What follows belongs to an exercise in optimizing a design on an open flow for small area and a short achievable clock period; a production flow would make more cautious choices.
In this exercise RTL edits were held to simulation tests only and were not proved equivalent to the original.
Some runs may be left out. An edit can pass the tests and still lose a function that they never use.
Power and IR drop assume default switching activity.

### Wiring by layer, run 1

Two of the layers only.
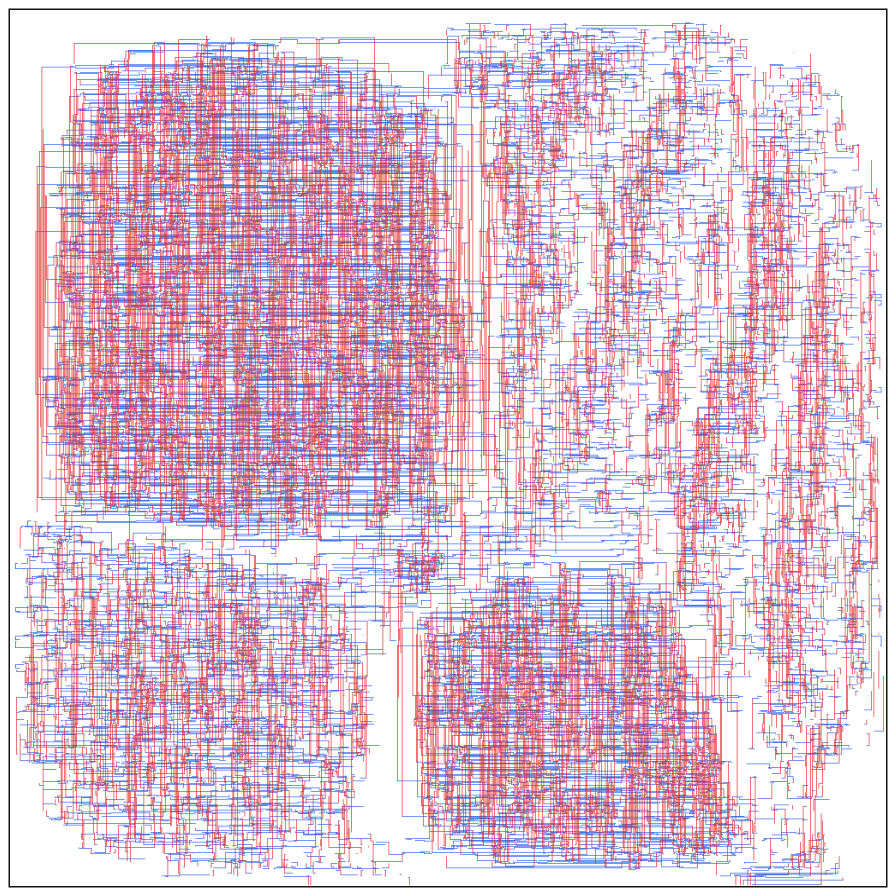
### Signal wires on met2, run 1

The bar under the picture is 100 um long. Cells faint in the background.
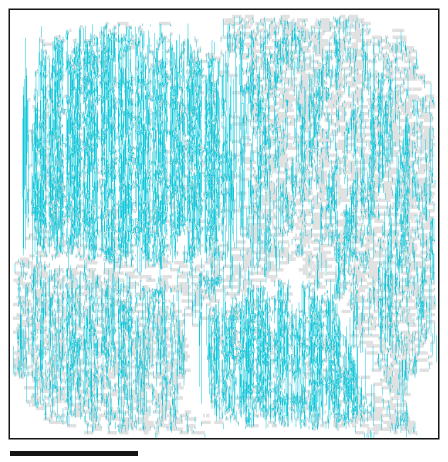
### The metal 1 layer, run 1

The bar under the picture is 100 um long. Cells faint in the background.
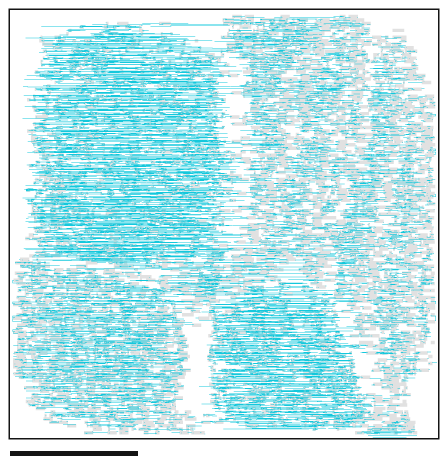
==> flow/design.v, too long to show whole: its modules and the start of the top module <==
// module gaussian_lzd: 144 lines
// module gaussian_coef: 3384 lines
// module gaussian_coef_kc: 1936 lines
// module gaussian_ctg: 45 lines
// module gaussian_interp: 60 lines
// module gaussian_poly: 3711 lines
// module gaussian: 35 lines
module gaussian #(
    parameter INIT_Z1 = 64'd5030521883283424767,
    parameter INIT_Z2 = 64'd18445829279364155008,
    parameter INIT_Z3 = 64'd18436106298727503359
)
(
    input clk,
    input rstn,
    input ce,
    output valid_out,
    output [15:0] data_out
);
  // ...
==> flow/run.sh <==
#!/bin/bash
# synth_recipe.tcl (not shown) runs the flow's synth.tcl, then flattens the netlist and writes it again
# the make line also repeats each setting of config.mk as NAME=value (left out here)
make -C /OpenROAD-flow-scripts/flow DESIGN_CONFIG=/design/flow/config.mk WORK_HOME=/design/flow/orfs CLKGATE_MAP_FILE= SYNTH_SCRIPT=/design/flow/synth_recipe.tcl finish
==> flow/config.mk <==
export PLATFORM = sky130hd
export DESIGN_NAME = gaussian
export DESIGN_NICKNAME = gaussian
export VERILOG_FILES = /design/flow/design.v
export SDC_FILE = /design/flow/constraint.sdc
export NUM_CORES = 4
export LEC_CHECK = 0
export CAP_MARGIN = 20
export CORE_MARGIN = 2
export CORE_UTILIZATION = 40
export SETUP_SLACK_MARGIN = 5.0
export SLEW_MARGIN = 20
export SYNTH_MEMORY_MAX_BITS = 32768
==> flow/constraint.sdc <==
create_clock -name core_clock -period 8.0 [get_ports {clk}]
set_input_delay 1.6000 -clock core_clock [delete_from_list [all_inputs] [get_ports {clk}]]
set_output_delay 1.6000 -clock core_clock [all_outputs]
set_load 0.01 [all_outputs]
==> flow_metrics.tcl, run 1 <==
set metrics [dict create \
    p_clk_uw 3810 \
    reg2reg_depth 12 \
    dr.pass1.iters 7 \
    crit_type "reg2reg" \
    internal_power_uw 12800 \
    start_kind "register" \
    use_met3_pct 7.42 \
    synth_fa_ha_area_share_pct 23.0 \
    pwr-share-comb_pct 59.1 \
    layout.cells.non_filler 6364 \
    finalHoldViolCount 0 \
    rows 121 \
    syn_area_per_cell_sq_um 8.91 \
    synth.net_count 5504 \
    seqCellArea_sq_um 13500 \
    synth-xor-area-share_pct 5.19 \
    antenna_found_initial 4 \
    die_height_um 336 \
    worstHoldPathType "reg2reg" \
    use_met2_pct 48.4 \
    wl_per_cell_um 28.7 \
    synth_common_cells "dfxtp_1 (665), nand2_1 (641), fa_1 (401)" \
    synth_compound_area_share_pct 15.7 \
    vias 38100 \
    pg_seq_uw 5650 \
    power_leader "combinational cells" \
    comb_power_uw 13700 \
    status "complete, no violations" \
    fin_crit_ns 3.24 \
    route.detailed.drc 0 \
    ctsHtreeMaxLevel 3 \
    grt_first_pass_wirelength_um 265000 \
    cts_root_buffer "clkbuf_16" \
    viasPerCell 5.99 \
    utilization_pct 45.9 \
    grt_overflow 0 \
    io_pins 20 \
    swShare_pct 44.6 \
    ys_types 87 \
    yosysTopAreaCell "dfxtp_1" \
    die_w_um 336 \
    leakagePower_uw 0.0208 \
    grt_util_met1_pct 42.4 \
    gp_congestion 1.07 \
    synthArstFlopShare_pct 0 \
    top_usage_layer "met2" \
    max_slew_margin_pct 15.9 \
    routed_wl_um 183000 \
    synth_top_family_by_area "adder cells" \
    initial_core_util_pct 40.3 \
    fmax_ghz 0.308 \
    ant_nets 0 \
    min_path_cells 0 \
    setup_viol_count_final 0 \
    cts_num_sinks 665 \
    pre_cts_slack_ns 3.71 \
    power.density_nw_per_um2 462 \
    syn-cell-area_sq_um 44000 \
    fin_skew_ns 0.0379 \
    yosysMostFrequentCell "dfxtp_1" \
    multi_input_area_sq_um 28900 \
    grt.total_usage_pct 32.0 \
    synth_top_area_share_pct 30.3 \
    tns_ns 0 \
    clkPwrFrac_pct 16.5 \
    syn-instance-count 4935 \
    fillers 10600 \
    yosysWarnings 4 \
    r2r_setup_slack_ns 4.76 \
    vdd_drop_max_v 0.000238 \
    max-cap-violations 0 \
    io_buffers 19 \
    cts_buffers 78 \
    p_seq_share_pct 24.5 \
    cp.required_ns 8.48 \
    timing.final.crit_share_pct 40.5 \
    final_net_count 5454 \
    ctsLongestPathBuffers 3 \
    synth_edf_count 0 \
    synthMuxAreaShare_pct 3.47 \
    dpl.hpwl_um 129000 \
    drive_above_1_share_pct 10.9 \
    ys_ff_latch 665 \
]
-- 'Wiring by layer' (at the start) --
[M1] blue | wire length: 75.8 mm
[M2] red | wire length: 78.6 mm

-- 'Signal wires on met2' (at the start) --
wire length on this layer: 78.6 mm
main direction: vertical
share of all routed wire: 43%

-- 'The metal 1 layer' (at the start) --
longest straight run: 85.1 um
main direction: horizontal
nets with wire on the layer: 5079
share of all routed wire: 41%
wire length on this layer: 75.8 mm

run 1: critical path: stages, from the launching register on:
cell	delay, ns
dfxtp_1	0.33
buf_12	0.16
buf_16	0.18
ha_1	0.25
buf_8	0.18
nor2_1	0.18
buf_4	0.30
nand2_1	0.28
nor2_1	0.27
a21oi_1	0.07
o21ai_0	0.15
a21oi_1	0.13
o21ai_0	0.52
run 1: cell type report:
| class | instances | area share [%] |
|---|---|---|
| diodes | 5 | 0.0250 |
| clock buffers | 107 | 4.55 |
| repair buffers | 176 | 3.52 |
| well taps | 1414 | 3.53 |
| repair inverters | 1 | 0.0100 |
| flip-flops and latches | 665 | 26.9 |
| clock inverters | 33 | 0.960 |
| inverters | 370 | 2.88 |
| multi-input cells | 3593 | 57.6 |
run 1: layer usage:
metal / routed length [um] / vias to the layer above
met3: 16700 / 580
met1: 75800 / 18900
met2: 78600 / 2060
li1: - / 16600
met5: 27 / -
met4: 11500 / 4
run 1: per-stage QoR:
step,hold WS [ns],total power (uW)
after global routing,0.317,25700
after global placement,0.310,18800
after floorplan,0.310,15000
final,0.302,23100
after detailed placement,0.312,19100
after CTS,0.309,23200
run 1: repair_timing:
| item | in CTS | in global routing |
|---|---|---|
| pin swaps | 4 | 9 |
| gates resized for setup | 243 | 141 |
| hold buffers | 0 | 0 |
| setup buffers | 34 | 24 |
| gates cloned | 2 | 1 |
| endpoints found under the setup margin | 175 | 90 |
run 1: cell usage in the layout, fill, tap and decap left out, drive strengths merged, types with 17 or more instances in the layout:
cell type    synthesis  routed
o221ai              31      31
a31oi               42      42
clkinvlp             0      18
ha                 165     165
xor2                35      35
a21o                22      22
o211ai              59      59
o32ai               21      21
nor2b               35      35
a311oi              23      23
nor3               100     100
clkinv               5      17
and2               260     260
nand2              642     642
a211oi              76      76
a21oi              262     262
o22ai               39      39
o31ai               21      21
o21a                25      25
o311ai              29      29
inv                365     361
nand2b              39      39
clkbuf             231     109
a221oi              19      19
o21ai              279     279
mux2i              140     140
dlygate4sd2          0      17
or3                 17      17
nor2               384     384
nand3               56      56
xnor2              151     151
fa                 401     401
dfxtp              665     665
buf                 76     154
run 1: cells by family (layout without fill, tap and decap cells):
kind of cell               after synthesis  after routing
muxes                                  146            146
other                                    0              5
xor gates and xnor gates               214            214
buffers and inverters                  677            687
DFF                                    665            665
and+or+nand+nor                       1595           1595
AOI/OAI and AO/OA                     1071           1071
adders and majority gates              567            567
### Clock tree after CTS, run 1

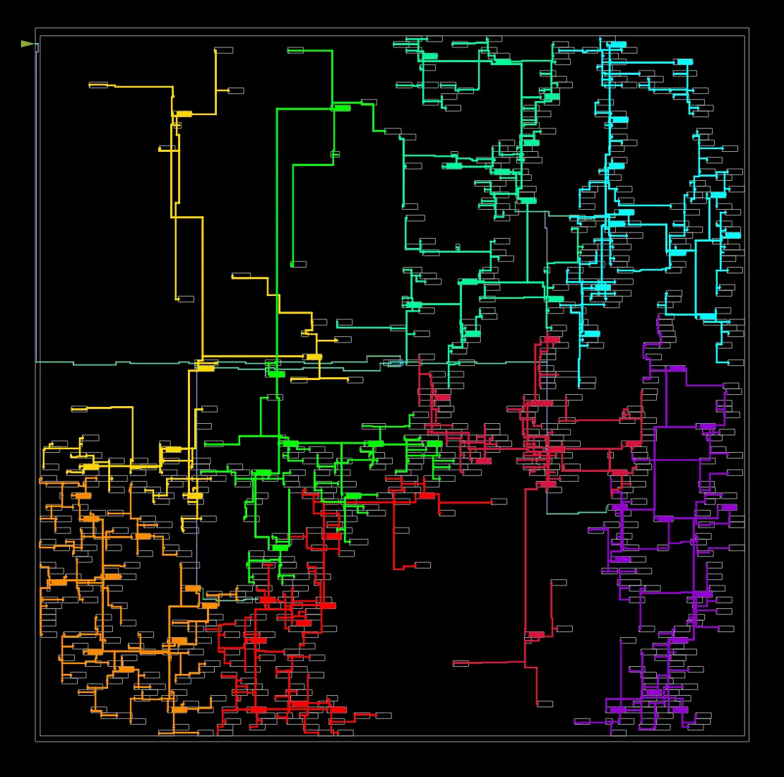

--- run 2: outline of the changes from run 1 ---
flow/design.v: 9319 -> 9570 lines; modules unchanged: 4
  gaussian_coef: edited, 3384 -> 1825 lines
  gaussian_coef_k1: new, 1837 lines
  gaussian_interp: edited, 60 -> 58 lines
  gaussian_poly: edited, 3711 -> 3686 lines
==> module gaussian_interp as of run 2 <==
module gaussian_interp (
    input clk,
    input rstn,
    input ce,
    input [63:0] word,         
    input word_rst,            
    output valid_out,
    output [15:0] data_out
);
localparam LAT = 7;        
localparam VL = LAT + 2;       
reg [VL-1:0] vld;
always @(posedge clk) begin
    if (!rstn)
        vld <= {VL{1'b0}};
    else
        vld <= {vld[VL-2:0], ce};
end
assign valid_out = vld[VL-1];
wire [5:0] lz;
gaussian_lzd u_gaussian_lzd (
    .data_in(word[63:3]),
    .data_out(lz)
);
reg [5:0]  a_lz;       
reg [5:0]  a_lzp;      
reg [1:0]  a_off;
reg [14:0] a_x;
reg        a_sign;
always @(posedge clk) begin
    a_lz   <= word_rst ? 6'd0 : lz;
    a_lzp  <= a_lz;
    a_off  <= {word[1], word[2]};
    a_x    <= {word[3], word[4], word[5], word[6], word[7],
               word[8], word[9], word[10], word[11], word[12],
               word[13], word[14], word[15], word[16], word[17]};
    a_sign <= word[0];
end
wire [16:0] c2;
gaussian_coef u_gaussian_coef (
    .addr({a_lz, a_off}),
    .c2(c2)
);
reg [14:0] mask_n;
integer i;
always @(*) begin
    for (i = 0; i < 15; i = i + 1)
        mask_n[i] = (a_lzp == 6'd46 + i);
end
gaussian_poly u_gaussian_poly (
    .clk(clk),
    .x(a_x & ~mask_n),
    .c2(c2),
    .addr({a_lz, a_off}),    
    .sign(a_sign),
    .out(data_out)
);
endmodule
### Clock tree after CTS, run 2

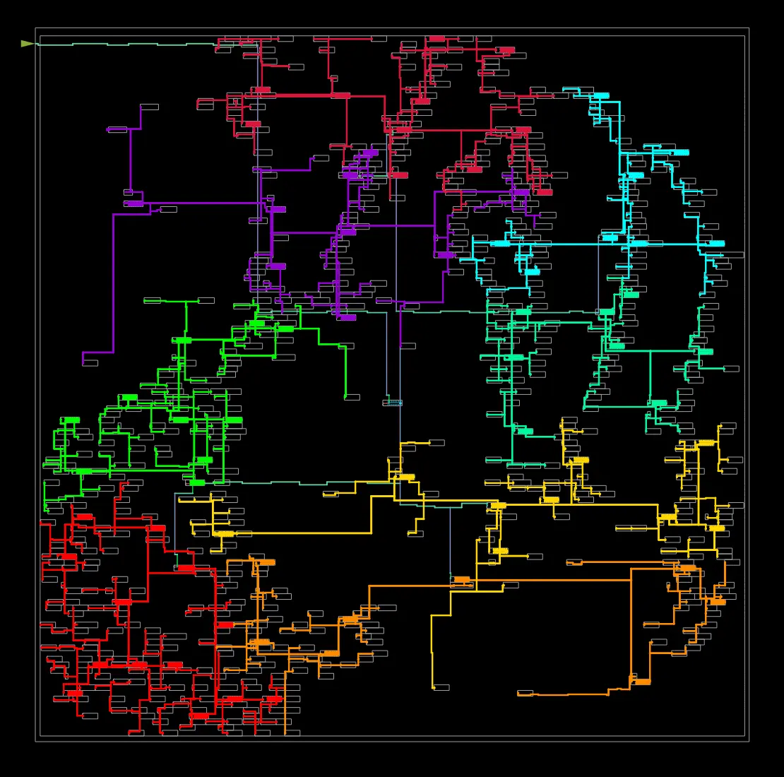
H-tree depth: 3
Seq Cell Count: 652
# clock sinks: 652
Root Buffer: clkbuf_16
Num CTS Buffers: 77

### The metal 1 layer, run 2

The bar under the picture is 100 um long. Cells faint in the background.
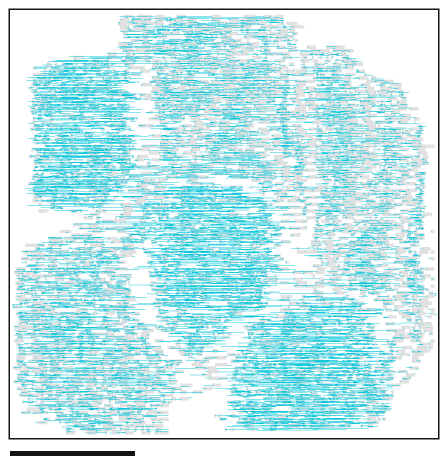
wire length on this layer: 67.3 mm
longest straight run: 66.7 um
share of all routed wire: 42%
nets with wire on the layer: 5116
main direction: horizontal

==> run 2 against run 1 <==
Effect of this change:
- still clean
- clock-buffer cell count decreased by 11
- sequential share of layout area decreased by 0.77 points
- cell count increased by 2.3%
- first-iteration DRC count decreased by 1.7%
- critical path depth decreased by 1
- sequential power about the same
- via count decreased by 0.40%
- clock skew increased by 0.0068 ns
- combinational power increased by 4%
- largest cell class unchanged
==> flow_metrics.tcl, run 2 <==
set metrics [dict create \
    crit_type "reg2reg" \
    areaGrowthSynthToFinish_pct 11.5 \
    grt_util_met1_pct 36.5 \
    worstPathCellList "buf_12, clkinvlp_4, buf_4, ha_1, buf_4, o21ai_0, a211oi_1, a21oi_1, o22ai_1, a21oi_1, o21ai_0" \
    final_net_count 5536 \
    finalHoldViolCount 0 \
    die_height_um 341 \
    synth-xor-area-share_pct 5.17 \
    wl_per_cell_um 24.5 \
    cp.arrival_ns 3.61 \
    viasPerCell 5.83 \
    path_max_fanout 18 \
    clock_latency_ns 0.68 \
    die_w_um 341 \
    cts_tree "done" \
    yosysTopAreaCell "dfxtp_1" \
    yosysMostFrequentCell "dfxtp_1" \
    ctsLongestPathBuffers 3 \
    timing.final.crit_share_pct 37.7 \
    placed_cells 6330 \
    dpl.hpwl_um 113000 \
    synth.net_count 5664 \
    grt_first_pass_wirelength_um 241000 \
    slew_violations 0 \
    fin_crit_ns 3.02 \
    ys_types 92 \
    synthArstFlopShare_pct 0 \
    ant_nets 0 \
    synth_top_family_by_area "adder cells" \
    fin_skew_ns 0.0447 \
    setup_viol_count_final 0 \
    worstHoldPathType "reg2reg" \
    cp_num_buf_inv 4 \
    dieArea_sq_um 116000 \
    fmax_ghz 0.331 \
    syn-instance-count 5074 \
    initial_core_util_pct 40.4 \
    layout.cells.non_filler 6512 \
    synth_compound_area_share_pct 16.4 \
    top_usage_layer "met2" \
    io_pins 20 \
    pre_cts_slack_ns 4.06 \
    tightest_slew_ns 1.06 \
    synth_edf_count 0 \
    holdBufCountCts 0 \
    leakagePower_uw 0.0214 \
    max_slew_margin_pct 28.4 \
    vias 38000 \
    setup_ws_ns 4.98 \
    ys_ff_latch 652 \
    max-cap-violations 0 \
    syn_area_per_cell_sq_um 8.96 \
    synth_fa_ha_area_share_pct 22.8 \
    start_kind "register" \
    routed_wl_um 160000 \
    first_global_vias 37600 \
    grt_overflow 0 \
    final_common_cell "nand2_1" \
    synth_flop_cell "dfxtp_1" \
    vdd_drop_max_v 0.000234 \
    rows 123 \
    synth_common_cells "dfxtp_1 (652), nand2_1 (615), fa_1 (400)" \
    cp.required_ns 8.59 \
    cpMaxStageDelayCell "o22ai_1" \
    synth_area_leaders "dfxtp_1 (29%), fa_1 (18%), ha_1 (5.1%)" \
    drive_above_1_share_pct 9.13 \
    drtIter0Drc 4025 \
    power.density_nw_per_um2 468 \
    tns_ns 0 \
    clk_pin_slew_ns 0.06 \
    fin_hold_ws_ns 0.304 \
    dr.pass1.iters 8 \
    grt.total_usage_pct 27.0 \
    synthMuxAreaShare_pct 3.66 \
    path_depth 11 \
    yosysWarnings 4 \
    route.detailed.drc 0 \
    use_met3_pct 4.73 \
    r2r_setup_slack_ns 4.98 \
    gp_congestion 1.02 \
    grt_max_degree 187 \
    antenna_found_initial 4 \
    cp-end-kind "register" \
    core_area_sq_um 113000 \
    io_buffers 19 \
    cpPeakStageDelay_ns 0.46 \
    status "complete, no violations" \
    reg2reg_depth 11 \
    min_path_cells 0 \
    seq_area_frac_synth_pct 28.7 \
    synth_top_area_share_pct 28.7 \
    use_met2_pct 41.8 \
    yosys.area_share.simple_pct 17.2 \
    syn-cell-area_sq_um 45500 \
    final_cell_mix "nand2_1 (613), dfxtp_1 (580), fa_1 (400)" \
    rsz0062_at_grt "yes" \
    crit_family "compound AO/OA/AOI/OAI gates" \
]
### Wiring by layer, run 2

Two of the layers only.
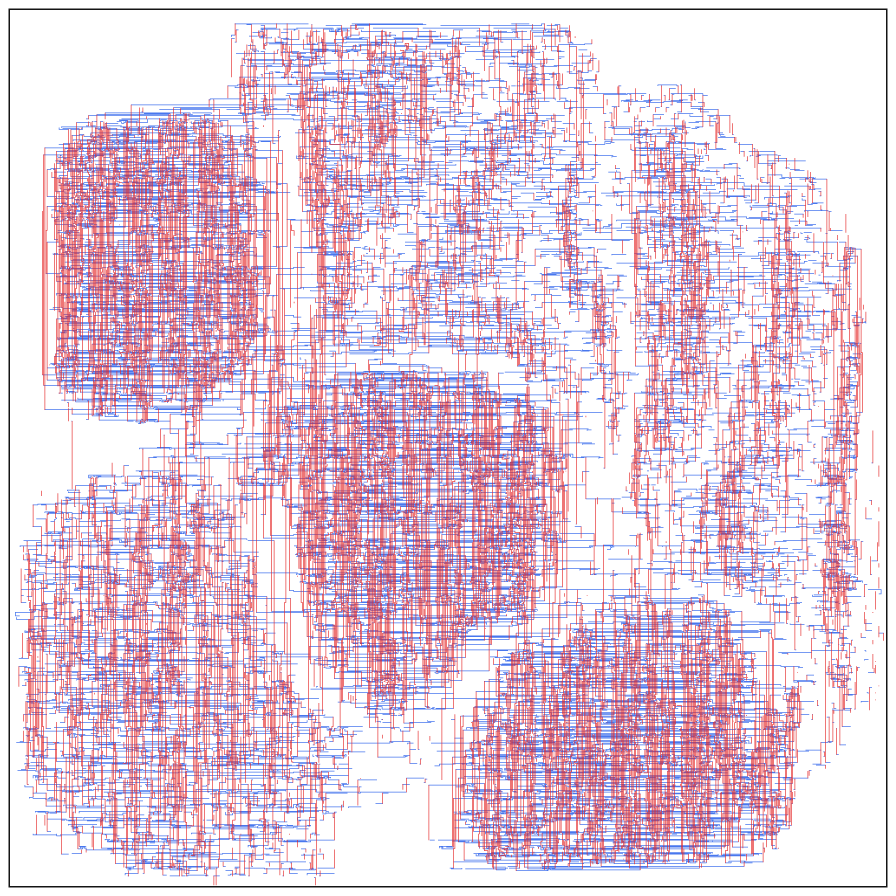
[M2] red | wire length: 70.3 mm
[M1] blue | wire length: 67.3 mm

[run 2: cell types whose count changed after synthesis, sizes merged, moves of 15 or more]
cell,before,now
ha,165,187
buf,76,105
a21oi,262,225
nor2b,35,74
nor2,384,359
a211o,5,24
nand2b,39,79
xnor2,151,127
nand2,642,615
o211ai,59,44
and2,260,283
a211oi,76,97
[run 2: timing repair]
item | CTS | global route
pin swaps | 3 | 7
endpoints found under the setup margin | 168 | 102
resized for setup | 167 | 126
setup buffers | 13 | 19
cloned | 1 | 4
[run 2: metal layers]
layer | vias to the layer above | part of all wire, %
met5 | - | 0
met4 | 0 | 5.6
met3 | 491 | 8.1
met2 | 1913 | 44
met1 | 18600 | 42
li1 | 17000 | -
[run 2: metrics by stage]
step | power [uW] | util [%] | cell area (sq um)
detailed placement | 19800 | 41.5 | 46700
global route | 26500 | 45.0 | 50700
CTS | 23800 | 44.4 | 50000
finish | 23700 | 45.0 | 50700
floorplan | 15600 | - | 45500
global placement | 19500 | 41.5 | 46700
[run 2: worst reg2reg max path: cells and delay by family (launching register included)]
kind,cells,cell delay (ns)
flip-flops,1,0.37
buffers and inverters,4,0.82
adder cells (fa/ha/maj),1,0.19
AO/OA/AOI/OAI,6,1.57
[run 2: layout make-up]
type | count | area [sq um]
Inverter | 379 | 1460
Sequential cell | 652 | 13200
Fill cell | 11100 | 62000
Timing Repair inverter | 1 | 5.00
Antenna cell | 4 | 10.0
Tap cell | 1500 | 1880
Clock buffer | 96 | 2110
Multi-Input combinational cell | 3714 | 30100
Clock inverter | 45 | 622
Timing Repair Buffer | 121 | 1230
[run 2: power breakdown]
part           switching (uW)  internal [uW]
clock                    1540           2200
sequential                997           4650
combinational            8080           6260
total                   10600          13100
[run 2: cell families after synthesis]
kind of cell	Yosys count
adder cells (fa/ha/maj)	587
XOR/XNOR	195
AO/OA/AOI/OAI	1121
buffers and inverters	708
multiplexers	150
AND/OR/NAND/NOR	1661
flip-flops	652
### Signal wires on met2, run 2

The bar under the picture is 100 um long. Cells faint in the background.
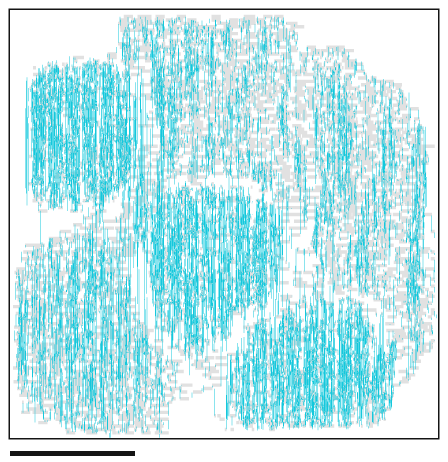

==> inputs of run 3 (changes only) <==
--- a/flow/design.v
+++ b/flow/design.v
@@ -5813,17 +5813,21 @@
     .data_out(lz)
 );
 reg [5:0]  a_lz;       
-reg [5:0]  a_lzp;      
 reg [1:0]  a_off;
-reg [14:0] a_x;
+reg [14:0] a_x;        
 reg        a_sign;
+reg [14:0] mask_n;
+integer i;
+always @(*) begin
+    for (i = 0; i < 15; i = i + 1)
+        mask_n[i] = (a_lz == 6'd46 + i);
+end
 always @(posedge clk) begin
     a_lz   <= word_rst ? 6'd0 : lz;
-    a_lzp  <= a_lz;
     a_off  <= {word[1], word[2]};
     a_x    <= {word[3], word[4], word[5], word[6], word[7],
                word[8], word[9], word[10], word[11], word[12],
-               word[13], word[14], word[15], word[16], word[17]};
+               word[13], word[14], word[15], word[16], word[17]} & ~mask_n;
     a_sign <= word[0];
 end
 wire [16:0] c2;
@@ -5831,15 +5835,9 @@
     .addr({a_lz, a_off}),
     .c2(c2)
 );
-reg [14:0] mask_n;
-integer i;
-always @(*) begin
-    for (i = 0; i < 15; i = i + 1)
-        mask_n[i] = (a_lzp == 6'd46 + i);
-end
 gaussian_poly u_gaussian_poly (
     .clk(clk),
-    .x(a_x & ~mask_n),
+    .x(a_x),
     .c2(c2),
     .addr({a_lz, a_off}),    
     .sign(a_sign),
@@ -7688,9 +7686,9 @@
 reg q6_1829;
 reg q6_1830;
 wire [37:0] us;
+wire [15:0] res;
 reg q5_1831;
 reg q6_1832;
-wire [15:0] res;
 gaussian_coef_k1 u_gaussian_coef_k1 (.addr({q1_8, q1_7, q1_6, q1_5, q1_4, q1_3, q1_2, q1_1}), .k1(k1v));
 gaussian_coef_kc u_gaussian_coef_kc (.addr({q3_24, q3_22, q3_20, q3_18, q3_16, q3_14, q3_12, q3_10}), .kc(kcv));
 assign p27 = q1_25 & q1_26;
--- a/flow/config.mk
+++ b/flow/config.mk
@@ -7,7 +7,7 @@
 export LEC_CHECK = 0
 export CAP_MARGIN = 20
 export CORE_MARGIN = 2
-export CORE_UTILIZATION = 40
+export CORE_UTILIZATION = 50
 export SETUP_SLACK_MARGIN = 5.0
 export SLEW_MARGIN = 20
 export SYNTH_MEMORY_MAX_BITS = 32768
### Signal wires on met2, run 3

The bar under the picture is 100 um long. Cells faint in the background.
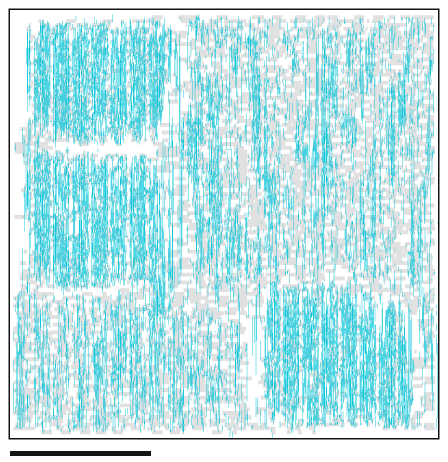
nets with wire on the layer: 4352
share of all routed wire: 42%
main direction: vertical

### Clock tree after CTS, run 3

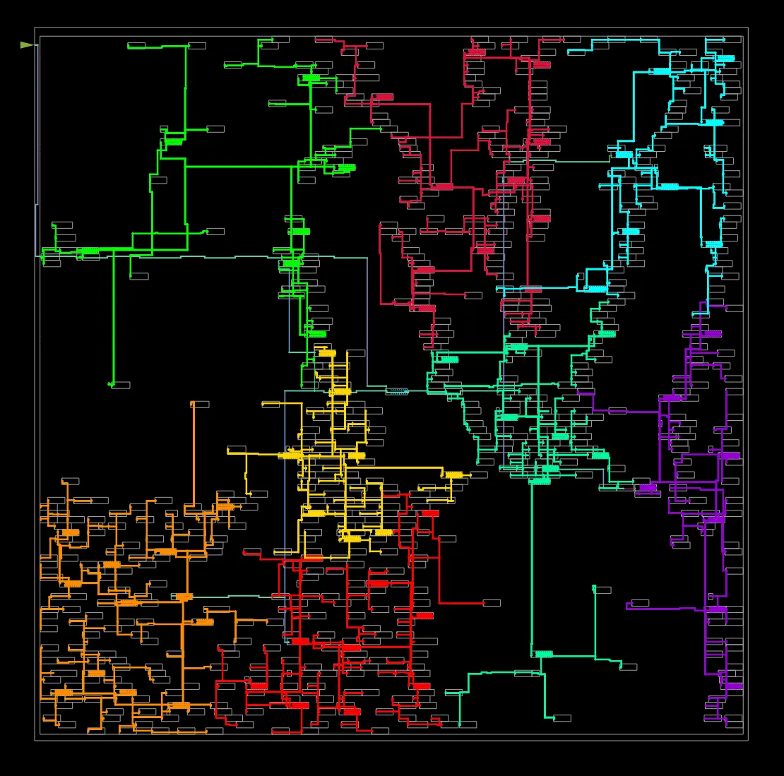
Num CTS Buffers: 73

==> run 3 against run 2 <==
Effect of this change:
- synthesized cell count fell by 0.24%
- routed wire length down 4.8%
- still clean
- highest routed layer is now met5
- largest cell class unchanged
- worst hold slack better by 0.0075 ns
- via count increased by 0.27%
- sequential power down 2%
- combinational power fell by 8%
- register-to-register slack worse by 0.05 ns
- area after synthesis is 1.7% lower
- clock-buffer cell count up 3
- die area down 21%
- utilization increased by 11 points
- largest power group unchanged
- cell area is 2.8% lower
==> flow_metrics.tcl, run 3 <==
set metrics [dict create \
    cp.required_ns 8.49 \
    syn-instance-count 5062 \
    grt.total_usage_pct 32.9 \
    finalHoldViolCount 0 \
    cts_root_buffer "clkbuf_16" \
    clkPwrFrac_pct 15.7 \
    ys_types 88 \
    grt_first_pass_wirelength_um 231000 \
    start_kind "register" \
    diodes 0 \
    reg2reg_depth 8 \
    timing.final.crit_share_pct 38.3 \
    grt_max_degree 201 \
    min_path_cells 0 \
    fin_hold_ws_ns 0.312 \
    routed_wl_um 152000 \
    ctsLongestPathBuffers 3 \
    power.density_nw_per_um2 449 \
    ctsHtreeMaxLevel 3 \
    initial_core_util_pct 50.5 \
    tightest_slew_ns 1.23 \
    antenna_found_initial 5 \
    rows 109 \
    viasPerCell 6.17 \
    path_depth 8 \
    cp_num_buf_inv 1 \
    ys_ff_latch 652 \
    dpl_cell_area_sq_um 45600 \
    placed_cells 5984 \
    cts_resized 156 \
    cts_tree "done" \
    drive_above_1_share_pct 8.86 \
    final_cell_mix "nand2_1 (640), dfxtp_1 (581), fa_1 (400)" \
    rsz0062_at_grt "yes" \
    vias 38100 \
    p_seq_share_pct 25.1 \
    status "complete, no violations" \
    yosysMostFrequentCell "dfxtp_1" \
    fin_crit_ns 3.07 \
    worstHoldPathType "reg2reg" \
    clk_pin_slew_ns 0.07 \
    wl_per_cell_um 24.6 \
    dieArea_sq_um 91800 \
    max_slew_margin_pct 18.2 \
    final_common_cell "nand2_1" \
    cts_setup_buffers 28 \
    crit_family "compound AO/OA/AOI/OAI gates" \
    final_area_sq_um 49200 \
    cp.arrival_ns 3.56 \
]
### Wiring by layer, run 3

Two of the layers only.
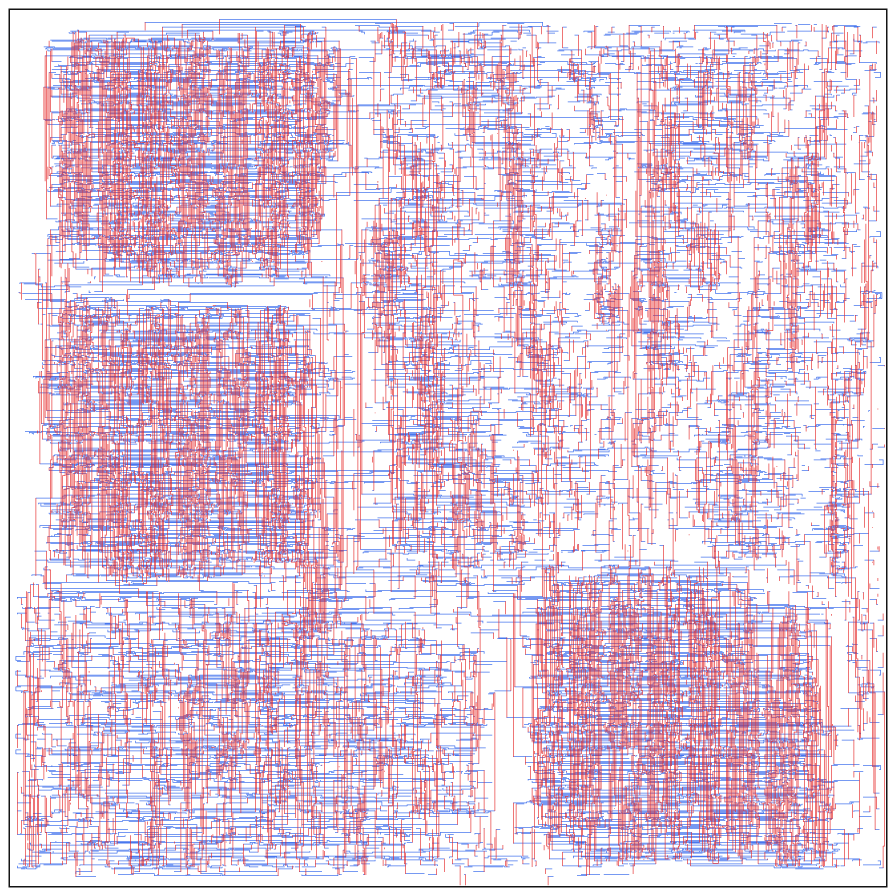
[M2] red | wire length: 63.4 mm
[M1] blue | wire length: 64.0 mm

-- run 3: cell types whose count changed after synthesis, moves of 12 or more --
cell / change
nor3_1: +14
xor2_1: +23
a21oi_1: +25
a211oi_1: -27
xnor2_1: +26
buf_2: -24
o211ai_1: +16
a211o_1: -14
o21ai_0: +23
nand2_1: +28
nand2b_1: -25
nor2b_1: -32
xor3_1: -14
nand3_1: -12
-- run 3: stage by stage --
stage | util, % | setup WS, ns
global placement | 51.5 | 4.15
detailed placement | 51.5 | 4.29
CTS | 55.0 | 4.93
global route | 55.6 | 4.97
finish | 55.6 | 4.93
floorplan | - | 5.04
-- run 3: logic make-up (layout without fill, tap and decap cells) --
| group | after synthesis | in the layout | share of synthesized area (%) |
|---|---|---|---|
| flip-flops | 652 | 652 | 29.2 |
| XOR/XNOR | 219 | 219 | 4.92 |
| AO/OA/AOI/OAI | 1080 | 1080 | 15.5 |
| AND/OR/NAND/NOR | 1662 | 1662 | 17.4 |
| adder cells (fa/ha/maj) | 589 | 589 | 23.2 |
| multiplexers | 153 | 153 | 3.69 |
| buffers and inverters | 707 | 647 | 6.05 |
-- run 3: worst register-to-register path, cell delays in order (launching register included) --
cell	delay [ns]
dfxtp_1	0.33
clkbuf_8	0.35
ha_1	0.76
nor3_1	0.33
a2111oi_0	0.48
a211o_1	0.18
o21ai_0	0.16
nand2_1	0.18
o311ai_0	0.14
-- run 3: final cells by class --
type | count | area [sq um] | share of cell area, %
Sequential cell | 652 | 13200 | 26.8
Tap cell | 1165 | 1460 | 2.96
Timing Repair Buffer | 130 | 1240 | 2.51
Timing Repair inverter | 1 | 5.00 | 0.0102
Multi-Input combinational cell | 3703 | 29400 | 59.6
Inverter | 383 | 1480 | 3.00
Clock inverter | 34 | 433 | 0.879
Clock buffer | 99 | 2060 | 4.17
-- run 3: power by group through the flow --
stage	Clock, uW	Sequential (uW)	Combinational [uW]
3_3_place_gp	0	5590	12700
6_report	3480	5550	13100
4_1_cts	3560	5540	13100
2_1_floorplan	0	5070	9750
3_5_place_dp	0	5600	13000
5_1_grt	3680	5670	15300
-- run 3: per-layer routing --
layer | vias to the layer above | share of wire, % | global-route usage, %
met2 | 2253 | 42 | 48.2
met3 | 625 | 10 | 7.35
li1 | 16800 | - | -
met4 | 4 | 5.7 | 16.1
met5 | - | 0.017 | 0
met1 | 18400 | 42 | 45.9
### The metal 1 layer, run 3

The bar under the picture is 100 um long. Cells faint in the background.
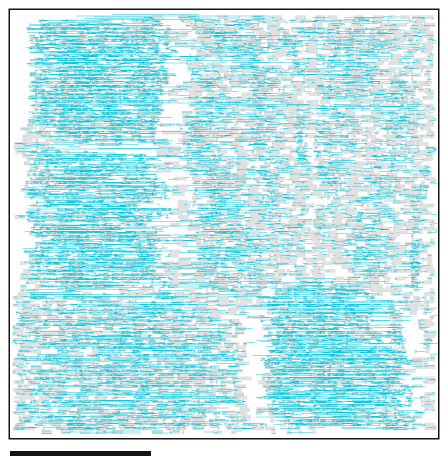

==> inputs of run 4 (changes only) <==
--- a/flow/config.mk
+++ b/flow/config.mk
@@ -8,6 +8,7 @@
 export CAP_MARGIN = 20
 export CORE_MARGIN = 2
 export CORE_UTILIZATION = 50
+export PLACE_DENSITY = 0.75
 export SETUP_SLACK_MARGIN = 5.0
 export SLEW_MARGIN = 20
 export SYNTH_MEMORY_MAX_BITS = 32768
### The metal 1 layer, run 4

The bar under the picture is 100 um long. Cells faint in the background.
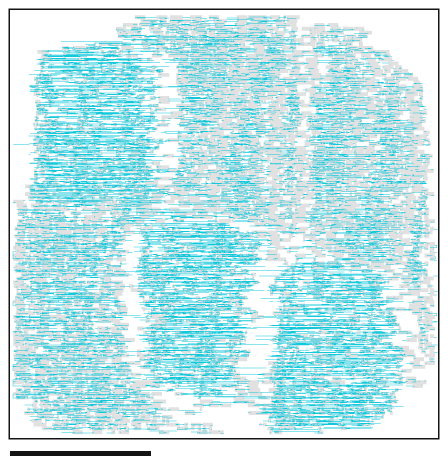
nets with wire on the layer: 5147
main direction: horizontal
longest straight run: 63.0 um
routed wire length: 155000 um
met1 usage: 42.0%
via count: 38.4k

### Cell sizes after repair, run 4

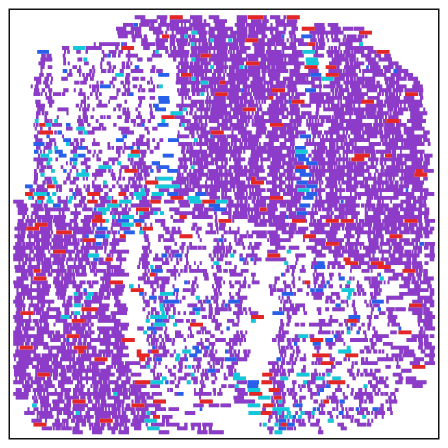
[x1 and smaller] purple | cells: 4555 | share: 91%
[x6 and larger] red | cells: 129 | share: 2.6%
[x2] blue | cells: 158 | share: 3.2%
[x3 and x4] cyan | cells: 168 | share: 3.4%

==> run 4 against run 3 <==
Effect of this change:
- utilization up 0.19 points
- routed wire length up 1.8%
- sequential share of layout area down 0.12 points
- clock-buffer cell count down 1
- die area unchanged
- combinational power up 3%
- via count up 0.77%
- first-iteration DRC count down 12%
- flip-flop and latch count unchanged
- cell area up 0.34%
- clock skew down 0.0090 ns
- fmax down 0.65%
==> flow_metrics.tcl, run 4 <==
set metrics [dict create \
    rows 109 \
    first_global_vias 38100 \
    fin_skew_ns 0.0278 \
    areaGrowthSynthToFinish_pct 10.6 \
    final_net_count 5543 \
    cp-end-kind "register" \
    seq_area_frac_synth_pct 29.2 \
    max_slew_margin_pct 30.0 \
    p_seq_share_pct 24.6 \
    io_pins 20 \
    leakagePower_uw 0.0207 \
    synth_common_cells "dfxtp_1 (652), nand2_1 (643), fa_1 (400)" \
    internal_power_uw 12400 \
    ant_nets 0 \
    cts_tree "done" \
    dr.pass1.iters 24 \
    synth.net_count 5653 \
    cts_num_sinks 652 \
    route.detailed.drc 0 \
    ctsHtreeMaxLevel 3 \
    final_cell_mix "nand2_1 (638), dfxtp_1 (586), fa_1 (400)" \
    tns_ns 0 \
    setup_viol_count_final 0 \
    slew_violations 0 \
    pwr-share-comb_pct 60.2 \
    fin_crit_ns 3.09 \
    grt_max_degree 105 \
    io_buffers 19 \
    swShare_pct 44.4 \
    worstHoldPathType "reg2reg" \
    worstPathCellList "buf_12, clkinvlp_4, ha_1, buf_4, or2_2, and2_1, a311o_1, a31oi_2, o211ai_1" \
    viasPerCell 6.21 \
    syn-cell-area_sq_um 44700 \
    start_kind "register" \
    grt_overflow 0 \
    cp_num_buf_inv 3 \
    synth_flop_cell "dfxtp_1" \
    initial_core_util_pct 50.5 \
    synth_top_area_share_pct 29.2 \
    grt_first_pass_wirelength_um 233000 \
    finalHoldViolCount 0 \
    syn_area_per_cell_sq_um 8.83 \
    dieArea_sq_um 91800 \
    final_common_cell "nand2_1" \
    ctsLongestPathBuffers 3 \
    switchingPower_uw 9920 \
    syn-instance-count 5062 \
    min_path_cells 0 \
    tightest_slew_ns 1.05 \
    cts_root_buffer "clkbuf_16" \
    core_area_sq_um 88500 \
    synthArstFlopShare_pct 0 \
    grt.total_usage_pct 33.3 \
    die_w_um 303 \
    design_power_total_uw 22400 \
    status "complete, no violations" \
    wl_per_cell_um 25.0 \
    synth_edf_count 0 \
    power.density_nw_per_um2 453 \
    drive_above_1_share_pct 9.08 \
    gp_congestion 1.06 \
    yosysTopAreaCell "dfxtp_1" \
    antenna_found_initial 2 \
    rsz0062_at_grt "yes" \
    die_height_um 303 \
    clock_latency_ns 0.65 \
    cp.required_ns 8.49 \
    max-cap-violations 0 \
    path_depth 9 \
    dpl.hpwl_um 107000 \
    ys_types 88 \
    cpPeakStageDelay_ns 0.42 \
    crit_family "compound AO/OA/AOI/OAI gates" \
    yosysMostFrequentCell "dfxtp_1" \
    drtIter0Drc 4605 \
    cp.arrival_ns 3.58 \
    synth_area_leaders "dfxtp_1 (29%), fa_1 (18%), nand2_1 (5.4%)" \
    ys_ff_latch 652 \
    vdd_drop_max_v 0.000292 \
    r2r_setup_slack_ns 4.91 \
    path_max_fanout 26 \
    holdBufCountCts 0 \
    crit_type "reg2reg" \
    clk_pin_slew_ns 0.06 \
    cpMaxStageDelayCell "a311o_1" \
    yosysWarnings 4 \
    clkPwrFrac_pct 15.2 \
    fmax_ghz 0.324 \
    reg2reg_depth 9 \
    timing.final.crit_share_pct 38.6 \
]
### Clock tree after CTS, run 4

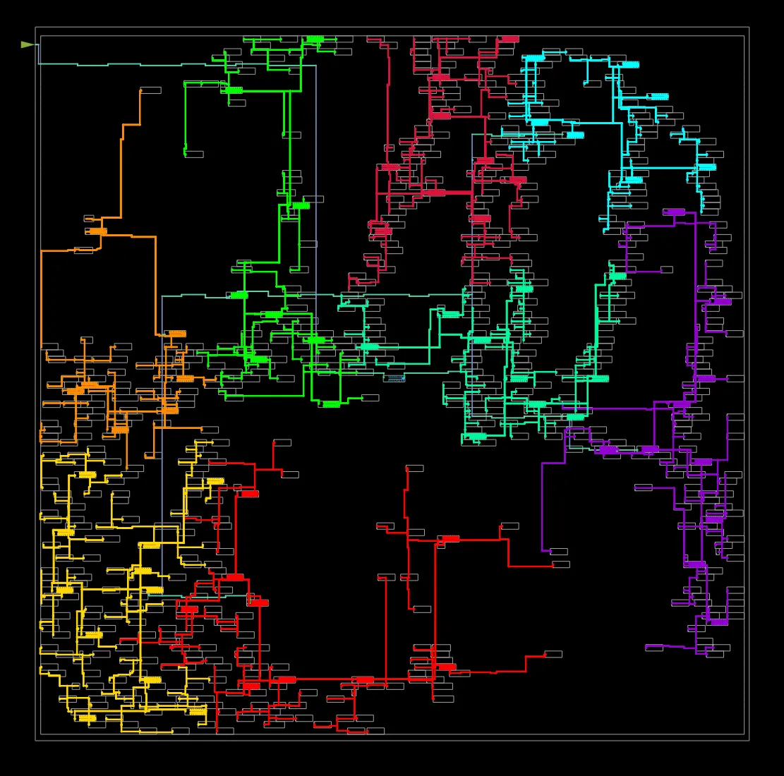
Num CTS Buffers: 72

-- run 4: cell type report --
type / count / area (sq um)
sequential: 652 / 13200
timing repair buffer: 140 / 1400
multi-input combinational: 3703 / 29400
inverter: 383 / 1480
fill: 7904 / 39100
antenna: 2 / 5.00
clock buffer: 98 / 2050
tap: 1165 / 1460
clock inverter: 34 / 378
-- run 4: kinds of logic after synthesis --
kind of cell	count (synthesis)	share of synthesized area [%]
and+or+nand+nor	1662	17.4
AOI/OAI and AO/OA	1080	15.5
buffers and inverters	707	6.05
DFF	652	29.2
adders and majority gates	589	23.2
xor gates and xnor gates	219	4.92
muxes	153	3.69
-- run 4: routing by layer --
metal,routed length [um],track usage (%)
met1,59500,42.0
met2,68800,52.7
met3,14200,6.13
met5,13,0
met4,12000,21.4
-- run 4: worst reg2reg max path, stage by stage, from the launching register on --
cell	delay (ns)
dfxtp_1	0.35
buf_12	0.22
clkinvlp_4	0.28
ha_1	0.26
buf_4	0.25
or2_2	0.39
and2_1	0.26
a311o_1	0.42
a31oi_2	0.36
o211ai_1	0.16
-- run 4: timing repair --
| item | 4_1_cts | 5_1_grt |
|---|---|---|
| hold endpoints to repair | 0 | 0 |
| setup endpoints to repair | 163 | 110 |
| cloned | 2 | 4 |
| pin swaps | 2 | 13 |
| resized for setup | 154 | 136 |
| buffers inserted | 24 | 29 |
-- run 4: power groups by stage --
stage / clock network, uW / registers, uW / logic (uW)
after CTS: 3480 / 5490 / 13400
after detailed placement: 0 / 5550 / 13100
final: 3400 / 5510 / 13500
after global routing: 3590 / 5620 / 15600
after floorplan: 0 / 5070 / 9750
after global placement: 0 / 5530 / 12600
-- run 4: metrics by stage --
stage	instances	utilization, %	instance area, sq um	hold WS (ns)	worst slack, ns
after floorplan	5062	-	44700	0.310	5.04
after global placement	5983	51.5	45600	0.310	4.12
after detailed placement	5983	51.5	45600	0.312	4.08
after CTS	6141	54.9	48600	0.311	4.92
after global routing	6175	55.8	49400	0.324	4.93
final	6177	55.8	49400	0.312	4.91
### Signal wires on met2, run 4

The bar under the picture is 100 um long. Cells faint in the background.
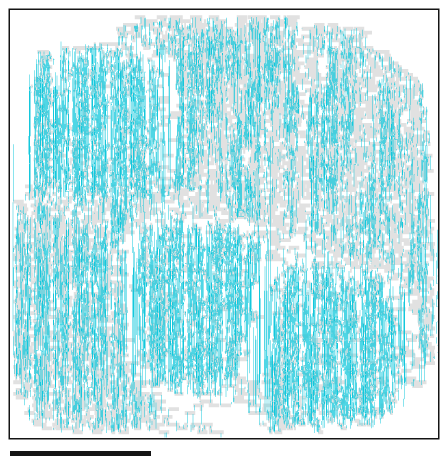

==> inputs of run 5 (changes only) <==
--- a/flow/config.mk
+++ b/flow/config.mk
@@ -8,7 +8,6 @@
 export CAP_MARGIN = 20
 export CORE_MARGIN = 2
 export CORE_UTILIZATION = 50
-export PLACE_DENSITY = 0.75
 export SETUP_SLACK_MARGIN = 5.0
-export SLEW_MARGIN = 20
+export SLEW_MARGIN = 60
 export SYNTH_MEMORY_MAX_BITS = 32768
### Signal wires on met2, run 5

The bar under the picture is 100 um long. Cells faint in the background.
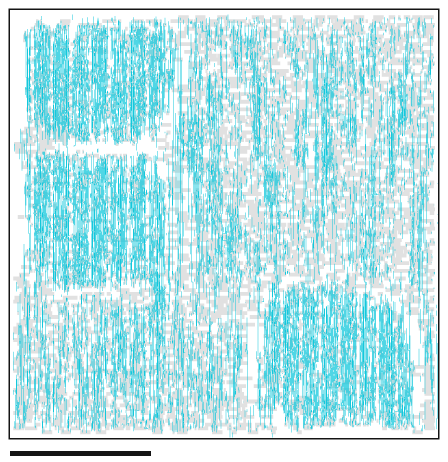
longest straight run: 188 um
main direction: vertical

### Cell sizes after repair, run 5

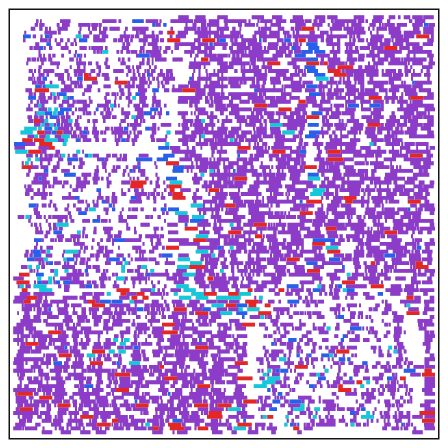
[x6 and larger] red | cells: 146 | share: 2.9%
[x3 and x4] cyan | cells: 145 | share: 2.9%
[x2] blue | cells: 179 | share: 3.6%
[x1 and smaller] purple | cells: 4528 | share: 91%

==> run 5 against run 4 <==
Effect of this change:
- critical path type unchanged
- sequential share of layout area about the same
- worst hold slack got worse by 0.0088 ns
- register-to-register slack better by 0.02 ns
- setup slack gained 0.018 ns
- still clean
==> flow_metrics.tcl, run 5 <==
set metrics [dict create \
    power.density_nw_per_um2 448 \
    setup_viol_count_final 0 \
    grt.total_usage_pct 33.0 \
    r2r_setup_slack_ns 4.93 \
    drive_above_1_share_pct 9.40 \
    synth_common_cells "dfxtp_1 (652), nand2_1 (643), fa_1 (400)" \
    setup_ws_ns 4.93 \
    holdBufCountCts 0 \
    dr.pass1.iters 9 \
    wl_per_cell_um 24.7 \
    dpl.hpwl_um 107000 \
    cp-end-kind "register" \
    clock_latency_ns 0.67 \
    viasPerCell 6.18 \
    cts_root_buffer "clkbuf_16" \
    ctsHtreeMaxLevel 3 \
    max-cap-violations 0 \
    diodes 0 \
    syn_area_per_cell_sq_um 8.83 \
    path_max_fanout 13 \
    synth_area_leaders "dfxtp_1 (29%), fa_1 (18%), nand2_1 (5.4%)" \
    cts_num_sinks 652 \
    tns_ns 0 \
    dieArea_sq_um 91800 \
    syn-instance-count 5062 \
    syn-cell-area_sq_um 44700 \
    worstHoldPathType "reg2reg" \
    synth_top_area_share_pct 29.2 \
    yosysMostFrequentCell "dfxtp_1" \
    gp_congestion 1.07 \
    areaGrowthSynthToFinish_pct 11.0 \
    grt_overflow 0 \
    antenna_found_initial 3 \
    yosysWarnings 4 \
    synth.net_count 5653 \
    status "complete, no violations" \
    routed_wl_um 152000 \
    first_global_vias 37400 \
    layout.cells.non_filler 6163 \
    final_common_cell "nand2_1" \
    timing.final.crit_share_pct 38.3 \
    tightest_slew_ns 0.641 \
    grt_max_degree 76 \
    min_path_cells 0 \
    seq_area_frac_synth_pct 29.2 \
    drtIter0Drc 4954 \
    vdd_drop_max_v 0.000213 \
    finalHoldViolCount 0 \
    synth_edf_count 0 \
    fin_crit_ns 3.07 \
    yosysTopAreaCell "dfxtp_1" \
    io_buffers 19 \
    final_net_count 5532 \
    grt_first_pass_wirelength_um 231000 \
    start_kind "register" \
    vias 38100 \
    fin_skew_ns 0.0415 \
    ys_types 88 \
    rsz0062_at_grt "yes" \
    final_cell_mix "nand2_1 (638), dfxtp_1 (578), fa_1 (400)" \
    io_pins 20 \
    cts_tree "done" \
    die_height_um 303 \
    max_slew_margin_pct 57.3 \
    clk_pin_slew_ns 0.06 \
    placed_cells 5989 \
    slew_violations 0 \
]
### Clock tree after CTS, run 5

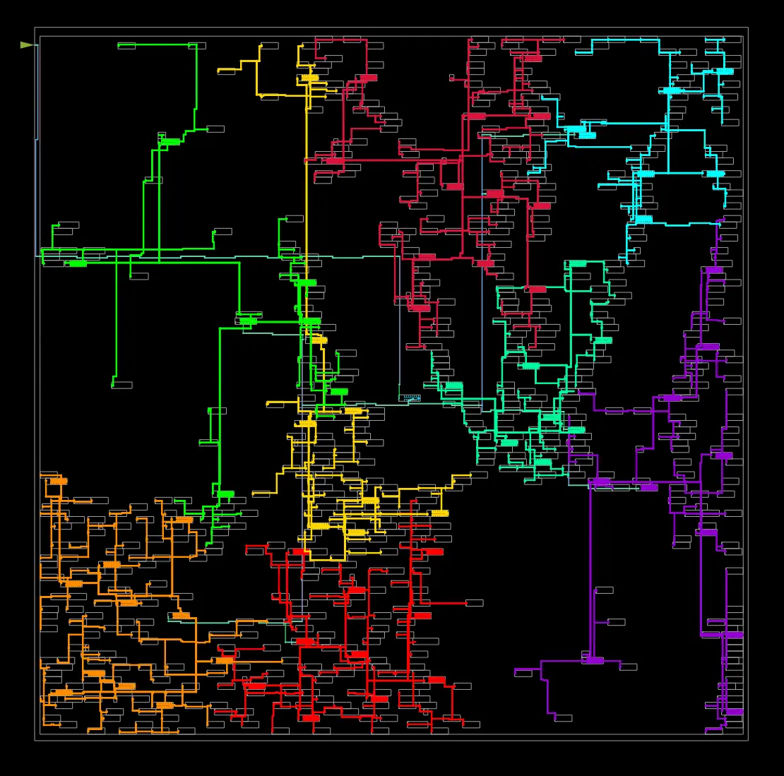
Num CTS Buffers: 74

## run 5: cell counts after synthesis
No cell type changed its count.
## run 5: layer usage
| layer | share of wire, % | up-vias | global-route usage (%) |
|---|---|---|---|
| met2 | 42 | 2222 | 48.7 |
| met3 | 10 | 558 | 7.83 |
| met4 | 5.2 | 4 | 15.3 |
| li1 | - | 16900 | - |
| met5 | 0.016 | - | 0 |
| met1 | 42 | 18500 | 45.7 |
## run 5: final cells by class
class	instances	area (sq um)
Clock buffer	93	2080
Fill cell	8088	38900
Multi-Input combinational cell	3703	29400
Timing Repair Buffer	127	1380
Clock inverter	40	539
Inverter	383	1490
Tap cell	1165	1460
Sequential cell	652	13200
## run 5: logic make-up (layout without fill, tap and decap cells)
kind of cell,Yosys count,in the layout,synth area share (%)
AND/OR/NAND/NOR,1662,1662,17.4
AO/OA/AOI/OAI,1080,1080,15.5
buffers and inverters,707,643,6.05
flip-flops,652,652,29.2
adder cells (fa/ha/maj),589,589,23.2
XOR/XNOR,219,219,4.92
multiplexers,153,153,3.69
## run 5: per-stage QoR
step                      utilization, %  power [uW]
after global placement              51.5       18300
after CTS                           55.2       22300
after detailed placement            51.9       18600
final                               56.0       22200
after global routing                56.0       24800
after floorplan                        -       14800
## run 5: report_power, final
group	leakage (uW)	switching (uW)	internal [uW]
Sequential	0.00545	948	4600
Clock	0.00129	1470	2160
Combinational	0.0140	7360	5710
## run 5: timing repair
item | CTS | global route
setup buffers | 13 | 24
cloned | 0 | 3
pin swaps | 2 | 2
endpoints found under the setup margin | 105 | 88
resized for setup | 94 | 94
## run 5: worst max-delay path, stage by stage (launching register included)
cell and delay [ns]:
dfxtp_4 0.38, buf_12 0.17, clkinvlp_4 0.12, buf_4 0.26
ha_2 0.43, buf_4 0.33, nand2b_1 0.30, o22ai_1 0.14
mux4_2 0.48, o21ai_0 0.22, a21oi_1 0.10
### The metal 1 layer, run 5

The bar under the picture is 100 um long. Cells faint in the background.
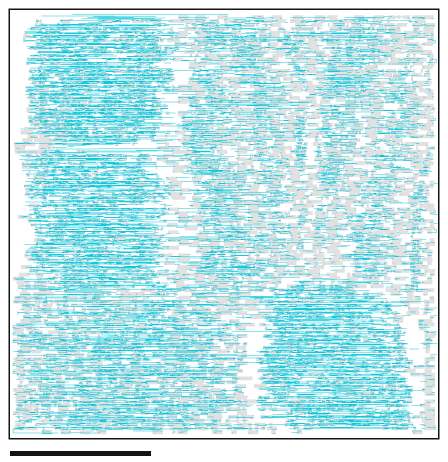

==> inputs of run 6 (changes only) <==
--- a/flow/config.mk
+++ b/flow/config.mk
@@ -7,7 +7,8 @@
 export LEC_CHECK = 0
 export CAP_MARGIN = 20
 export CORE_MARGIN = 2
-export CORE_UTILIZATION = 50
+export CORE_UTILIZATION = 55
+export CTS_BUF_LIST = sky130_fd_sc_hd__clkbuf_8
 export SETUP_SLACK_MARGIN = 5.0
-export SLEW_MARGIN = 60
+export SLEW_MARGIN = 20
 export SYNTH_MEMORY_MAX_BITS = 32768
### The metal 1 layer, run 6

The bar under the picture is 100 um long. Cells faint in the background.
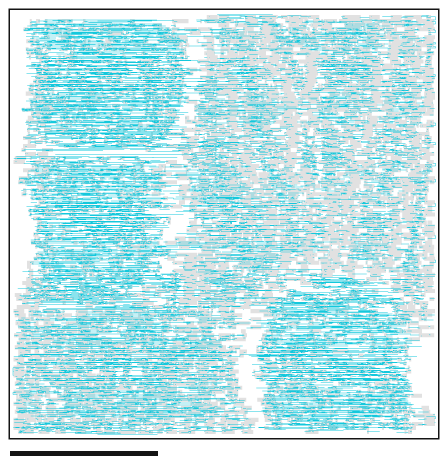
nets with wire on the layer: 5171
wire length on this layer: 61.5 mm
via count: 38.6k
routed wire length: 151000 um
met1 usage: 48.6%

### Clock tree after CTS, run 6

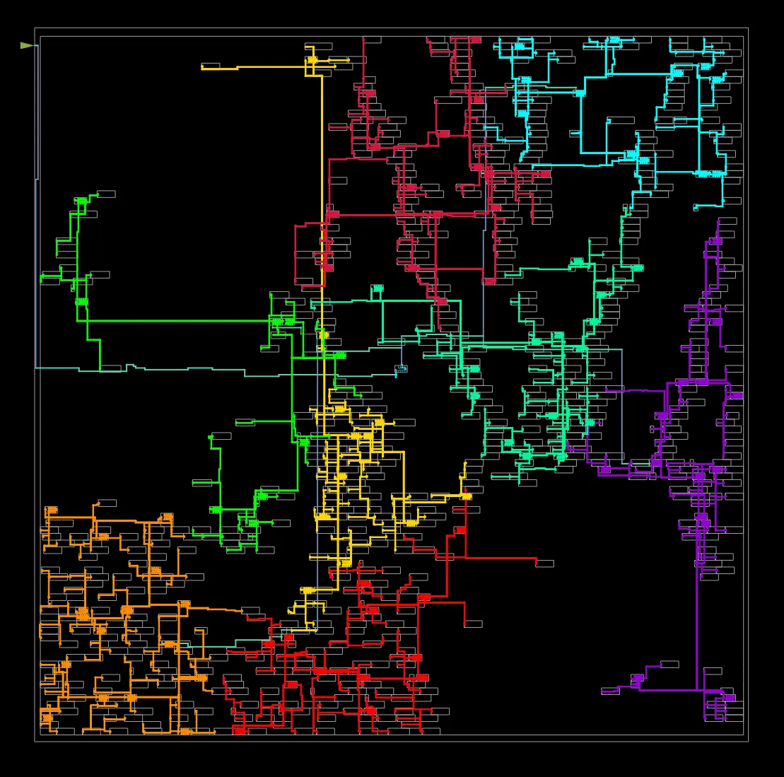
Root Buffer: clkbuf_8
Num CTS Buffers: 108

==> run 6 against run 5 <==
Effect of this change:
- register-to-register slack worse by 0.04 ns
- still clean on timing, DRC and antenna
- first-iteration DRC count up 4.5%
- clock power down 11%
- clock skew down 0.0085 ns
==> flow_metrics.tcl, run 6 <==
set metrics [dict create \
    timing.final.crit_share_pct 38.8 \
    yosysMostFrequentCell "dfxtp_1" \
    synth.net_count 5653 \
    dr.pass1.iters 10 \
    viasPerCell 6.29 \
    dpl.hpwl_um 105000 \
    tns_ns 0 \
    vdd_drop_max_v 0.000255 \
    rsz0062_at_grt "yes" \
    antenna_found_initial 6 \
    synth_common_cells "dfxtp_1 (652), nand2_1 (643), fa_1 (400)" \
    status "complete, no violations" \
    fin_skew_ns 0.0330 \
    seq_area_frac_synth_pct 29.2 \
    grt_overflow 0 \
    dieArea_sq_um 83500 \
    holdBufCountCts 0 \
    grt_max_degree 89 \
    multi_input_area_sq_um 29400 \
    seqCellArea_sq_um 13200 \
    syn-cell-area_sq_um 44700 \
    power.density_nw_per_um2 448 \
    final_common_cell "nand2_1" \
    cts_num_sinks 652 \
    synth_edf_count 0 \
    use_met3_pct 10.5 \
    cts_tree "done" \
    drive_above_1_share_pct 9.83 \
    r2r_setup_slack_ns 4.89 \
    finalHoldViolCount 0 \
    top_usage_layer "met2" \
    yosysWarnings 4 \
    max_slew_margin_pct 24.0 \
    yosysTopAreaCell "dfxtp_1" \
    first_global_vias 38100 \
    fin_crit_ns 3.11 \
    worstHoldPathType "reg2reg" \
    setup_viol_count_final 0 \
    ys_types 88 \
    ctsHtreeMaxLevel 3 \
    slew_violations 0 \
    design_power_total_uw 22000 \
    clk_pin_slew_ns 0.06 \
    synth_area_leaders "dfxtp_1 (29%), fa_1 (18%), nand2_1 (5.4%)" \
    clock_latency_ns 0.76 \
    synth_top_area_share_pct 29.2 \
    die_height_um 289 \
    max-cap-violations 0 \
]
### Cell sizes after repair, run 6

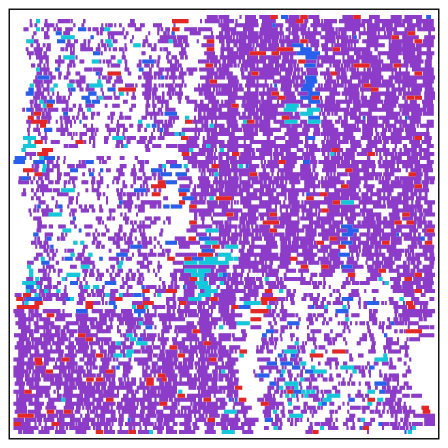
[x6 and larger] red | cells: 171 | share: 3.4%
[x2] blue | cells: 153 | share: 3.0%
[x1 and smaller] purple | cells: 4566 | share: 90%
[x3 and x4] cyan | cells: 174 | share: 3.4%

## run 6: power by group
part           leakage [uW]  internal (uW)  switching [uW]
combinational        0.0140           5790            7480
sequential          0.00545           4600             938
clock               0.00132           1850            1380
total                0.0207          12200            9790
## run 6: metal layers
layer / wire length, um / up-vias
met5: 46 / -
li1: - / 16900
met2: 63600 / 2437
met3: 17800 / 624
met1: 61500 / 18600
met4: 8090 / 6
## run 6: cell type report
| cell class | instances | share of cell area (%) |
|---|---|---|
| diodes | 3 | 0.0153 |
| clock buffers | 132 | 3.70 |
| clock inverters | 61 | 1.21 |
| inverters | 383 | 3.02 |
| multi-input cells | 3703 | 59.9 |
| flip-flops and latches | 652 | 26.9 |
| well taps | 1060 | 2.70 |
| repair buffers | 132 | 2.54 |
| repair inverters | 1 | 0.0102 |
## run 6: repair_timing
action,4_1_cts,5_1_grt
cloned,2,3
resized for setup,150,138
pin swaps,1,3
setup buffers,18,28
endpoints found under the setup margin,162,107
## run 6: critical path, stage by stage, from the launching register on
cell and delay (ns):
dfxtp_1 0.32, buf_12 0.18, inv_4 0.20, ha_1 0.49, nand2_1 0.36, a221oi_1 0.64, o22ai_1 0.19, nor2b_1 0.14
nor3_1 0.06, o31ai_1 0.26, o21ai_0 0.11
## run 6: kinds of logic (layout without fill, tap and decap cells)
kind of cell / Yosys count / in the layout / share of synthesized area (%)
AOI/OAI and AO/OA: 1080 / 1080 / 15.5
xor gates and xnor gates: 219 / 219 / 4.92
adders and majority gates: 589 / 589 / 23.2
buffers and inverters: 707 / 709 / 6.05
DFF: 652 / 652 / 29.2
muxes: 153 / 153 / 3.69
other: 0 / 3 / 0
and+or+nand+nor: 1662 / 1662 / 17.4
## run 6: through the flow
stage / setup slack [ns] / hold slack (ns) / std cells / utilization [%]
floorplan: 5.04 / 0.310 / 5062 / -
global placement: 4.05 / 0.310 / 5880 / 56.4
detailed placement: 4.05 / 0.312 / 5880 / 56.4
CTS: 4.99 / 0.294 / 6093 / 60.1
global route: 4.88 / 0.317 / 6125 / 61.0
finish: 4.89 / 0.306 / 6127 / 61.0
### Signal wires on met2, run 6

The bar under the picture is 100 um long. Cells faint in the background.
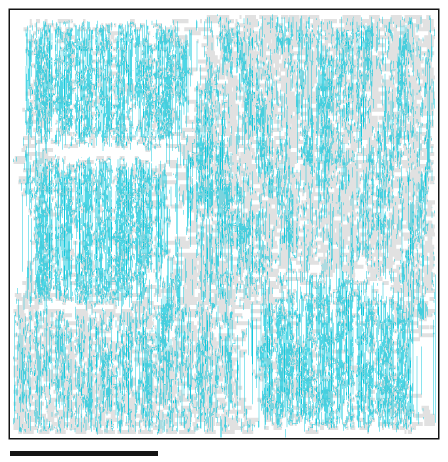

==> inputs of run 7 (changes only) <==
==> flow/config.mk (replaced) <==
export PLATFORM = sky130hd
export DESIGN_NAME = gaussian
export DESIGN_NICKNAME = gaussian
export VERILOG_FILES = /design/flow/design.v
export SDC_FILE = /design/flow/constraint.sdc
export NUM_CORES = 4
export LEC_CHECK = 0
export CAP_MARGIN = 40
export CORE_MARGIN = 2
export CORE_UTILIZATION = 50
export SETUP_SLACK_MARGIN = 5.0
export SLEW_MARGIN = 20
export SYNTH_MEMORY_MAX_BITS = 32768
### Signal wires on met2, run 7

The bar under the picture is 100 um long. Cells faint in the background.
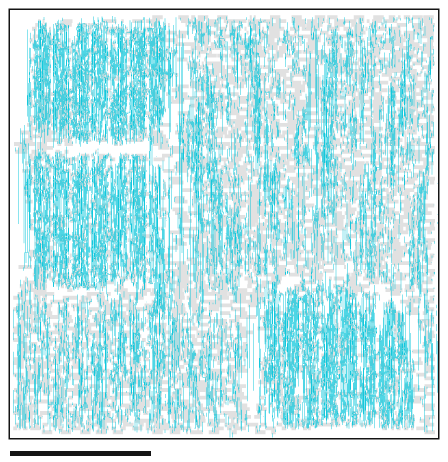
nets with wire on the layer: 4368
wire length on this layer: 64.4 mm
via count: 38.0k
routed wire length: 153000 um
Global Route met2 Usage: 48.6%

### Clock tree after CTS, run 7

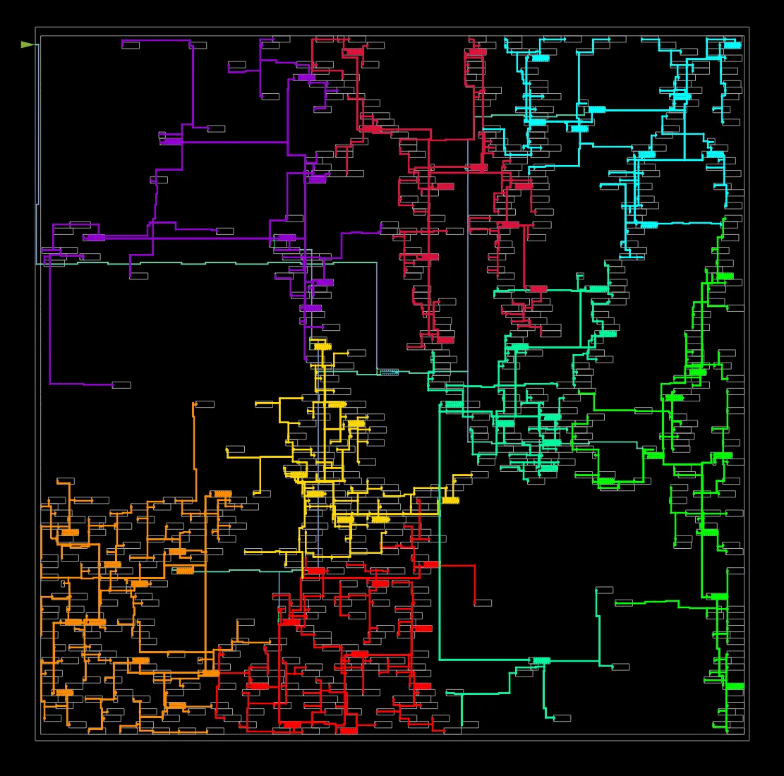
Num CTS Buffers: 75
Root Buffer: clkbuf_16

==> run 7 against run 6 <==
Effect of this change:
- global-route usage shrank 2.9 points
- routed wire length up 1.1%
- worst hold slack improved by 0.0075 ns
- sequential power barely moved
- combinational power about the same
- largest power group unchanged
- clock skew grew 0.0023 ns
- synthesized cell count unchanged
- area after synthesis unchanged
- register-to-register slack better by 0.04 ns
==> flow_metrics.tcl, run 7 <==
set metrics [dict create \
    grt_max_degree 201 \
    rsz0062_at_grt "yes" \
    power.density_nw_per_um2 449 \
    clock_latency_ns 0.66 \
    timing.final.crit_share_pct 38.4 \
    crit_family "buffers and inverters" \
    seq_area_frac_synth_pct 29.2 \
    synth_edf_count 0 \
    finalHoldViolCount 0 \
    design_power_total_uw 22200 \
    synth_area_leaders "dfxtp_1 (29%), fa_1 (18%), nand2_1 (5.4%)" \
    cts_tree "done" \
    cp_common_cell "buf_4" \
    cts_num_sinks 652 \
    path_depth 11 \
    cpPeakStageDelay_ns 0.47 \
    slew_violations 0 \
    first_global_vias 37400 \
    max_slew_margin_pct 23.8 \
    tns_ns 0 \
    status "complete, no violations" \
    max-cap-violations 0 \
    pwr-share-comb_pct 59.5 \
    die_height_um 303 \
    worstHoldPathType "reg2reg" \
    swShare_pct 44.3 \
    internal_power_uw 12300 \
    p_seq_share_pct 24.9 \
    drive_above_1_share_pct 8.89 \
    yosysTopAreaCell "dfxtp_1" \
    grt_overflow 0 \
    dieArea_sq_um 91800 \
    antenna_found_initial 5 \
    ctsHtreeMaxLevel 3 \
    layout.cells.non_filler 6172 \
    diodes 0 \
    switchingPower_uw 9810 \
    ys_types 88 \
    cp_num_buf_inv 5 \
    clkPwrFrac_pct 15.6 \
]
### Cell sizes after repair, run 7

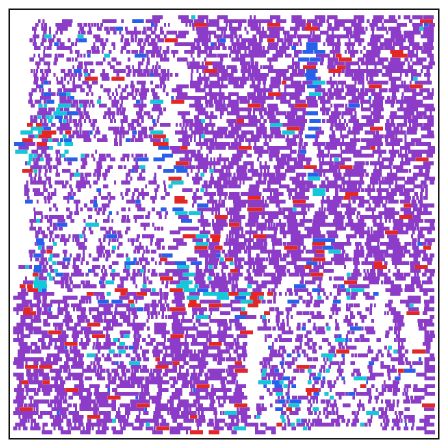
[x2] blue | cells: 145 | share: 2.9%
[x3 and x4] cyan | cells: 158 | share: 3.2%
[x6 and larger] red | cells: 142 | share: 2.8%
[x1 and smaller] purple | cells: 4562 | share: 91%

==> run 7: routing by layer <==
layer  wire, um  up-vias  share of wire (%)  global-route usage [%]
met5         30        -              0.020                       0
met4       7980        6                5.2                    15.2
met3      15800      596                 10                    8.64
met2      64400     2202                 42                    48.6
met1      64500    18400                 42                    45.3
li1           -    16900                  -                       -
==> run 7: stage by stage <==
step	utilization, %	instance area, sq um	hold WS [ns]
final	55.8	49400	0.314
after global routing	55.8	49400	0.316
after CTS	55.0	48700	0.311
after detailed placement	51.6	45700	0.312
after global placement	51.5	45600	0.310
after floorplan	-	44700	0.310
==> run 7: cell families after synthesis <==
| kind of cell | after synthesis | share of synthesized area, % |
|---|---|---|
| AO/OA/AOI/OAI | 1080 | 15.5 |
| AND/OR/NAND/NOR | 1662 | 17.4 |
| adder cells (fa/ha/maj) | 589 | 23.2 |
| XOR/XNOR | 219 | 4.92 |
| buffers and inverters | 707 | 6.05 |
| multiplexers | 153 | 3.69 |
| flip-flops | 652 | 29.2 |
==> run 7: layout make-up <==
cell class | count | area [sq um]
clock buffer | 105 | 2160
timing repair buffer | 132 | 1320
clock inverter | 31 | 353
timing repair inverter | 1 | 5.00
inverter | 383 | 1480
sequential | 652 | 13200
tap | 1165 | 1460
fill | 8152 | 39200
multi-input combinational | 3703 | 29400
==> run 7: power by group through the flow <==
stage | sequential [uW] | combinational, uW | clock (uW)
after floorplan | 5070 | 9750 | 0
after global placement | 5590 | 12700 | 0
after detailed placement | 5570 | 13000 | 0
after CTS | 5520 | 13100 | 3560
after global routing | 5650 | 15400 | 3680
final | 5520 | 13200 | 3470
==> run 7: what timing repair did <==
item	CTS	global route
setup buffers	21	19
setup endpoints to repair	173	95
cloned	1	3
pin swaps	1	3
endpoints found under the hold margin	0	0
gates resized for setup	153	125
### The metal 1 layer, run 7

The bar under the picture is 100 um long. Cells faint in the background.
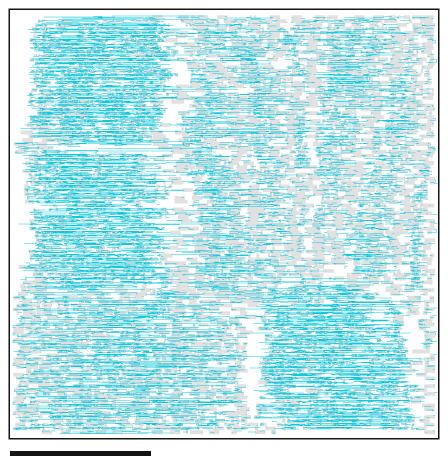

==> inputs of run 8 (changes only) <==
--- a/flow/config.mk
+++ b/flow/config.mk
@@ -5,9 +5,9 @@
 export SDC_FILE = /design/flow/constraint.sdc
 export NUM_CORES = 4
 export LEC_CHECK = 0
-export CAP_MARGIN = 40
+export CAP_MARGIN = 50
 export CORE_MARGIN = 2
 export CORE_UTILIZATION = 50
 export SETUP_SLACK_MARGIN = 5.0
-export SLEW_MARGIN = 20
+export SLEW_MARGIN = 40
 export SYNTH_MEMORY_MAX_BITS = 32768
### The metal 1 layer, run 8

The bar under the picture is 100 um long. Cells faint in the background.
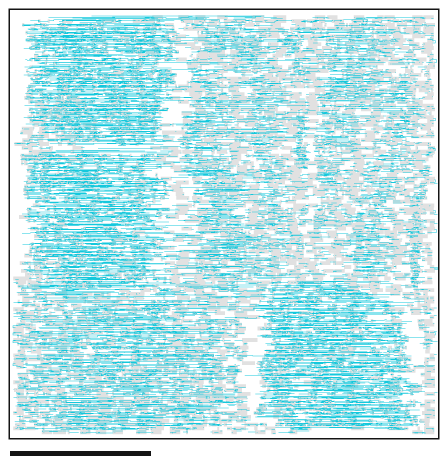
main direction: horizontal
longest straight run: 114 um

### Clock tree after CTS, run 8

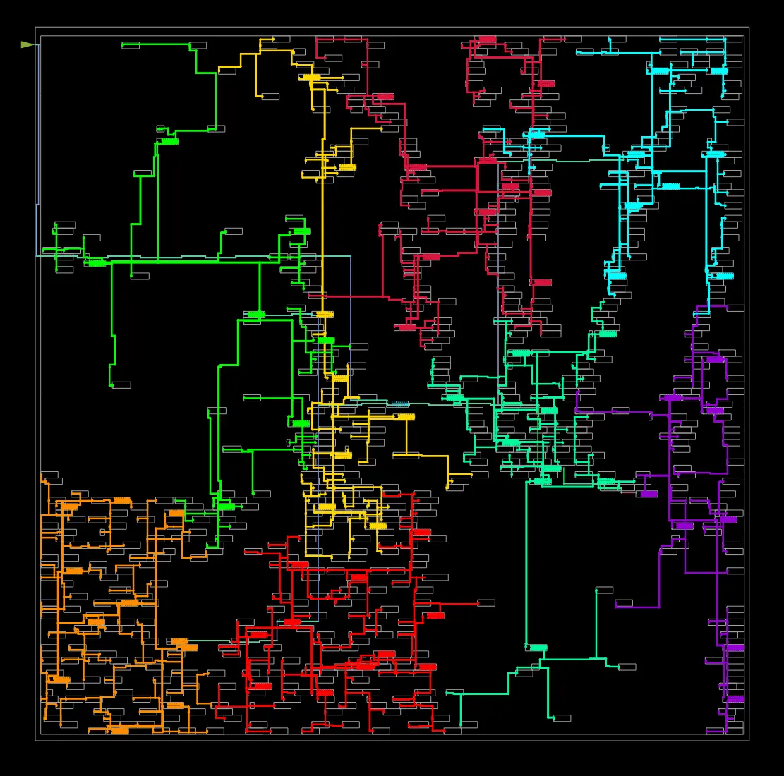

==> run 8 against run 7 <==
Effect of this change:
- worst hold slack gained 0.0066 ns
- register-to-register slack lost 0.04 ns
- highest routed layer is now met4
- critical path depth shrank 1
- combinational power is essentially flat
- power grew 0.77%
- clock power grew 4%
- non-clock buffer count grew 17
- clock-buffer cell count shrank 1
- sequential share of layout area shrank 0.17 points
- via count grew 0.35%
- largest cell class unchanged
- synthesized cell count is the same
==> flow_metrics.tcl, run 8 <==
set metrics [dict create \
    grt.total_usage_pct 33.1 \
    internal_power_uw 12500 \
    seq_area_frac_synth_pct 29.2 \
    worstHoldPathType "reg2reg" \
    fin_crit_ns 3.11 \
    fin_hold_ws_ns 0.320 \
    dr.pass1.iters 10 \
    cts_buffers 75 \
    setup_viol_count_final 0 \
    yosysWarnings 4 \
    final_common_cell "nand2_1" \
    cp.required_ns 8.50 \
    fin_skew_ns 0.0416 \
    path_depth 10 \
    final_cell_mix "nand2_1 (639), dfxtp_1 (578), fa_1 (400)" \
    design_power_total_uw 22300 \
    p_seq_share_pct 24.6 \
    start_kind "register" \
    rsz0062_at_grt "yes" \
    max_slew_margin_pct 46.1 \
    dpl.hpwl_um 108000 \
    min_path_cells 0 \
    swShare_pct 43.9 \
    clock_latency_ns 0.66 \
    status "complete, no violations" \
    die_w_um 303 \
    crit_family "buffers and inverters" \
    pre_cts_slack_ns 4.31 \
    io_pins 20 \
    ys_types 88 \
    seqCellArea_sq_um 13200 \
    timing.final.crit_share_pct 38.9 \
    clk_pin_slew_ns 0.06 \
    dieArea_sq_um 91800 \
    multi_input_area_sq_um 29300 \
    synth_edf_count 0 \
    grt_max_degree 113 \
    finalHoldViolCount 0 \
    path_max_fanout 30 \
    antenna_found_initial 1 \
    tns_ns 0 \
    setup_ws_ns 4.89 \
    drive_above_1_share_pct 9.18 \
    synth_area_leaders "dfxtp_1 (29%), fa_1 (18%), nand2_1 (5.4%)" \
    syn-instance-count 5062 \
    synthArstFlopShare_pct 0 \
    synth_common_cells "dfxtp_1 (652), nand2_1 (643), fa_1 (400)" \
    cts_num_sinks 652 \
    cpPeakStageDelay_ns 0.59 \
    grt_overflow 0 \
    diodes 0 \
    clkPwrFrac_pct 16.2 \
    slew_violations 0 \
    cp_num_buf_inv 4 \
    pwr-share-comb_pct 59.2 \
    synth.net_count 5653 \
    cts_tree "done" \
    core_area_sq_um 88500 \
    power.density_nw_per_um2 450 \
    cts_root_buffer "clkbuf_16" \
    utilization_pct 56.1 \
    max-cap-violations 0 \
    synth_flop_cell "dfxtp_1" \
    switchingPower_uw 9790 \
    grt_first_pass_wirelength_um 233000 \
    yosysTopAreaCell "dfxtp_1" \
    vdd_drop_max_v 0.000244 \
    fillers 8114 \
    syn_area_per_cell_sq_um 8.83 \
    die_height_um 303 \
    reg2reg_depth 10 \
    first_global_vias 37600 \
    syn-cell-area_sq_um 44700 \
    rows 109 \
    ctsHtreeMaxLevel 3 \
]
### Signal wires on met2, run 8

The bar under the picture is 100 um long. Cells faint in the background.
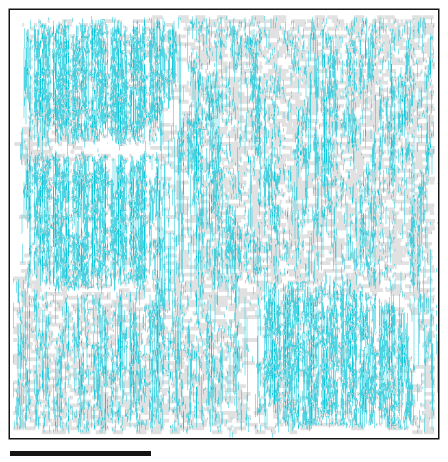
share of all routed wire: 42%
wire length on this layer: 64.1 mm
Global Route met2 Usage: 48.9%
routed wire length: 153000 um
via count: 38.2k

[run 8: cell counts after synthesis]
No cell type changed its count.
[run 8: cell families (layout without fill, tap and decap cells)]
group,Yosys count,in the layout,share of synthesized area [%]
adder cells (fa/ha/maj),589,589,23.2
AO/OA/AOI/OAI,1080,1080,15.5
flip-flops,652,652,29.2
multiplexers,153,153,3.69
XOR/XNOR,219,219,4.92
buffers and inverters,707,668,6.05
AND/OR/NAND/NOR,1662,1662,17.4
[run 8: repair_timing]
item,CTS,global route
setup buffers,19,13
hold buffers,0,0
gates resized for setup,133,119
endpoints found under the setup margin,165,93
cloned,1,2
pin swaps,2,8
[run 8: worst reg2reg max path, cell delays in order (launching register included)]
cell     delay (ns)
dfxtp_2        0.31
buf_4          0.23
inv_1          0.10
buf_4          0.37
ha_1           0.60
inv_1          0.29
nand2_1        0.31
o21ai_0        0.14
a21oi_1        0.14
nor4_1         0.09
a221o_1        0.37
[run 8: layer usage]
metal  wire length, um  vias to the layer above  GRT usage, %
li1                  -                    16900             -
met1             64300                    18300          45.6
met2             64100                     2304          48.9
met3             16200                      639          8.01
met4              8650                        0          16.1
met5                 0                        -             0
[run 8: power groups by stage]
stage	Sequential [uW]	Clock (uW)	Combinational (uW)
floorplan	5070	0	9750
global placement	5590	0	12700
finish	5500	3620	13200
detailed placement	5550	0	13100
global route	5620	3810	15400
CTS	5490	3710	13200
[run 8: area by class of cell]
| type | count | area share, % |
|---|---|---|
| sequential | 652 | 26.6 |
| clock buffer | 104 | 4.30 |
| tap | 1165 | 2.94 |
| inverter | 383 | 2.98 |
| multi-input combinational | 3703 | 59.1 |
| timing repair buffer | 149 | 3.20 |
| clock inverter | 32 | 0.923 |
[run 8: through the flow]
step                      area (sq um)  std cells
after floorplan                  44700       5062
after global placement           45600       5984
after detailed placement         45900       6011
after CTS                        49000       6167
after global routing             49600       6188
final                            49600       6188
### Cell sizes after repair, run 8

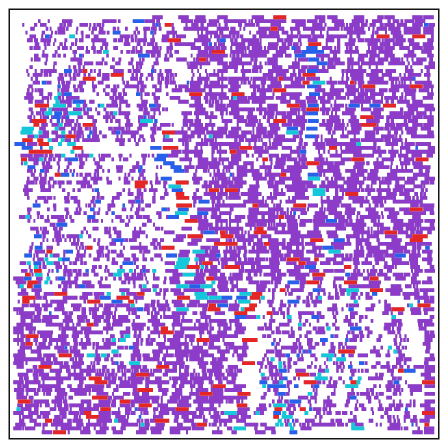

==> inputs of run 9 (changes only) <==
==> flow/flow/run.sh (new file) <==
#!/bin/bash
set -euo pipefail
sed 's/SETUP_SLACK_MARGIN=[0-9.]*/SETUP_SLACK_MARGIN=5.2/' standard.sh > standard_margin.sh
grep -q 'SETUP_SLACK_MARGIN=5.2' standard_margin.sh
bash standard_margin.sh finish > standard.log 2>&1
==> flow/standard.sh (new file) <==
#!/bin/bash
# synth_recipe.tcl (not shown) runs the flow's synth.tcl, then flattens the netlist and writes it again
# the make line also repeats each setting of config.mk as NAME=value (left out here)
make -C /OpenROAD-flow-scripts/flow DESIGN_CONFIG=/design/flow/config.mk WORK_HOME=/design/flow/orfs CLKGATE_MAP_FILE= SYNTH_SCRIPT=/design/flow/synth_recipe.tcl "${@:-finish}"
--- a/flow/config.mk
+++ b/flow/config.mk
@@ -5,9 +5,9 @@
 export SDC_FILE = /design/flow/constraint.sdc
 export NUM_CORES = 4
 export LEC_CHECK = 0
-export CAP_MARGIN = 50
+export CAP_MARGIN = 20
 export CORE_MARGIN = 2
 export CORE_UTILIZATION = 50
 export SETUP_SLACK_MARGIN = 5.0
-export SLEW_MARGIN = 40
+export SLEW_MARGIN = 20
 export SYNTH_MEMORY_MAX_BITS = 32768
removed: flow/run.sh
### Cell sizes after repair, run 9

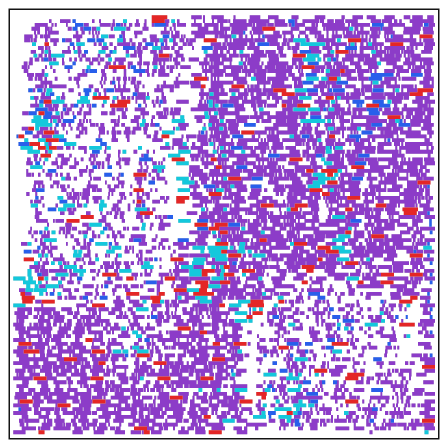
[x1 and smaller] purple | cells: 4412 | share: 86%
[x3 and x4] cyan | cells: 328 | share: 6.4%
[x2] blue | cells: 214 | share: 4.2%
[x6 and larger] red | cells: 172 | share: 3.4%
min setup slack post-route: 5.07 ns
post-route design area: 51300 sq um
Area Growth Syn to Fin: 14.8%
Signal buffers: 249

### The metal 1 layer, run 9

The bar under the picture is 100 um long. Cells faint in the background.
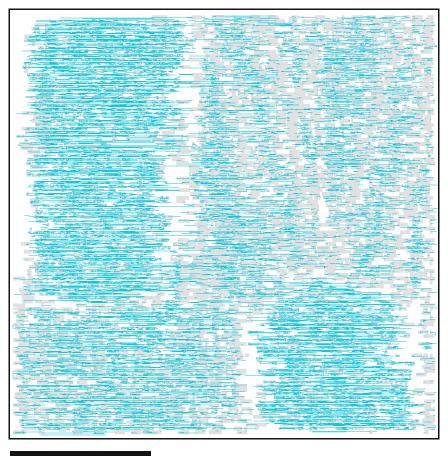
longest straight run: 84.6 um
share of all routed wire: 41%
wire length on this layer: 65.8 mm
nets with wire on the layer: 5233
via count: 38.9k
met1 usage: 46.3%
routed wire length: 160000 um

==> run 9 against run 8 <==
Effect of this change:
- clock-buffer cell count increased by 4
- fmax rose by 6.3%
- still clean on timing, DRC and antenna
- via count up 1.8%
- setup slack improved by 0.18 ns
- cell count is 1.7% higher
- clock skew rose by 0.010 ns
- combinational power increased by 4%
==> flow_metrics.tcl, run 9 <==
set metrics [dict create \
    layout.cells.non_filler 6294 \
    seq_area_frac_synth_pct 29.2 \
    fin_skew_ns 0.0521 \
    yosysWarnings 4 \
    final_cell_mix "nand2_1 (621), dfxtp_1 (558), fa_1 (383)" \
    fin_crit_ns 2.93 \
    seqCellArea_sq_um 13300 \
    cts_tree "done" \
    placed_cells 5983 \
    path_depth 6 \
    cts_root_buffer "clkbuf_16" \
    drive_above_1_share_pct 13.9 \
    synthMuxAreaShare_pct 3.69 \
    cpPeakStageDelay_ns 0.59 \
    synth_area_leaders "dfxtp_1 (29%), fa_1 (18%), nand2_1 (5.4%)" \
    dr.pass1.iters 20 \
    dieArea_sq_um 91800 \
    synth-xor-area-share_pct 4.92 \
    finalHoldViolCount 0 \
    multi_input_area_sq_um 29900 \
    slew_violations 0 \
    syn-instance-count 5062 \
    grt_overflow 0 \
    die_w_um 303 \
    ctsHtreeMaxLevel 3 \
    vdd_drop_max_v 0.000272 \
    ys_types 88 \
    max-cap-violations 0 \
    grt_max_degree 92 \
    syn_area_per_cell_sq_um 8.83 \
    synthArstFlopShare_pct 0 \
    status "complete, no violations" \
    setup_viol_count_final 0 \
    synth_common_cells "dfxtp_1 (652), nand2_1 (643), fa_1 (400)" \
    clock_latency_ns 0.67 \
    grt_first_pass_wirelength_um 237000 \
    min_path_cells 0 \
    cts_buffers 76 \
    synth_edf_count 0 \
    yosys.area_share.simple_pct 17.4 \
    rsz0062_at_grt "yes" \
    yosysTopAreaCell "dfxtp_1" \
    reg2reg_depth 6 \
    cts_num_sinks 652 \
    antenna_found_initial 6 \
    cp.required_ns 8.50 \
    worstHoldPathType "reg2reg" \
    start_kind "register" \
    die_height_um 303 \
    first_global_vias 37900 \
    holdBufCountCts 0 \
    synth.net_count 5653 \
    final_common_cell "nand2_1" \
    grt.total_usage_pct 34.0 \
    synth_fa_ha_area_share_pct 23.2 \
]
### Signal wires on met2, run 9

The bar under the picture is 100 um long. Cells faint in the background.
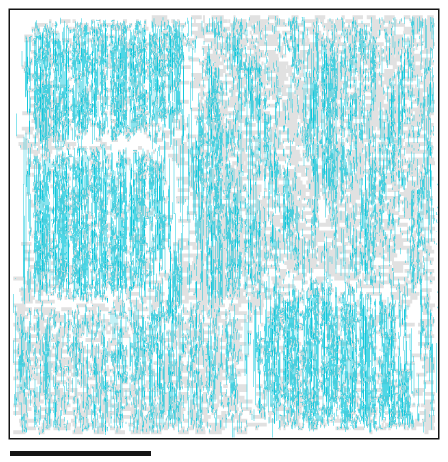
wire length on this layer: 67.8 mm
share of all routed wire: 42%
longest straight run: 89.8 um
main direction: vertical
Global Route met2 Usage: 50.2%

-- run 9: cell count changes in the layout (fill, tap and decap cells not counted), moves of 12 or more --
cell / change
ha_4: +13
dfxtp_2: -21
dlygate4sd2_1: -17
fa_1: -17
dfxtp_1: -20
fa_2: +17
nor2_1: -12
nand2_1: -18
dfxtp_4: +41
buf_4: +93
-- run 9: logic make-up after synthesis --
family / count (synthesis)
buf+inv: 707
mux: 153
xor+xnor: 219
flops: 652
compound gates: 1080
simple gates: 1662
fa+ha+maj: 589
-- run 9: through the flow --
| step | util [%] | cell area (sq um) | total power, uW | hold WS, ns | setup slack (ns) |
|---|---|---|---|---|---|
| after floorplan | - | 44800 | 14800 | 0.309 | 5.20 |
| after global placement | 51.5 | 45600 | 18200 | 0.309 | 3.92 |
| after detailed placement | 51.5 | 45600 | 18600 | 0.312 | 3.88 |
| after CTS | 56.1 | 49700 | 22600 | 0.300 | 5.15 |
| after global routing | 58.0 | 51300 | 25300 | 0.316 | 5.08 |
| final | 58.0 | 51300 | 22800 | 0.293 | 5.07 |
-- run 9: layout make-up --
class / count / area share, %
Antenna cell: 3 / 0.0146
Timing Repair Buffer: 249 / 4.90
Timing Repair inverter: 1 / 0.0146
Clock buffer: 108 / 4.26
Sequential cell: 652 / 26.0
Multi-Input combinational cell: 3703 / 58.4
Inverter: 383 / 2.92
Clock inverter: 30 / 0.700
Tap cell: 1165 / 2.84
-- run 9: per-layer routing --
metal | track usage (%) | up-vias | share of wire (%)
li1 | - | 17100 | -
met1 | 46.3 | 18800 | 41
met2 | 50.2 | 2259 | 42
met3 | 8.91 | 635 | 11
met4 | 16.6 | 8 | 5.8
met5 | 0 | - | 0.034
-- run 9: what timing repair did --
item,4_1_cts,5_1_grt
endpoints found under the setup margin,186,136
setup buffers,75,81
endpoints found under the hold margin,0,0
gates resized for setup,356,226
pin swaps,37,118
cloned,6,8
-- run 9: where the power goes --
part | leakage [uW] | internal, uW | switching [uW]
Sequential | 0.00546 | 4630 | 912
Clock | 0.00122 | 2080 | 1440
Combinational | 0.0148 | 6090 | 7650
Total | 0.0215 | 12800 | 10000
### Wiring by layer, run 9

Two of the layers only.
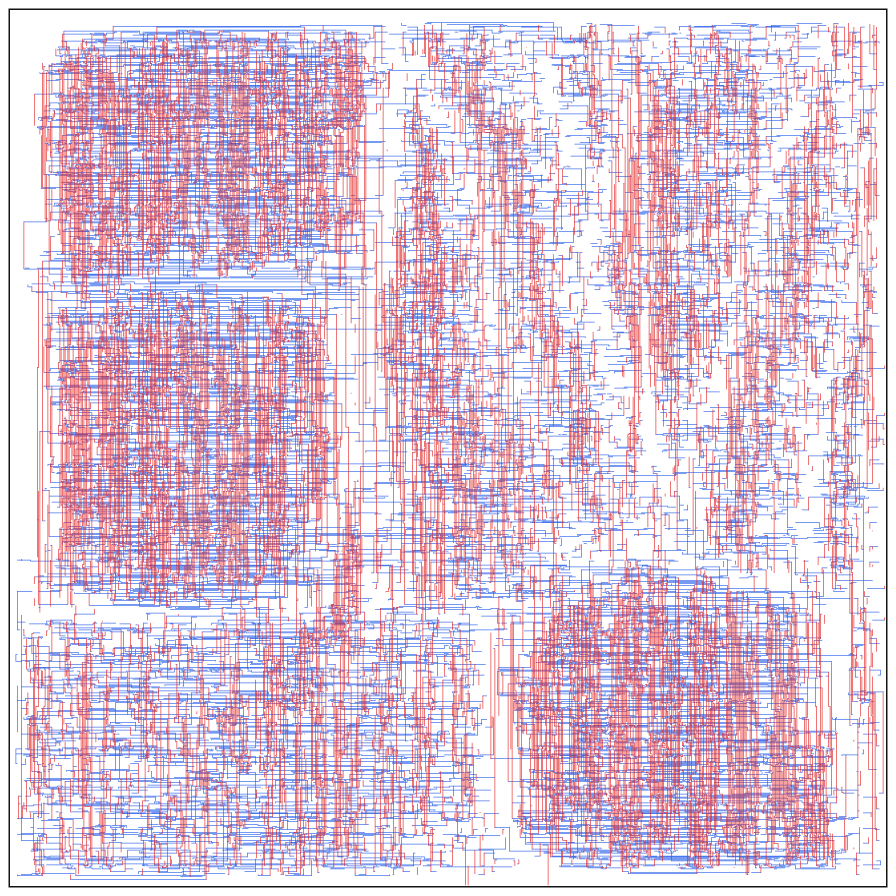

## Run 10: large edit since run 9, in outline
flow/design.v: 9568 -> 9516 lines; modules unchanged: 7
  gaussian_coef_kc: edited, 1936 -> 1884 lines
==> flow/run.sh (new file) <==
#!/bin/bash
# synth_recipe.tcl (not shown) runs the flow's synth.tcl, then flattens the netlist and writes it again
# the make line also repeats each setting of config.mk as NAME=value (left out here)
make -C /OpenROAD-flow-scripts/flow DESIGN_CONFIG=/design/flow/config.mk WORK_HOME=/design/flow/orfs CLKGATE_MAP_FILE= SYNTH_SCRIPT=/design/flow/synth_recipe.tcl finish
removed: flow/flow/run.sh
removed: flow/standard.sh
### Wiring by layer, run 10

Two of the layers only.
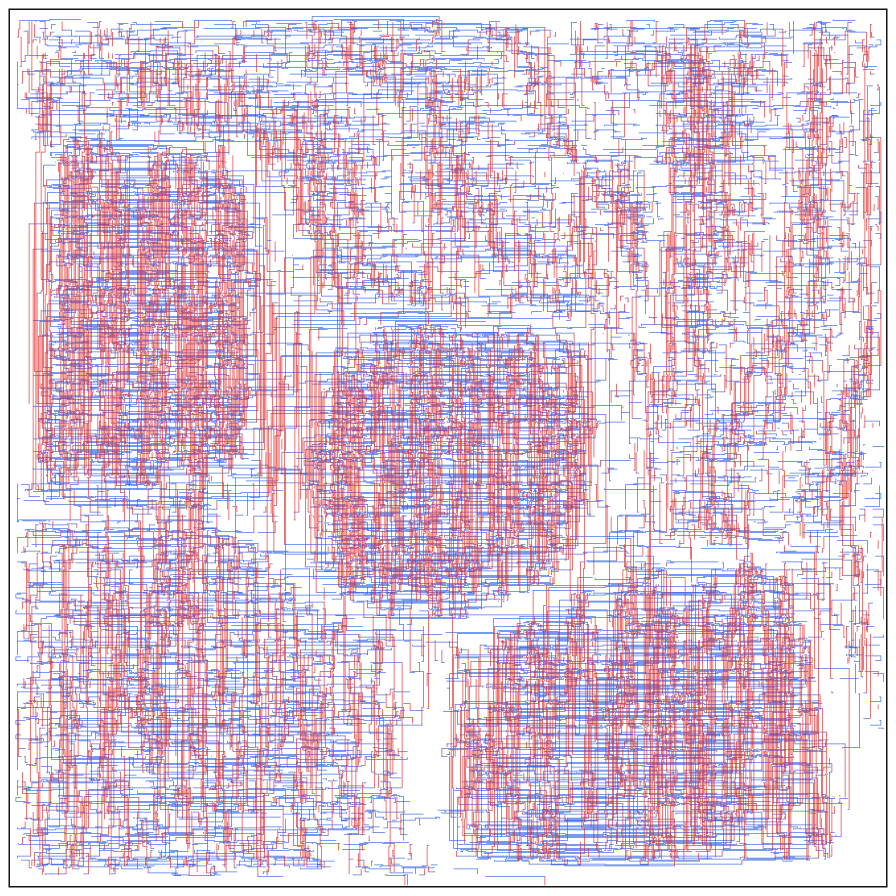
[M2] red | wire length: 67.4 mm
[M1] blue | wire length: 66.3 mm

### Clock tree after CTS, run 10

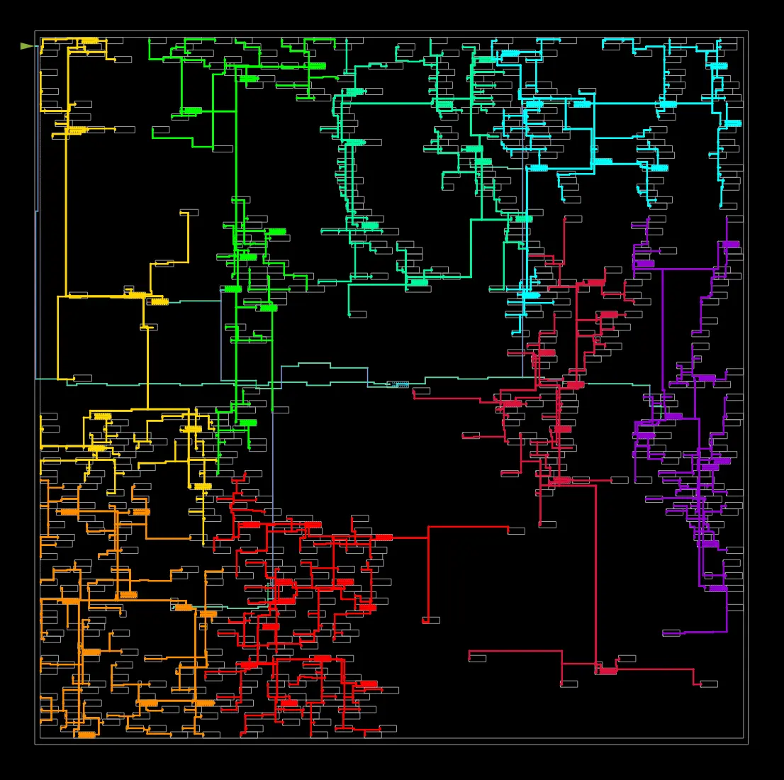

==> run 10 against run 9 <==
Effect of this change:
- worst hold slack improved by 0.026 ns
- still clean on timing, DRC and antenna
- global-route usage fell by 0.62 points
- highest routed layer unchanged
- critical path type unchanged
- clock-buffer cell count is 9 lower
- via count shrank 1.3%
- combinational power about the same
- largest power group unchanged
- area after synthesis up 1.2%
- clock power increased by 6.8%
- cell area is 2.8% lower
- register-to-register slack worse by 0.17 ns
- critical endpoint is now u_gaussian_interp.u_gaussian_poly.q1_54$_DFF_P_
==> flow_metrics.tcl, run 10 <==
set metrics [dict create \
    tns_ns 0 \
    setup_ws_ns 4.90 \
    start_kind "register" \
    final_area_sq_um 49900 \
    fin_skew_ns 0.0322 \
    yosysWarnings 4 \
    drtIter0Drc 4711 \
    yosysTopAreaCell "dfxtp_1" \
    status "complete, no violations" \
    rsz0062_at_grt "yes" \
    cp.required_ns 8.50 \
    holdBufCountCts 0 \
    cts_num_sinks 652 \
    r2r_setup_slack_ns 4.90 \
    gp_congestion 1.05 \
    final_net_count 5520 \
    finalHoldViolCount 0 \
    grt_overflow 0 \
    power.density_nw_per_um2 459 \
    ys_types 96 \
    die_w_um 305 \
    cp.arrival_ns 3.60 \
    synth_top_area_share_pct 28.9 \
    leakagePower_uw 0.0211 \
    syn-cell-area_sq_um 45200 \
    yosysMostFrequentCell "dfxtp_1" \
    cp-end-kind "register" \
    die_height_um 305 \
    dpl_cell_area_sq_um 46200 \
    dr.pass1.iters 6 \
    final_cell_mix "nand2_1 (624), dfxtp_1 (593), fa_1 (400)" \
    grt_max_degree 78 \
    synth_area_leaders "dfxtp_1 (29%), fa_1 (18%), nand2_1 (5.2%)" \
    dpl.hpwl_um 111000 \
    core_area_sq_um 89900 \
    grt_first_pass_wirelength_um 239000 \
    crit_type "reg2reg" \
    cts_root_buffer "clkbuf_16" \
    first_global_vias 38000 \
    cts_buffers 75 \
    clock_latency_ns 0.67 \
    antenna_found_initial 3 \
    ctsHtreeMaxLevel 3 \
    final_common_cell "nand2_1" \
    dieArea_sq_um 92800 \
    io_pins 20 \
    grt.total_usage_pct 33.4 \
    grt_util_met1_pct 45.8 \
    initial_core_util_pct 50.3 \
    synth_common_cells "dfxtp_1 (652), nand2_1 (626), fa_1 (400)" \
    wl_per_cell_um 25.4 \
    synthArstFlopShare_pct 0 \
    min_path_cells 0 \
    io_buffers 19 \
    cts_tree "done" \
    timing.final.crit_share_pct 38.8 \
    setup_viol_count_final 0 \
    fin_hold_ws_ns 0.319 \
    use_met2_pct 50.4 \
    fin_crit_ns 3.10 \
    rows 110 \
    drive_above_1_share_pct 8.93 \
    routed_wl_um 157000 \
    seq_area_frac_synth_pct 28.9 \
    slew_violations 0 \
    use_met3_pct 6.33 \
    viasPerCell 6.21 \
    worstHoldPathType "reg2reg" \
    synth_edf_count 0 \
    vias 38300 \
    synth.net_count 5642 \
    syn_area_per_cell_sq_um 8.94 \
    pre_cts_slack_ns 4.12 \
    route.detailed.drc 0 \
    tightest_slew_ns 1.01 \
    path_max_fanout 30 \
    max-cap-violations 0 \
    reg2reg_depth 9 \
    fmax_ghz 0.323 \
    vdd_drop_max_v 0.000235 \
    syn-instance-count 5058 \
    top_usage_layer "met2" \
]
### Cell sizes after repair, run 10

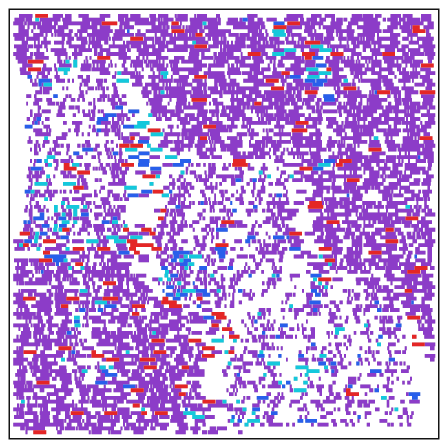
[x6 and larger] red | cells: 138 | share: 2.8%
[x3 and x4] cyan | cells: 148 | share: 3.0%
[x2] blue | cells: 160 | share: 3.2%
[x1 and smaller] purple | cells: 4550 | share: 91%
Area Growth Syn to Fin: 10.4%
Signal buffers: 123

## run 10: cell families (layout without fill, tap and decap cells)
| kind of cell | count (synthesis) | after routing | synth area share, % |
|---|---|---|---|
| XOR/XNOR | 209 | 209 | 5.31 |
| adder cells (fa/ha/maj) | 582 | 582 | 22.7 |
| AND/OR/NAND/NOR | 1637 | 1637 | 17.0 |
| multiplexers | 166 | 166 | 4.07 |
| other | 0 | 1 | 0 |
| buffers and inverters | 702 | 640 | 5.92 |
| flip-flops | 652 | 652 | 28.9 |
| AO/OA/AOI/OAI | 1110 | 1110 | 16.1 |
## run 10: per-stage QoR
step	power [uW]	std cells	util, %
final	22900	6173	55.5
after global routing	25500	6172	55.5
after CTS	23000	6147	54.9
after global placement	18600	6000	51.4
after detailed placement	19000	6000	51.4
after floorplan	15100	5058	-
## run 10: cell type report
cell class                 instances  area, sq um
clock inverter                    38          583
fill                            8217        40000
antenna                            1         2.50
clock buffer                      99         2150
sequential                       652        13200
multi-input combinational       3704        29900
inverter                         380         1460
tap                             1176         1470
timing repair buffer             123         1140
## run 10: metal layers
metal	part of all wire, %	vias to the layer above
met5	0.010	-
met1	42	18600
met2	43	2236
met4	5.7	2
li1	-	17000
met3	9.0	562
## run 10: repair_timing
action | 4_1_cts | 5_1_grt
setup endpoints to repair | 175 | 150
setup buffers | 10 | 24
cloned | 0 | 1
resized for setup | 139 | 119
pin swaps | 0 | 6
## run 10: report_power, final
part / leakage, uW / internal (uW) / switching [uW]
logic: 0.0143 / 5940 / 7700
registers: 0.00545 / 4600 / 900
clock network: 0.00134 / 2280 / 1490
total: 0.0211 / 12800 / 10100
## run 10: worst max-delay path, stage by stage (launching register included)
cell and delay (ns):
dfxtp_2 0.31, buf_4 0.37, buf_4 0.44, inv_1 0.07
buf_4 0.26, o21ai_0 0.55, o21ai_0 0.22, o21ai_0 0.11
o21ai_0 0.09, a221oi_1 0.46
### The metal 1 layer, run 10

The bar under the picture is 100 um long. Cells faint in the background.
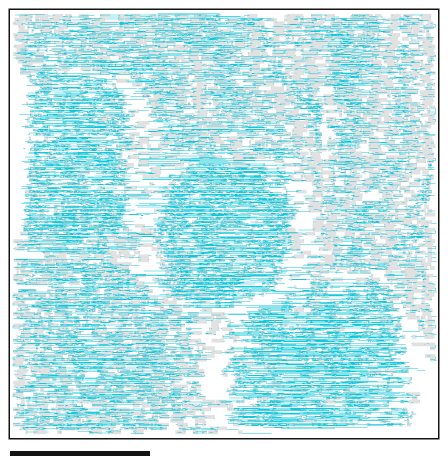

## Run 11: large edit since run 10, in outline
flow/design.v: 9516 -> 9572 lines; modules unchanged: 5
  gaussian_coef: edited, 1825 -> 1837 lines
  gaussian_coef_k1: edited, 1837 -> 1845 lines
  gaussian_coef_kc: edited, 1884 -> 1920 lines
### The metal 1 layer, run 11

The bar under the picture is 100 um long. Cells faint in the background.
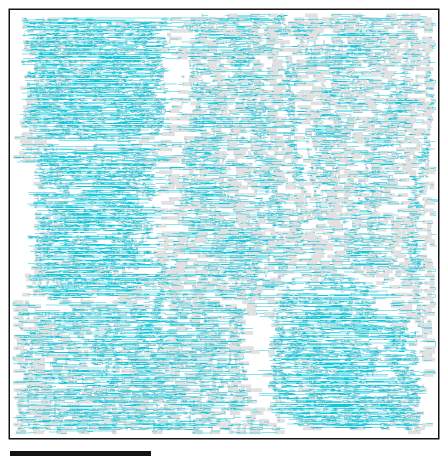
share of all routed wire: 42%
main direction: horizontal
wire length on this layer: 63.5 mm
nets with wire on the layer: 5114

### Wiring by layer, run 11

Two of the layers only.
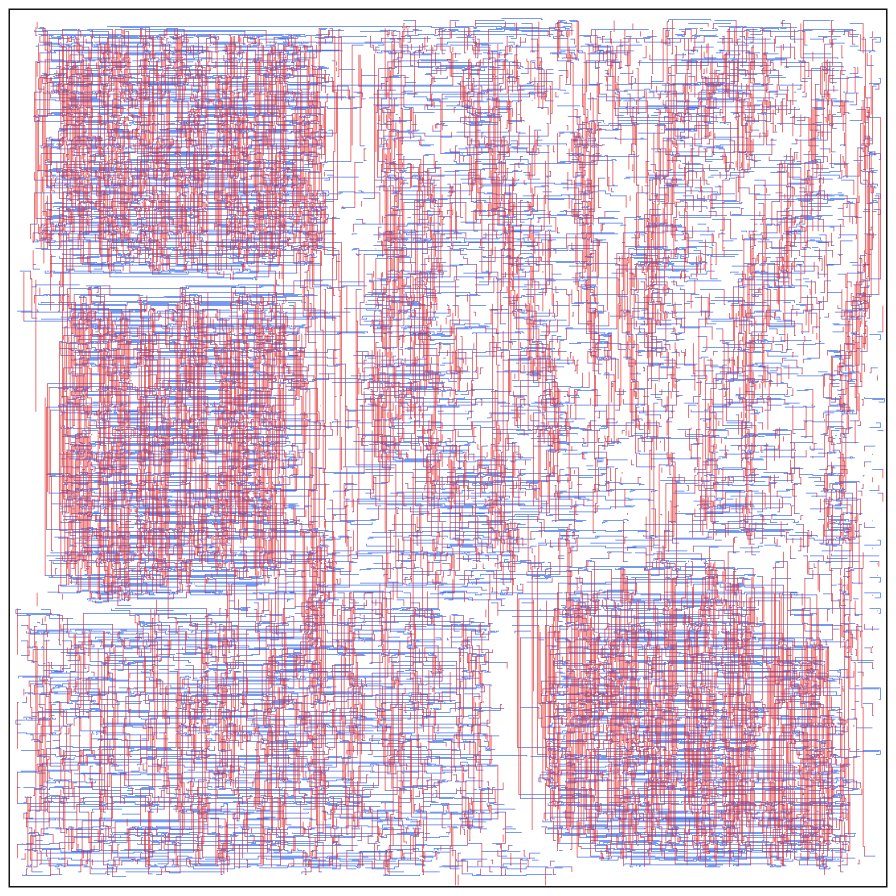
[M2] red | wire length: 64.5 mm
[M1] blue | wire length: 63.5 mm

### Clock tree after CTS, run 11

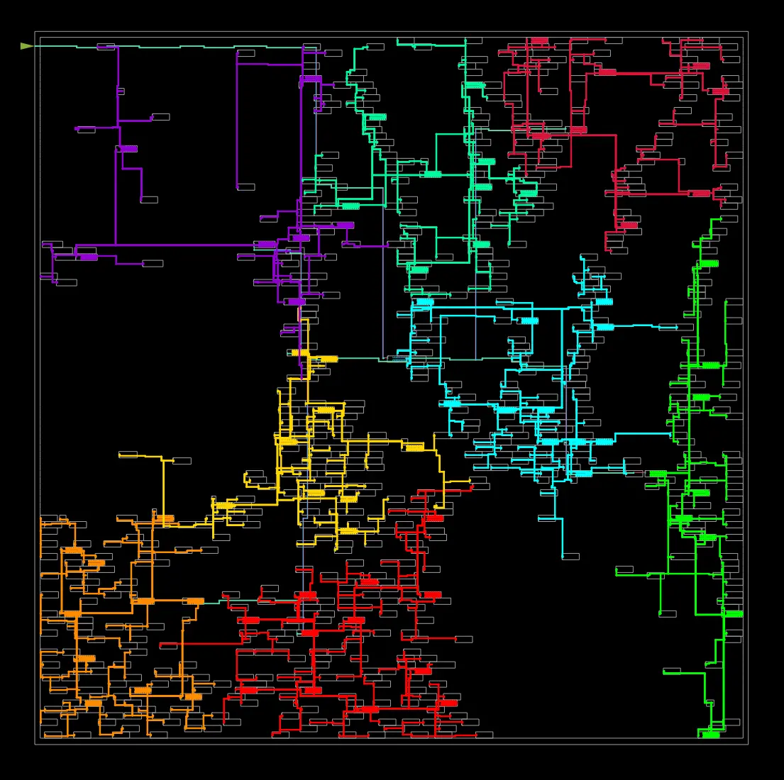
Num CTS Buffers: 76

==> run 11 against run 10 <==
Effect of this change:
- via count shrank 0.99%
- global-route usage shrank 1.3 points
- setup slack gained 0.015 ns
- routed wire length shrank 3.8%
- utilization shrank 0.27 points
- fmax grew 0.48%
- clock skew shrank 0.0061 ns
- combinational power is essentially flat
- clock power is essentially flat
- sequential power grew 0.7%
- clock-buffer cell count shrank 2
- critical path type unchanged
- largest power group unchanged
==> flow_metrics.tcl, run 11 <==
set metrics [dict create \
    status "complete, no violations" \
    fin_hold_ws_ns 0.300 \
    seq_area_frac_synth_pct 28.9 \
    wl_met2_um 64500 \
    power.density_nw_per_um2 455 \
    drtIter0Drc 4646 \
    holdBufCountCts 0 \
    grt.total_usage_pct 32.1 \
    final_cell_mix "nand2_1 (637), dfxtp_1 (585), fa_1 (400)" \
    synth_area_leaders "dfxtp_1 (29%), fa_1 (18%), nand2_1 (5.3%)" \
    max-cap-violations 0 \
    dieArea_sq_um 92700 \
    grt_overflow 0 \
    clock_latency_ns 0.65 \
    clkPwrFrac_pct 16.7 \
    fillers 8254 \
    fin_crit_ns 3.09 \
    antenna_found_initial 3 \
    seqCellArea_sq_um 13200 \
    final_net_count 5495 \
    pwr-share-comb_pct 58.8 \
    io_buffers 19 \
    slew_violations 0 \
    p_seq_share_pct 24.5 \
    areaGrowthSynthToFinish_pct 9.85 \
    routed_wl_um 151000 \
    cp.required_ns 8.54 \
    wl_per_cell_um 24.6 \
    synth_common_cells "dfxtp_1 (652), nand2_1 (637), fa_1 (400)" \
    setup_viol_count_final 0 \
    r2r_setup_slack_ns 4.91 \
    multi_input_area_sq_um 29700 \
    cts_root_buffer "clkbuf_16" \
    top_layer "met5" \
    vias 38000 \
    grt_max_degree 93 \
    die_height_um 304 \
    core_area_sq_um 89700 \
    die_w_um 304 \
    leakagePower_uw 0.0207 \
    syn-instance-count 5068 \
    dr.pass1.iters 10 \
    tns_ns 0 \
    rsz0062_at_grt "yes" \
    fin_skew_ns 0.0261 \
    ys_types 87 \
    io_pins 20 \
    synth_top_area_share_pct 28.9 \
    cp-end-kind "register" \
    swShare_pct 43.8 \
    synthArstFlopShare_pct 0 \
    rows 110 \
    yosysWarnings 4 \
    path_max_fanout 15 \
    reg2reg_depth 12 \
    fmax_ghz 0.324 \
    initial_core_util_pct 50.3 \
    crit_type "reg2reg" \
    syn-cell-area_sq_um 45100 \
    cts_tree "done" \
    finalHoldViolCount 0 \
    drive_above_1_share_pct 8.39 \
]
==> run 11: changes by cell type in the layout (fill, tap and decap cells not counted), moves of 12 or more <==
cell | before | now
nor2_1 | 341 | 304
a21oi_1 | 233 | 261
o21ai_0 | 275 | 299
nor3_1 | 99 | 81
o311ai_0 | 22 | 38
a211oi_1 | 76 | 91
buf_4 | 80 | 65
nand2_1 | 624 | 637
a21o_1 | 33 | 21
==> run 11: per-stage QoR <==
stage	power, uW	std cells	instance area [sq um]	setup slack [ns]	util (%)
6_report	22600	6147	49600	4.91	55.2
3_3_place_gp	18500	5978	46000	3.95	51.2
5_1_grt	25200	6145	49600	4.89	55.2
4_1_cts	22700	6129	49100	4.92	54.7
3_5_place_dp	18800	5978	46000	3.95	51.2
2_1_floorplan	15000	5068	45100	5.01	-
==> run 11: final cells by class <==
cell class / count / share of cell area (%)
flip-flops and latches: 652 / 26.7
multi-input cells: 3697 / 59.9
well taps: 1176 / 2.97
repair buffers: 102 / 1.90
diodes: 2 / 0.0101
clock buffers: 97 / 4.32
clock inverters: 42 / 1.23
inverters: 379 / 2.98
==> run 11: kinds of logic after synthesis <==
group	synth area share [%]
simple gates	16.4
compound gates	16.6
buf+inv	6.02
flops	28.9
fa+ha+maj	22.8
xor+xnor	5.04
mux	4.09
==> run 11: per-layer routing <==
| metal | vias to the layer above | track usage [%] |
|---|---|---|
| met2 | 2150 | 48.0 |
| met3 | 553 | 6.82 |
| met4 | 6 | 14.8 |
| met1 | 18400 | 44.5 |
| li1 | 16900 | - |
| met5 | - | 0 |
==> run 11: repair_timing <==
item / CTS / global route
gates resized for setup: 128 / 118
pin swaps: 0 / 3
gates cloned: 0 / 1
setup buffers: 12 / 15
setup endpoints to repair: 168 / 93
==> run 11: critical path: stages (launching register included) <==
cell and delay [ns]:
dfxtp_2 0.41, buf_12 0.18, clkinv_4 0.14, ha_4 0.33, buf_8 0.20, clkinvlp_4 0.18, ha_4 0.25, or3_1 0.43
nand2_1 0.17, o211ai_1 0.11, o211ai_1 0.22, o311ai_0 0.21, o31ai_1 0.11
==> run 11: power by group through the flow <==
stage / clock network [uW] / registers (uW) / logic, uW
6_report: 3760 / 5540 / 13300
5_1_grt: 3970 / 5670 / 15600
4_1_cts: 3850 / 5540 / 13300
3_5_place_dp: 0 / 5590 / 13200
3_3_place_gp: 0 / 5580 / 12900
2_1_floorplan: 0 / 5070 / 9970
### Cell sizes after repair, run 11

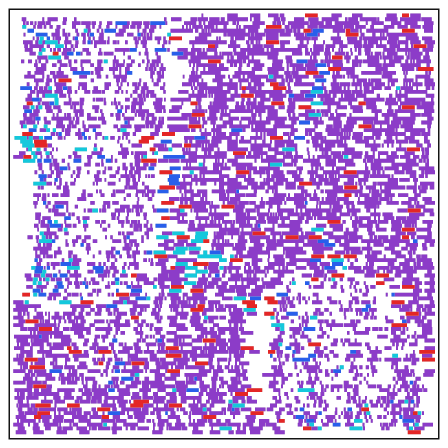

## Run 12: large edit since run 11, in outline
flow/design.v: 9572 -> 9591 lines; modules unchanged: 3
  gaussian_coef: edited, 1837 -> 1827 lines
  gaussian_coef_k1: edited, 1845 -> 1839 lines
  gaussian_coef_kc: edited, 1920 -> 1886 lines
  gaussian_interp: edited, 56 -> 61 lines
  gaussian_poly: edited, 3686 -> 3750 lines
==> module gaussian_interp as of run 12 <==
module gaussian_interp (
    input clk,
    input rstn,
    input ce,
    input [63:0] word,         
    input word_rst,            
    output valid_out,
    output [15:0] data_out
);
localparam LAT = 7;        
localparam VL = LAT + 2;       
reg [VL-1:0] vld;
always @(posedge clk) begin
    if (!rstn)
        vld <= {VL{1'b0}};
    else
        vld <= {vld[VL-2:0], ce};
end
assign valid_out = vld[VL-1];
wire [5:0] lz;
gaussian_lzd u_gaussian_lzd (
    .data_in(word[63:3]),
    .data_out(lz)
);
reg [5:0]  a_lz;       
reg [1:0]  a_off;
reg [5:0]  a_lzn;      
reg [1:0]  a_offn;     
reg [14:0] a_x;        
reg        a_sign;
reg [14:0] mask_n;
integer i;
always @(*) begin
    for (i = 0; i < 15; i = i + 1)
        mask_n[i] = (a_lz == 6'd46 + i);
end
always @(posedge clk) begin
    a_lz   <= word_rst ? 6'd0 : lz;
    a_off  <= {word[1], word[2]};
    a_lzn  <= word_rst ? 6'h3f : ~lz;
    a_offn <= ~{word[1], word[2]};
    a_x    <= {word[3], word[4], word[5], word[6], word[7],
               word[8], word[9], word[10], word[11], word[12],
               word[13], word[14], word[15], word[16], word[17]} & ~mask_n;
    a_sign <= word[0];
end
wire [16:0] c2;
gaussian_coef u_gaussian_coef (
    .addr({a_lz, a_off}),
    .addr_n({a_lzn, a_offn}),
    .c2(c2)
);
gaussian_poly u_gaussian_poly (
    .clk(clk),
    .x(a_x),
    .c2(c2),
    .addr({a_lz, a_off}),    
    .sign(a_sign),
    .out(data_out)
);
endmodule
### Cell sizes after repair, run 12

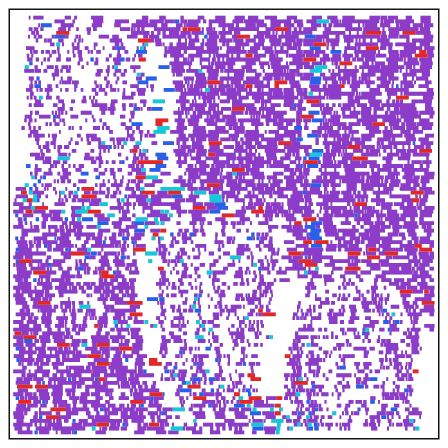
[x2] blue | cells: 164 | share: 3.2%
[x3 and x4] cyan | cells: 116 | share: 2.3%
[x1 and smaller] purple | cells: 4709 | share: 92%
[x6 and larger] red | cells: 121 | share: 2.4%
min setup slack post-route: 4.79 ns
Signal buffers: 115

### The metal 1 layer, run 12

The bar under the picture is 100 um long. Cells faint in the background.
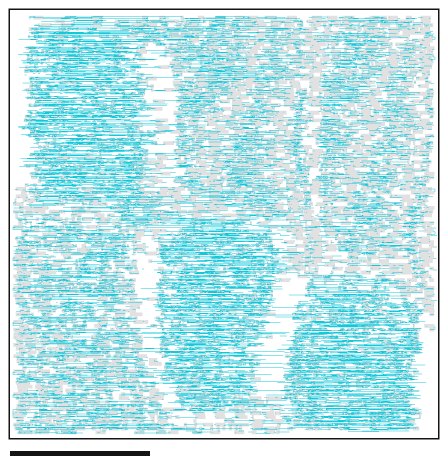
met1 usage: 45.1%
via count: 40.0k
routed wire length: 166000 um

==> run 12 against run 11 <==
Effect of this change:
- first-iteration DRC count decreased by 1.0%
- clock power decreased by 5%
- register-to-register slack got worse by 0.13 ns
- worst hold slack improved by 0.021 ns
- fmax decreased by 3.9%
- clock-buffer cell count increased by 2
- largest cell class unchanged
- utilization decreased by 0.32 points
- critical endpoint is now u_gaussian_interp.u_gaussian_poly.q2_601$_DFF_P_
- area after synthesis increased by 1.1%
- routed wire length increased by 10%
- setup slack got worse by 0.13 ns
- non-clock buffer count increased by 13
- sequential power increased by 3%
==> flow_metrics.tcl, run 12 <==
set metrics [dict create \
    cpMaxStageDelayCell "nor2b_1" \
    path_max_fanout 37 \
    clk_pin_slew_ns 0.06 \
    utilization_pct 54.9 \
    grt.total_usage_pct 35.4 \
    io_buffers 19 \
    die_height_um 306 \
    clock_latency_ns 0.67 \
    ctsHtreeMaxLevel 3 \
    cp_num_buf_inv 1 \
    synth.net_count 5756 \
    dieArea_sq_um 93700 \
    power.density_nw_per_um2 465 \
    r2r_setup_slack_ns 4.79 \
    cts_root_buffer "clkbuf_16" \
    drive_above_1_share_pct 7.85 \
    final_area_sq_um 49500 \
    worstHoldPathType "reg2reg" \
    dpl.hpwl_um 115000 \
    tightest_slew_ns 1.24 \
    worstPathCellList "buf_4, nor2b_1, a21oi_1, o21ai_0, a32oi_1, a211oi_1, a211oi_1" \
    holdBufCountCts 0 \
    max_slew_margin_pct 16.9 \
    final_common_cell "dfxtp_1" \
    crit_type "reg2reg" \
    drtIter0Drc 4599 \
    setup_viol_count_final 0 \
    tns_ns 0 \
    synth_area_leaders "dfxtp_1 (30%), fa_1 (18%), nand2_1 (4.5%)" \
    cpPeakStageDelay_ns 1.03 \
    ys_ff_latch 676 \
    syn_area_per_cell_sq_um 8.71 \
    areaGrowthSynthToFinish_pct 8.56 \
    fmax_ghz 0.311 \
    synth_common_cells "dfxtp_1 (676), nand2_1 (544), fa_1 (400)" \
    leakagePower_uw 0.0207 \
    core_area_sq_um 90100 \
    ctsLongestPathBuffers 3 \
    dr.pass1.iters 7 \
    final_cell_mix "dfxtp_1 (611), nand2_1 (535), fa_1 (400)" \
    synth_edf_count 0 \
    placed_cells 6151 \
    die_w_um 306 \
    antenna_found_initial 1 \
    synth_flop_cell "dfxtp_1" \
    layout.cells.non_filler 6287 \
    cp.required_ns 8.51 \
    fin_hold_ws_ns 0.321 \
    wl_per_cell_um 26.5 \
    grt_first_pass_wirelength_um 252000 \
    rows 110 \
    cp.arrival_ns 3.72 \
    grt_overflow 0 \
    ys_types 85 \
    cp_common_cell "a211oi_1" \
    syn-cell-area_sq_um 45600 \
    initial_core_util_pct 50.6 \
    synth_top_area_share_pct 29.7 \
    finalHoldViolCount 0 \
    synthArstFlopShare_pct 0 \
    timing.final.crit_share_pct 40.1 \
    status "complete, no violations" \
    io_pins 20 \
    ant_nets 0 \
    grt_max_degree 196 \
    yosysTopAreaCell "dfxtp_1" \
    first_global_vias 40100 \
    reg2reg_depth 7 \
    min_path_cells 0 \
    fin_crit_ns 3.21 \
    syn-instance-count 5236 \
    gp_congestion 1.06 \
    final_net_count 5574 \
    seq_area_frac_synth_pct 29.7 \
    max-cap-violations 0 \
    crit_family "compound AO/OA/AOI/OAI gates" \
    cp-end-kind "register" \
    fin_skew_ns 0.0381 \
    dpl_cell_area_sq_um 46600 \
    slew_violations 0 \
    yosysWarnings 4 \
    vdd_drop_max_v 0.000266 \
    cts_tree "done" \
    path_depth 7 \
    rsz0062_at_grt "yes" \
    route.detailed.drc 0 \
]
### Clock tree after CTS, run 12

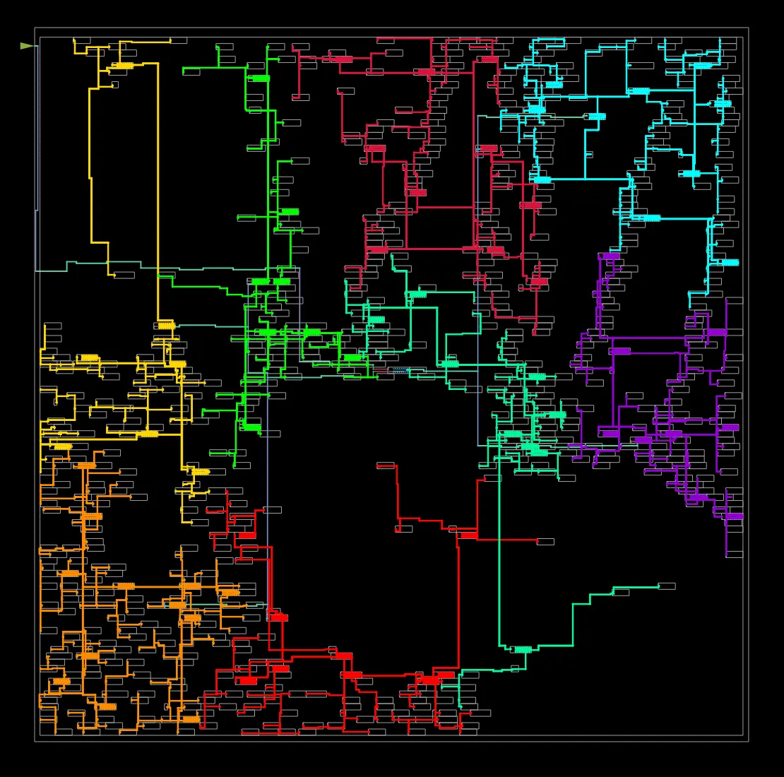
# clock sinks: 676
Num CTS Buffers: 75
Seq Cell Count: 676

-- run 12: cell count changes after synthesis, moves of 34 or more --
cell | previous run | this run
a211o_1 | 13 | 86
a21oi_1 | 266 | 305
clkbuf_1 | 277 | 311
ha_1 | 184 | 117
mux2i_1 | 144 | 66
nand2_1 | 637 | 544
nor2_1 | 320 | 393
nor2b_1 | 48 | 114
-- run 12: final cells by class --
class	instances	area [sq um]
Inverter	368	1380
Clock buffer	99	2100
Tap cell	1176	1470
Timing Repair Buffer	115	965
Multi-Input combinational cell	3818	29500
Sequential cell	676	13700
Antenna cell	1	2.50
Clock inverter	34	450
Fill cell	8215	40600
-- run 12: cell families (layout without fill, tap and decap cells) --
family | count (synthesis) | in the layout | synth area share, %
xor+xnor | 223 | 223 | 4.90
simple gates | 1695 | 1695 | 17.8
other cells | 0 | 1 | 0
compound gates | 1316 | 1316 | 19.2
mux | 67 | 67 | 1.50
buf+inv | 742 | 616 | 6.14
fa+ha+maj | 517 | 517 | 20.8
flops | 676 | 676 | 29.7
-- run 12: where the power goes --
part           switching (uW)  internal [uW]
clock network            1500           2070
registers                 967           4760
logic                    7860           5850
-- run 12: repair_timing --
action | CTS | global route
endpoints found under the setup margin | 150 | 82
buffers inserted | 0 | 1
pin swaps | 0 | 2
gates resized for setup | 81 | 87
-- run 12: per-layer routing --
| layer | vias up | global-route usage [%] | share of wire (%) |
|---|---|---|---|
| met2 | 2473 | 55.0 | 44 |
| met1 | 19300 | 45.1 | 39 |
| li1 | 17500 | - | - |
| met4 | 0 | 20.8 | 7.1 |
| met3 | 727 | 8.07 | 9.7 |
| met5 | - | 0 | 0 |
-- run 12: through the flow --
stage,setup WS [ns],total power (uW)
2_1_floorplan,4.99,15500
3_3_place_gp,4.50,19200
3_5_place_dp,4.63,19400
4_1_cts,4.84,23100
5_1_grt,4.84,25600
6_report,4.79,23000

static timing again, ports no longer ideal:
Ports are ideal in the flow. The routed layouts listed here were re-timed in OpenROAD.
Step 1, drivers: a clkbuf_16 drives clk and a buf_2 each remaining input, both assumed.
Step 2, shift: input delay + t, output delay - t, t = (earliest + latest rising clock arrival at the registers) / 2. This alone moves slack from input paths to output paths.
Slacks: no drivers / after step 1 / after step 2; pairs: no drivers / after step 1.
| run | t, ns | setup WS [ns] | worst setup path at the end |
|---|---|---|---|
| run 1 | 0.726 | 4.757 / 4.757 / 4.757 | register to register |
| run 2 | 0.730 | 4.981 / 4.981 / 4.981 | register to register |
| run 3 | 0.706 | 4.935 / 4.935 / 4.935 | register to register |
| run 4 | 0.704 | 4.914 / 4.914 / 4.914 | register to register |
| run 5 | 0.707 | 4.932 / 4.932 / 4.932 | register to register |
| run 6 | 0.800 | 4.892 / 4.892 / 4.892 | register to register |
| run 7 | 0.705 | 4.930 / 4.930 / 4.930 | register to register |
| run 8 | 0.704 | 4.891 / 4.891 / 4.891 | register to register |
| run 9 | 0.708 | 5.075 / 5.075 / 5.075 | register to register |
| run 10 | 0.730 | 4.900 / 4.900 / 4.900 | register to register |
| run 11 | 0.705 | 4.915 / 4.915 / 4.915 | register to register |
| run 12 | 0.717 | 4.790 / 4.790 / 4.790 | register to register |
After both steps setup and hold are still met in every run listed.
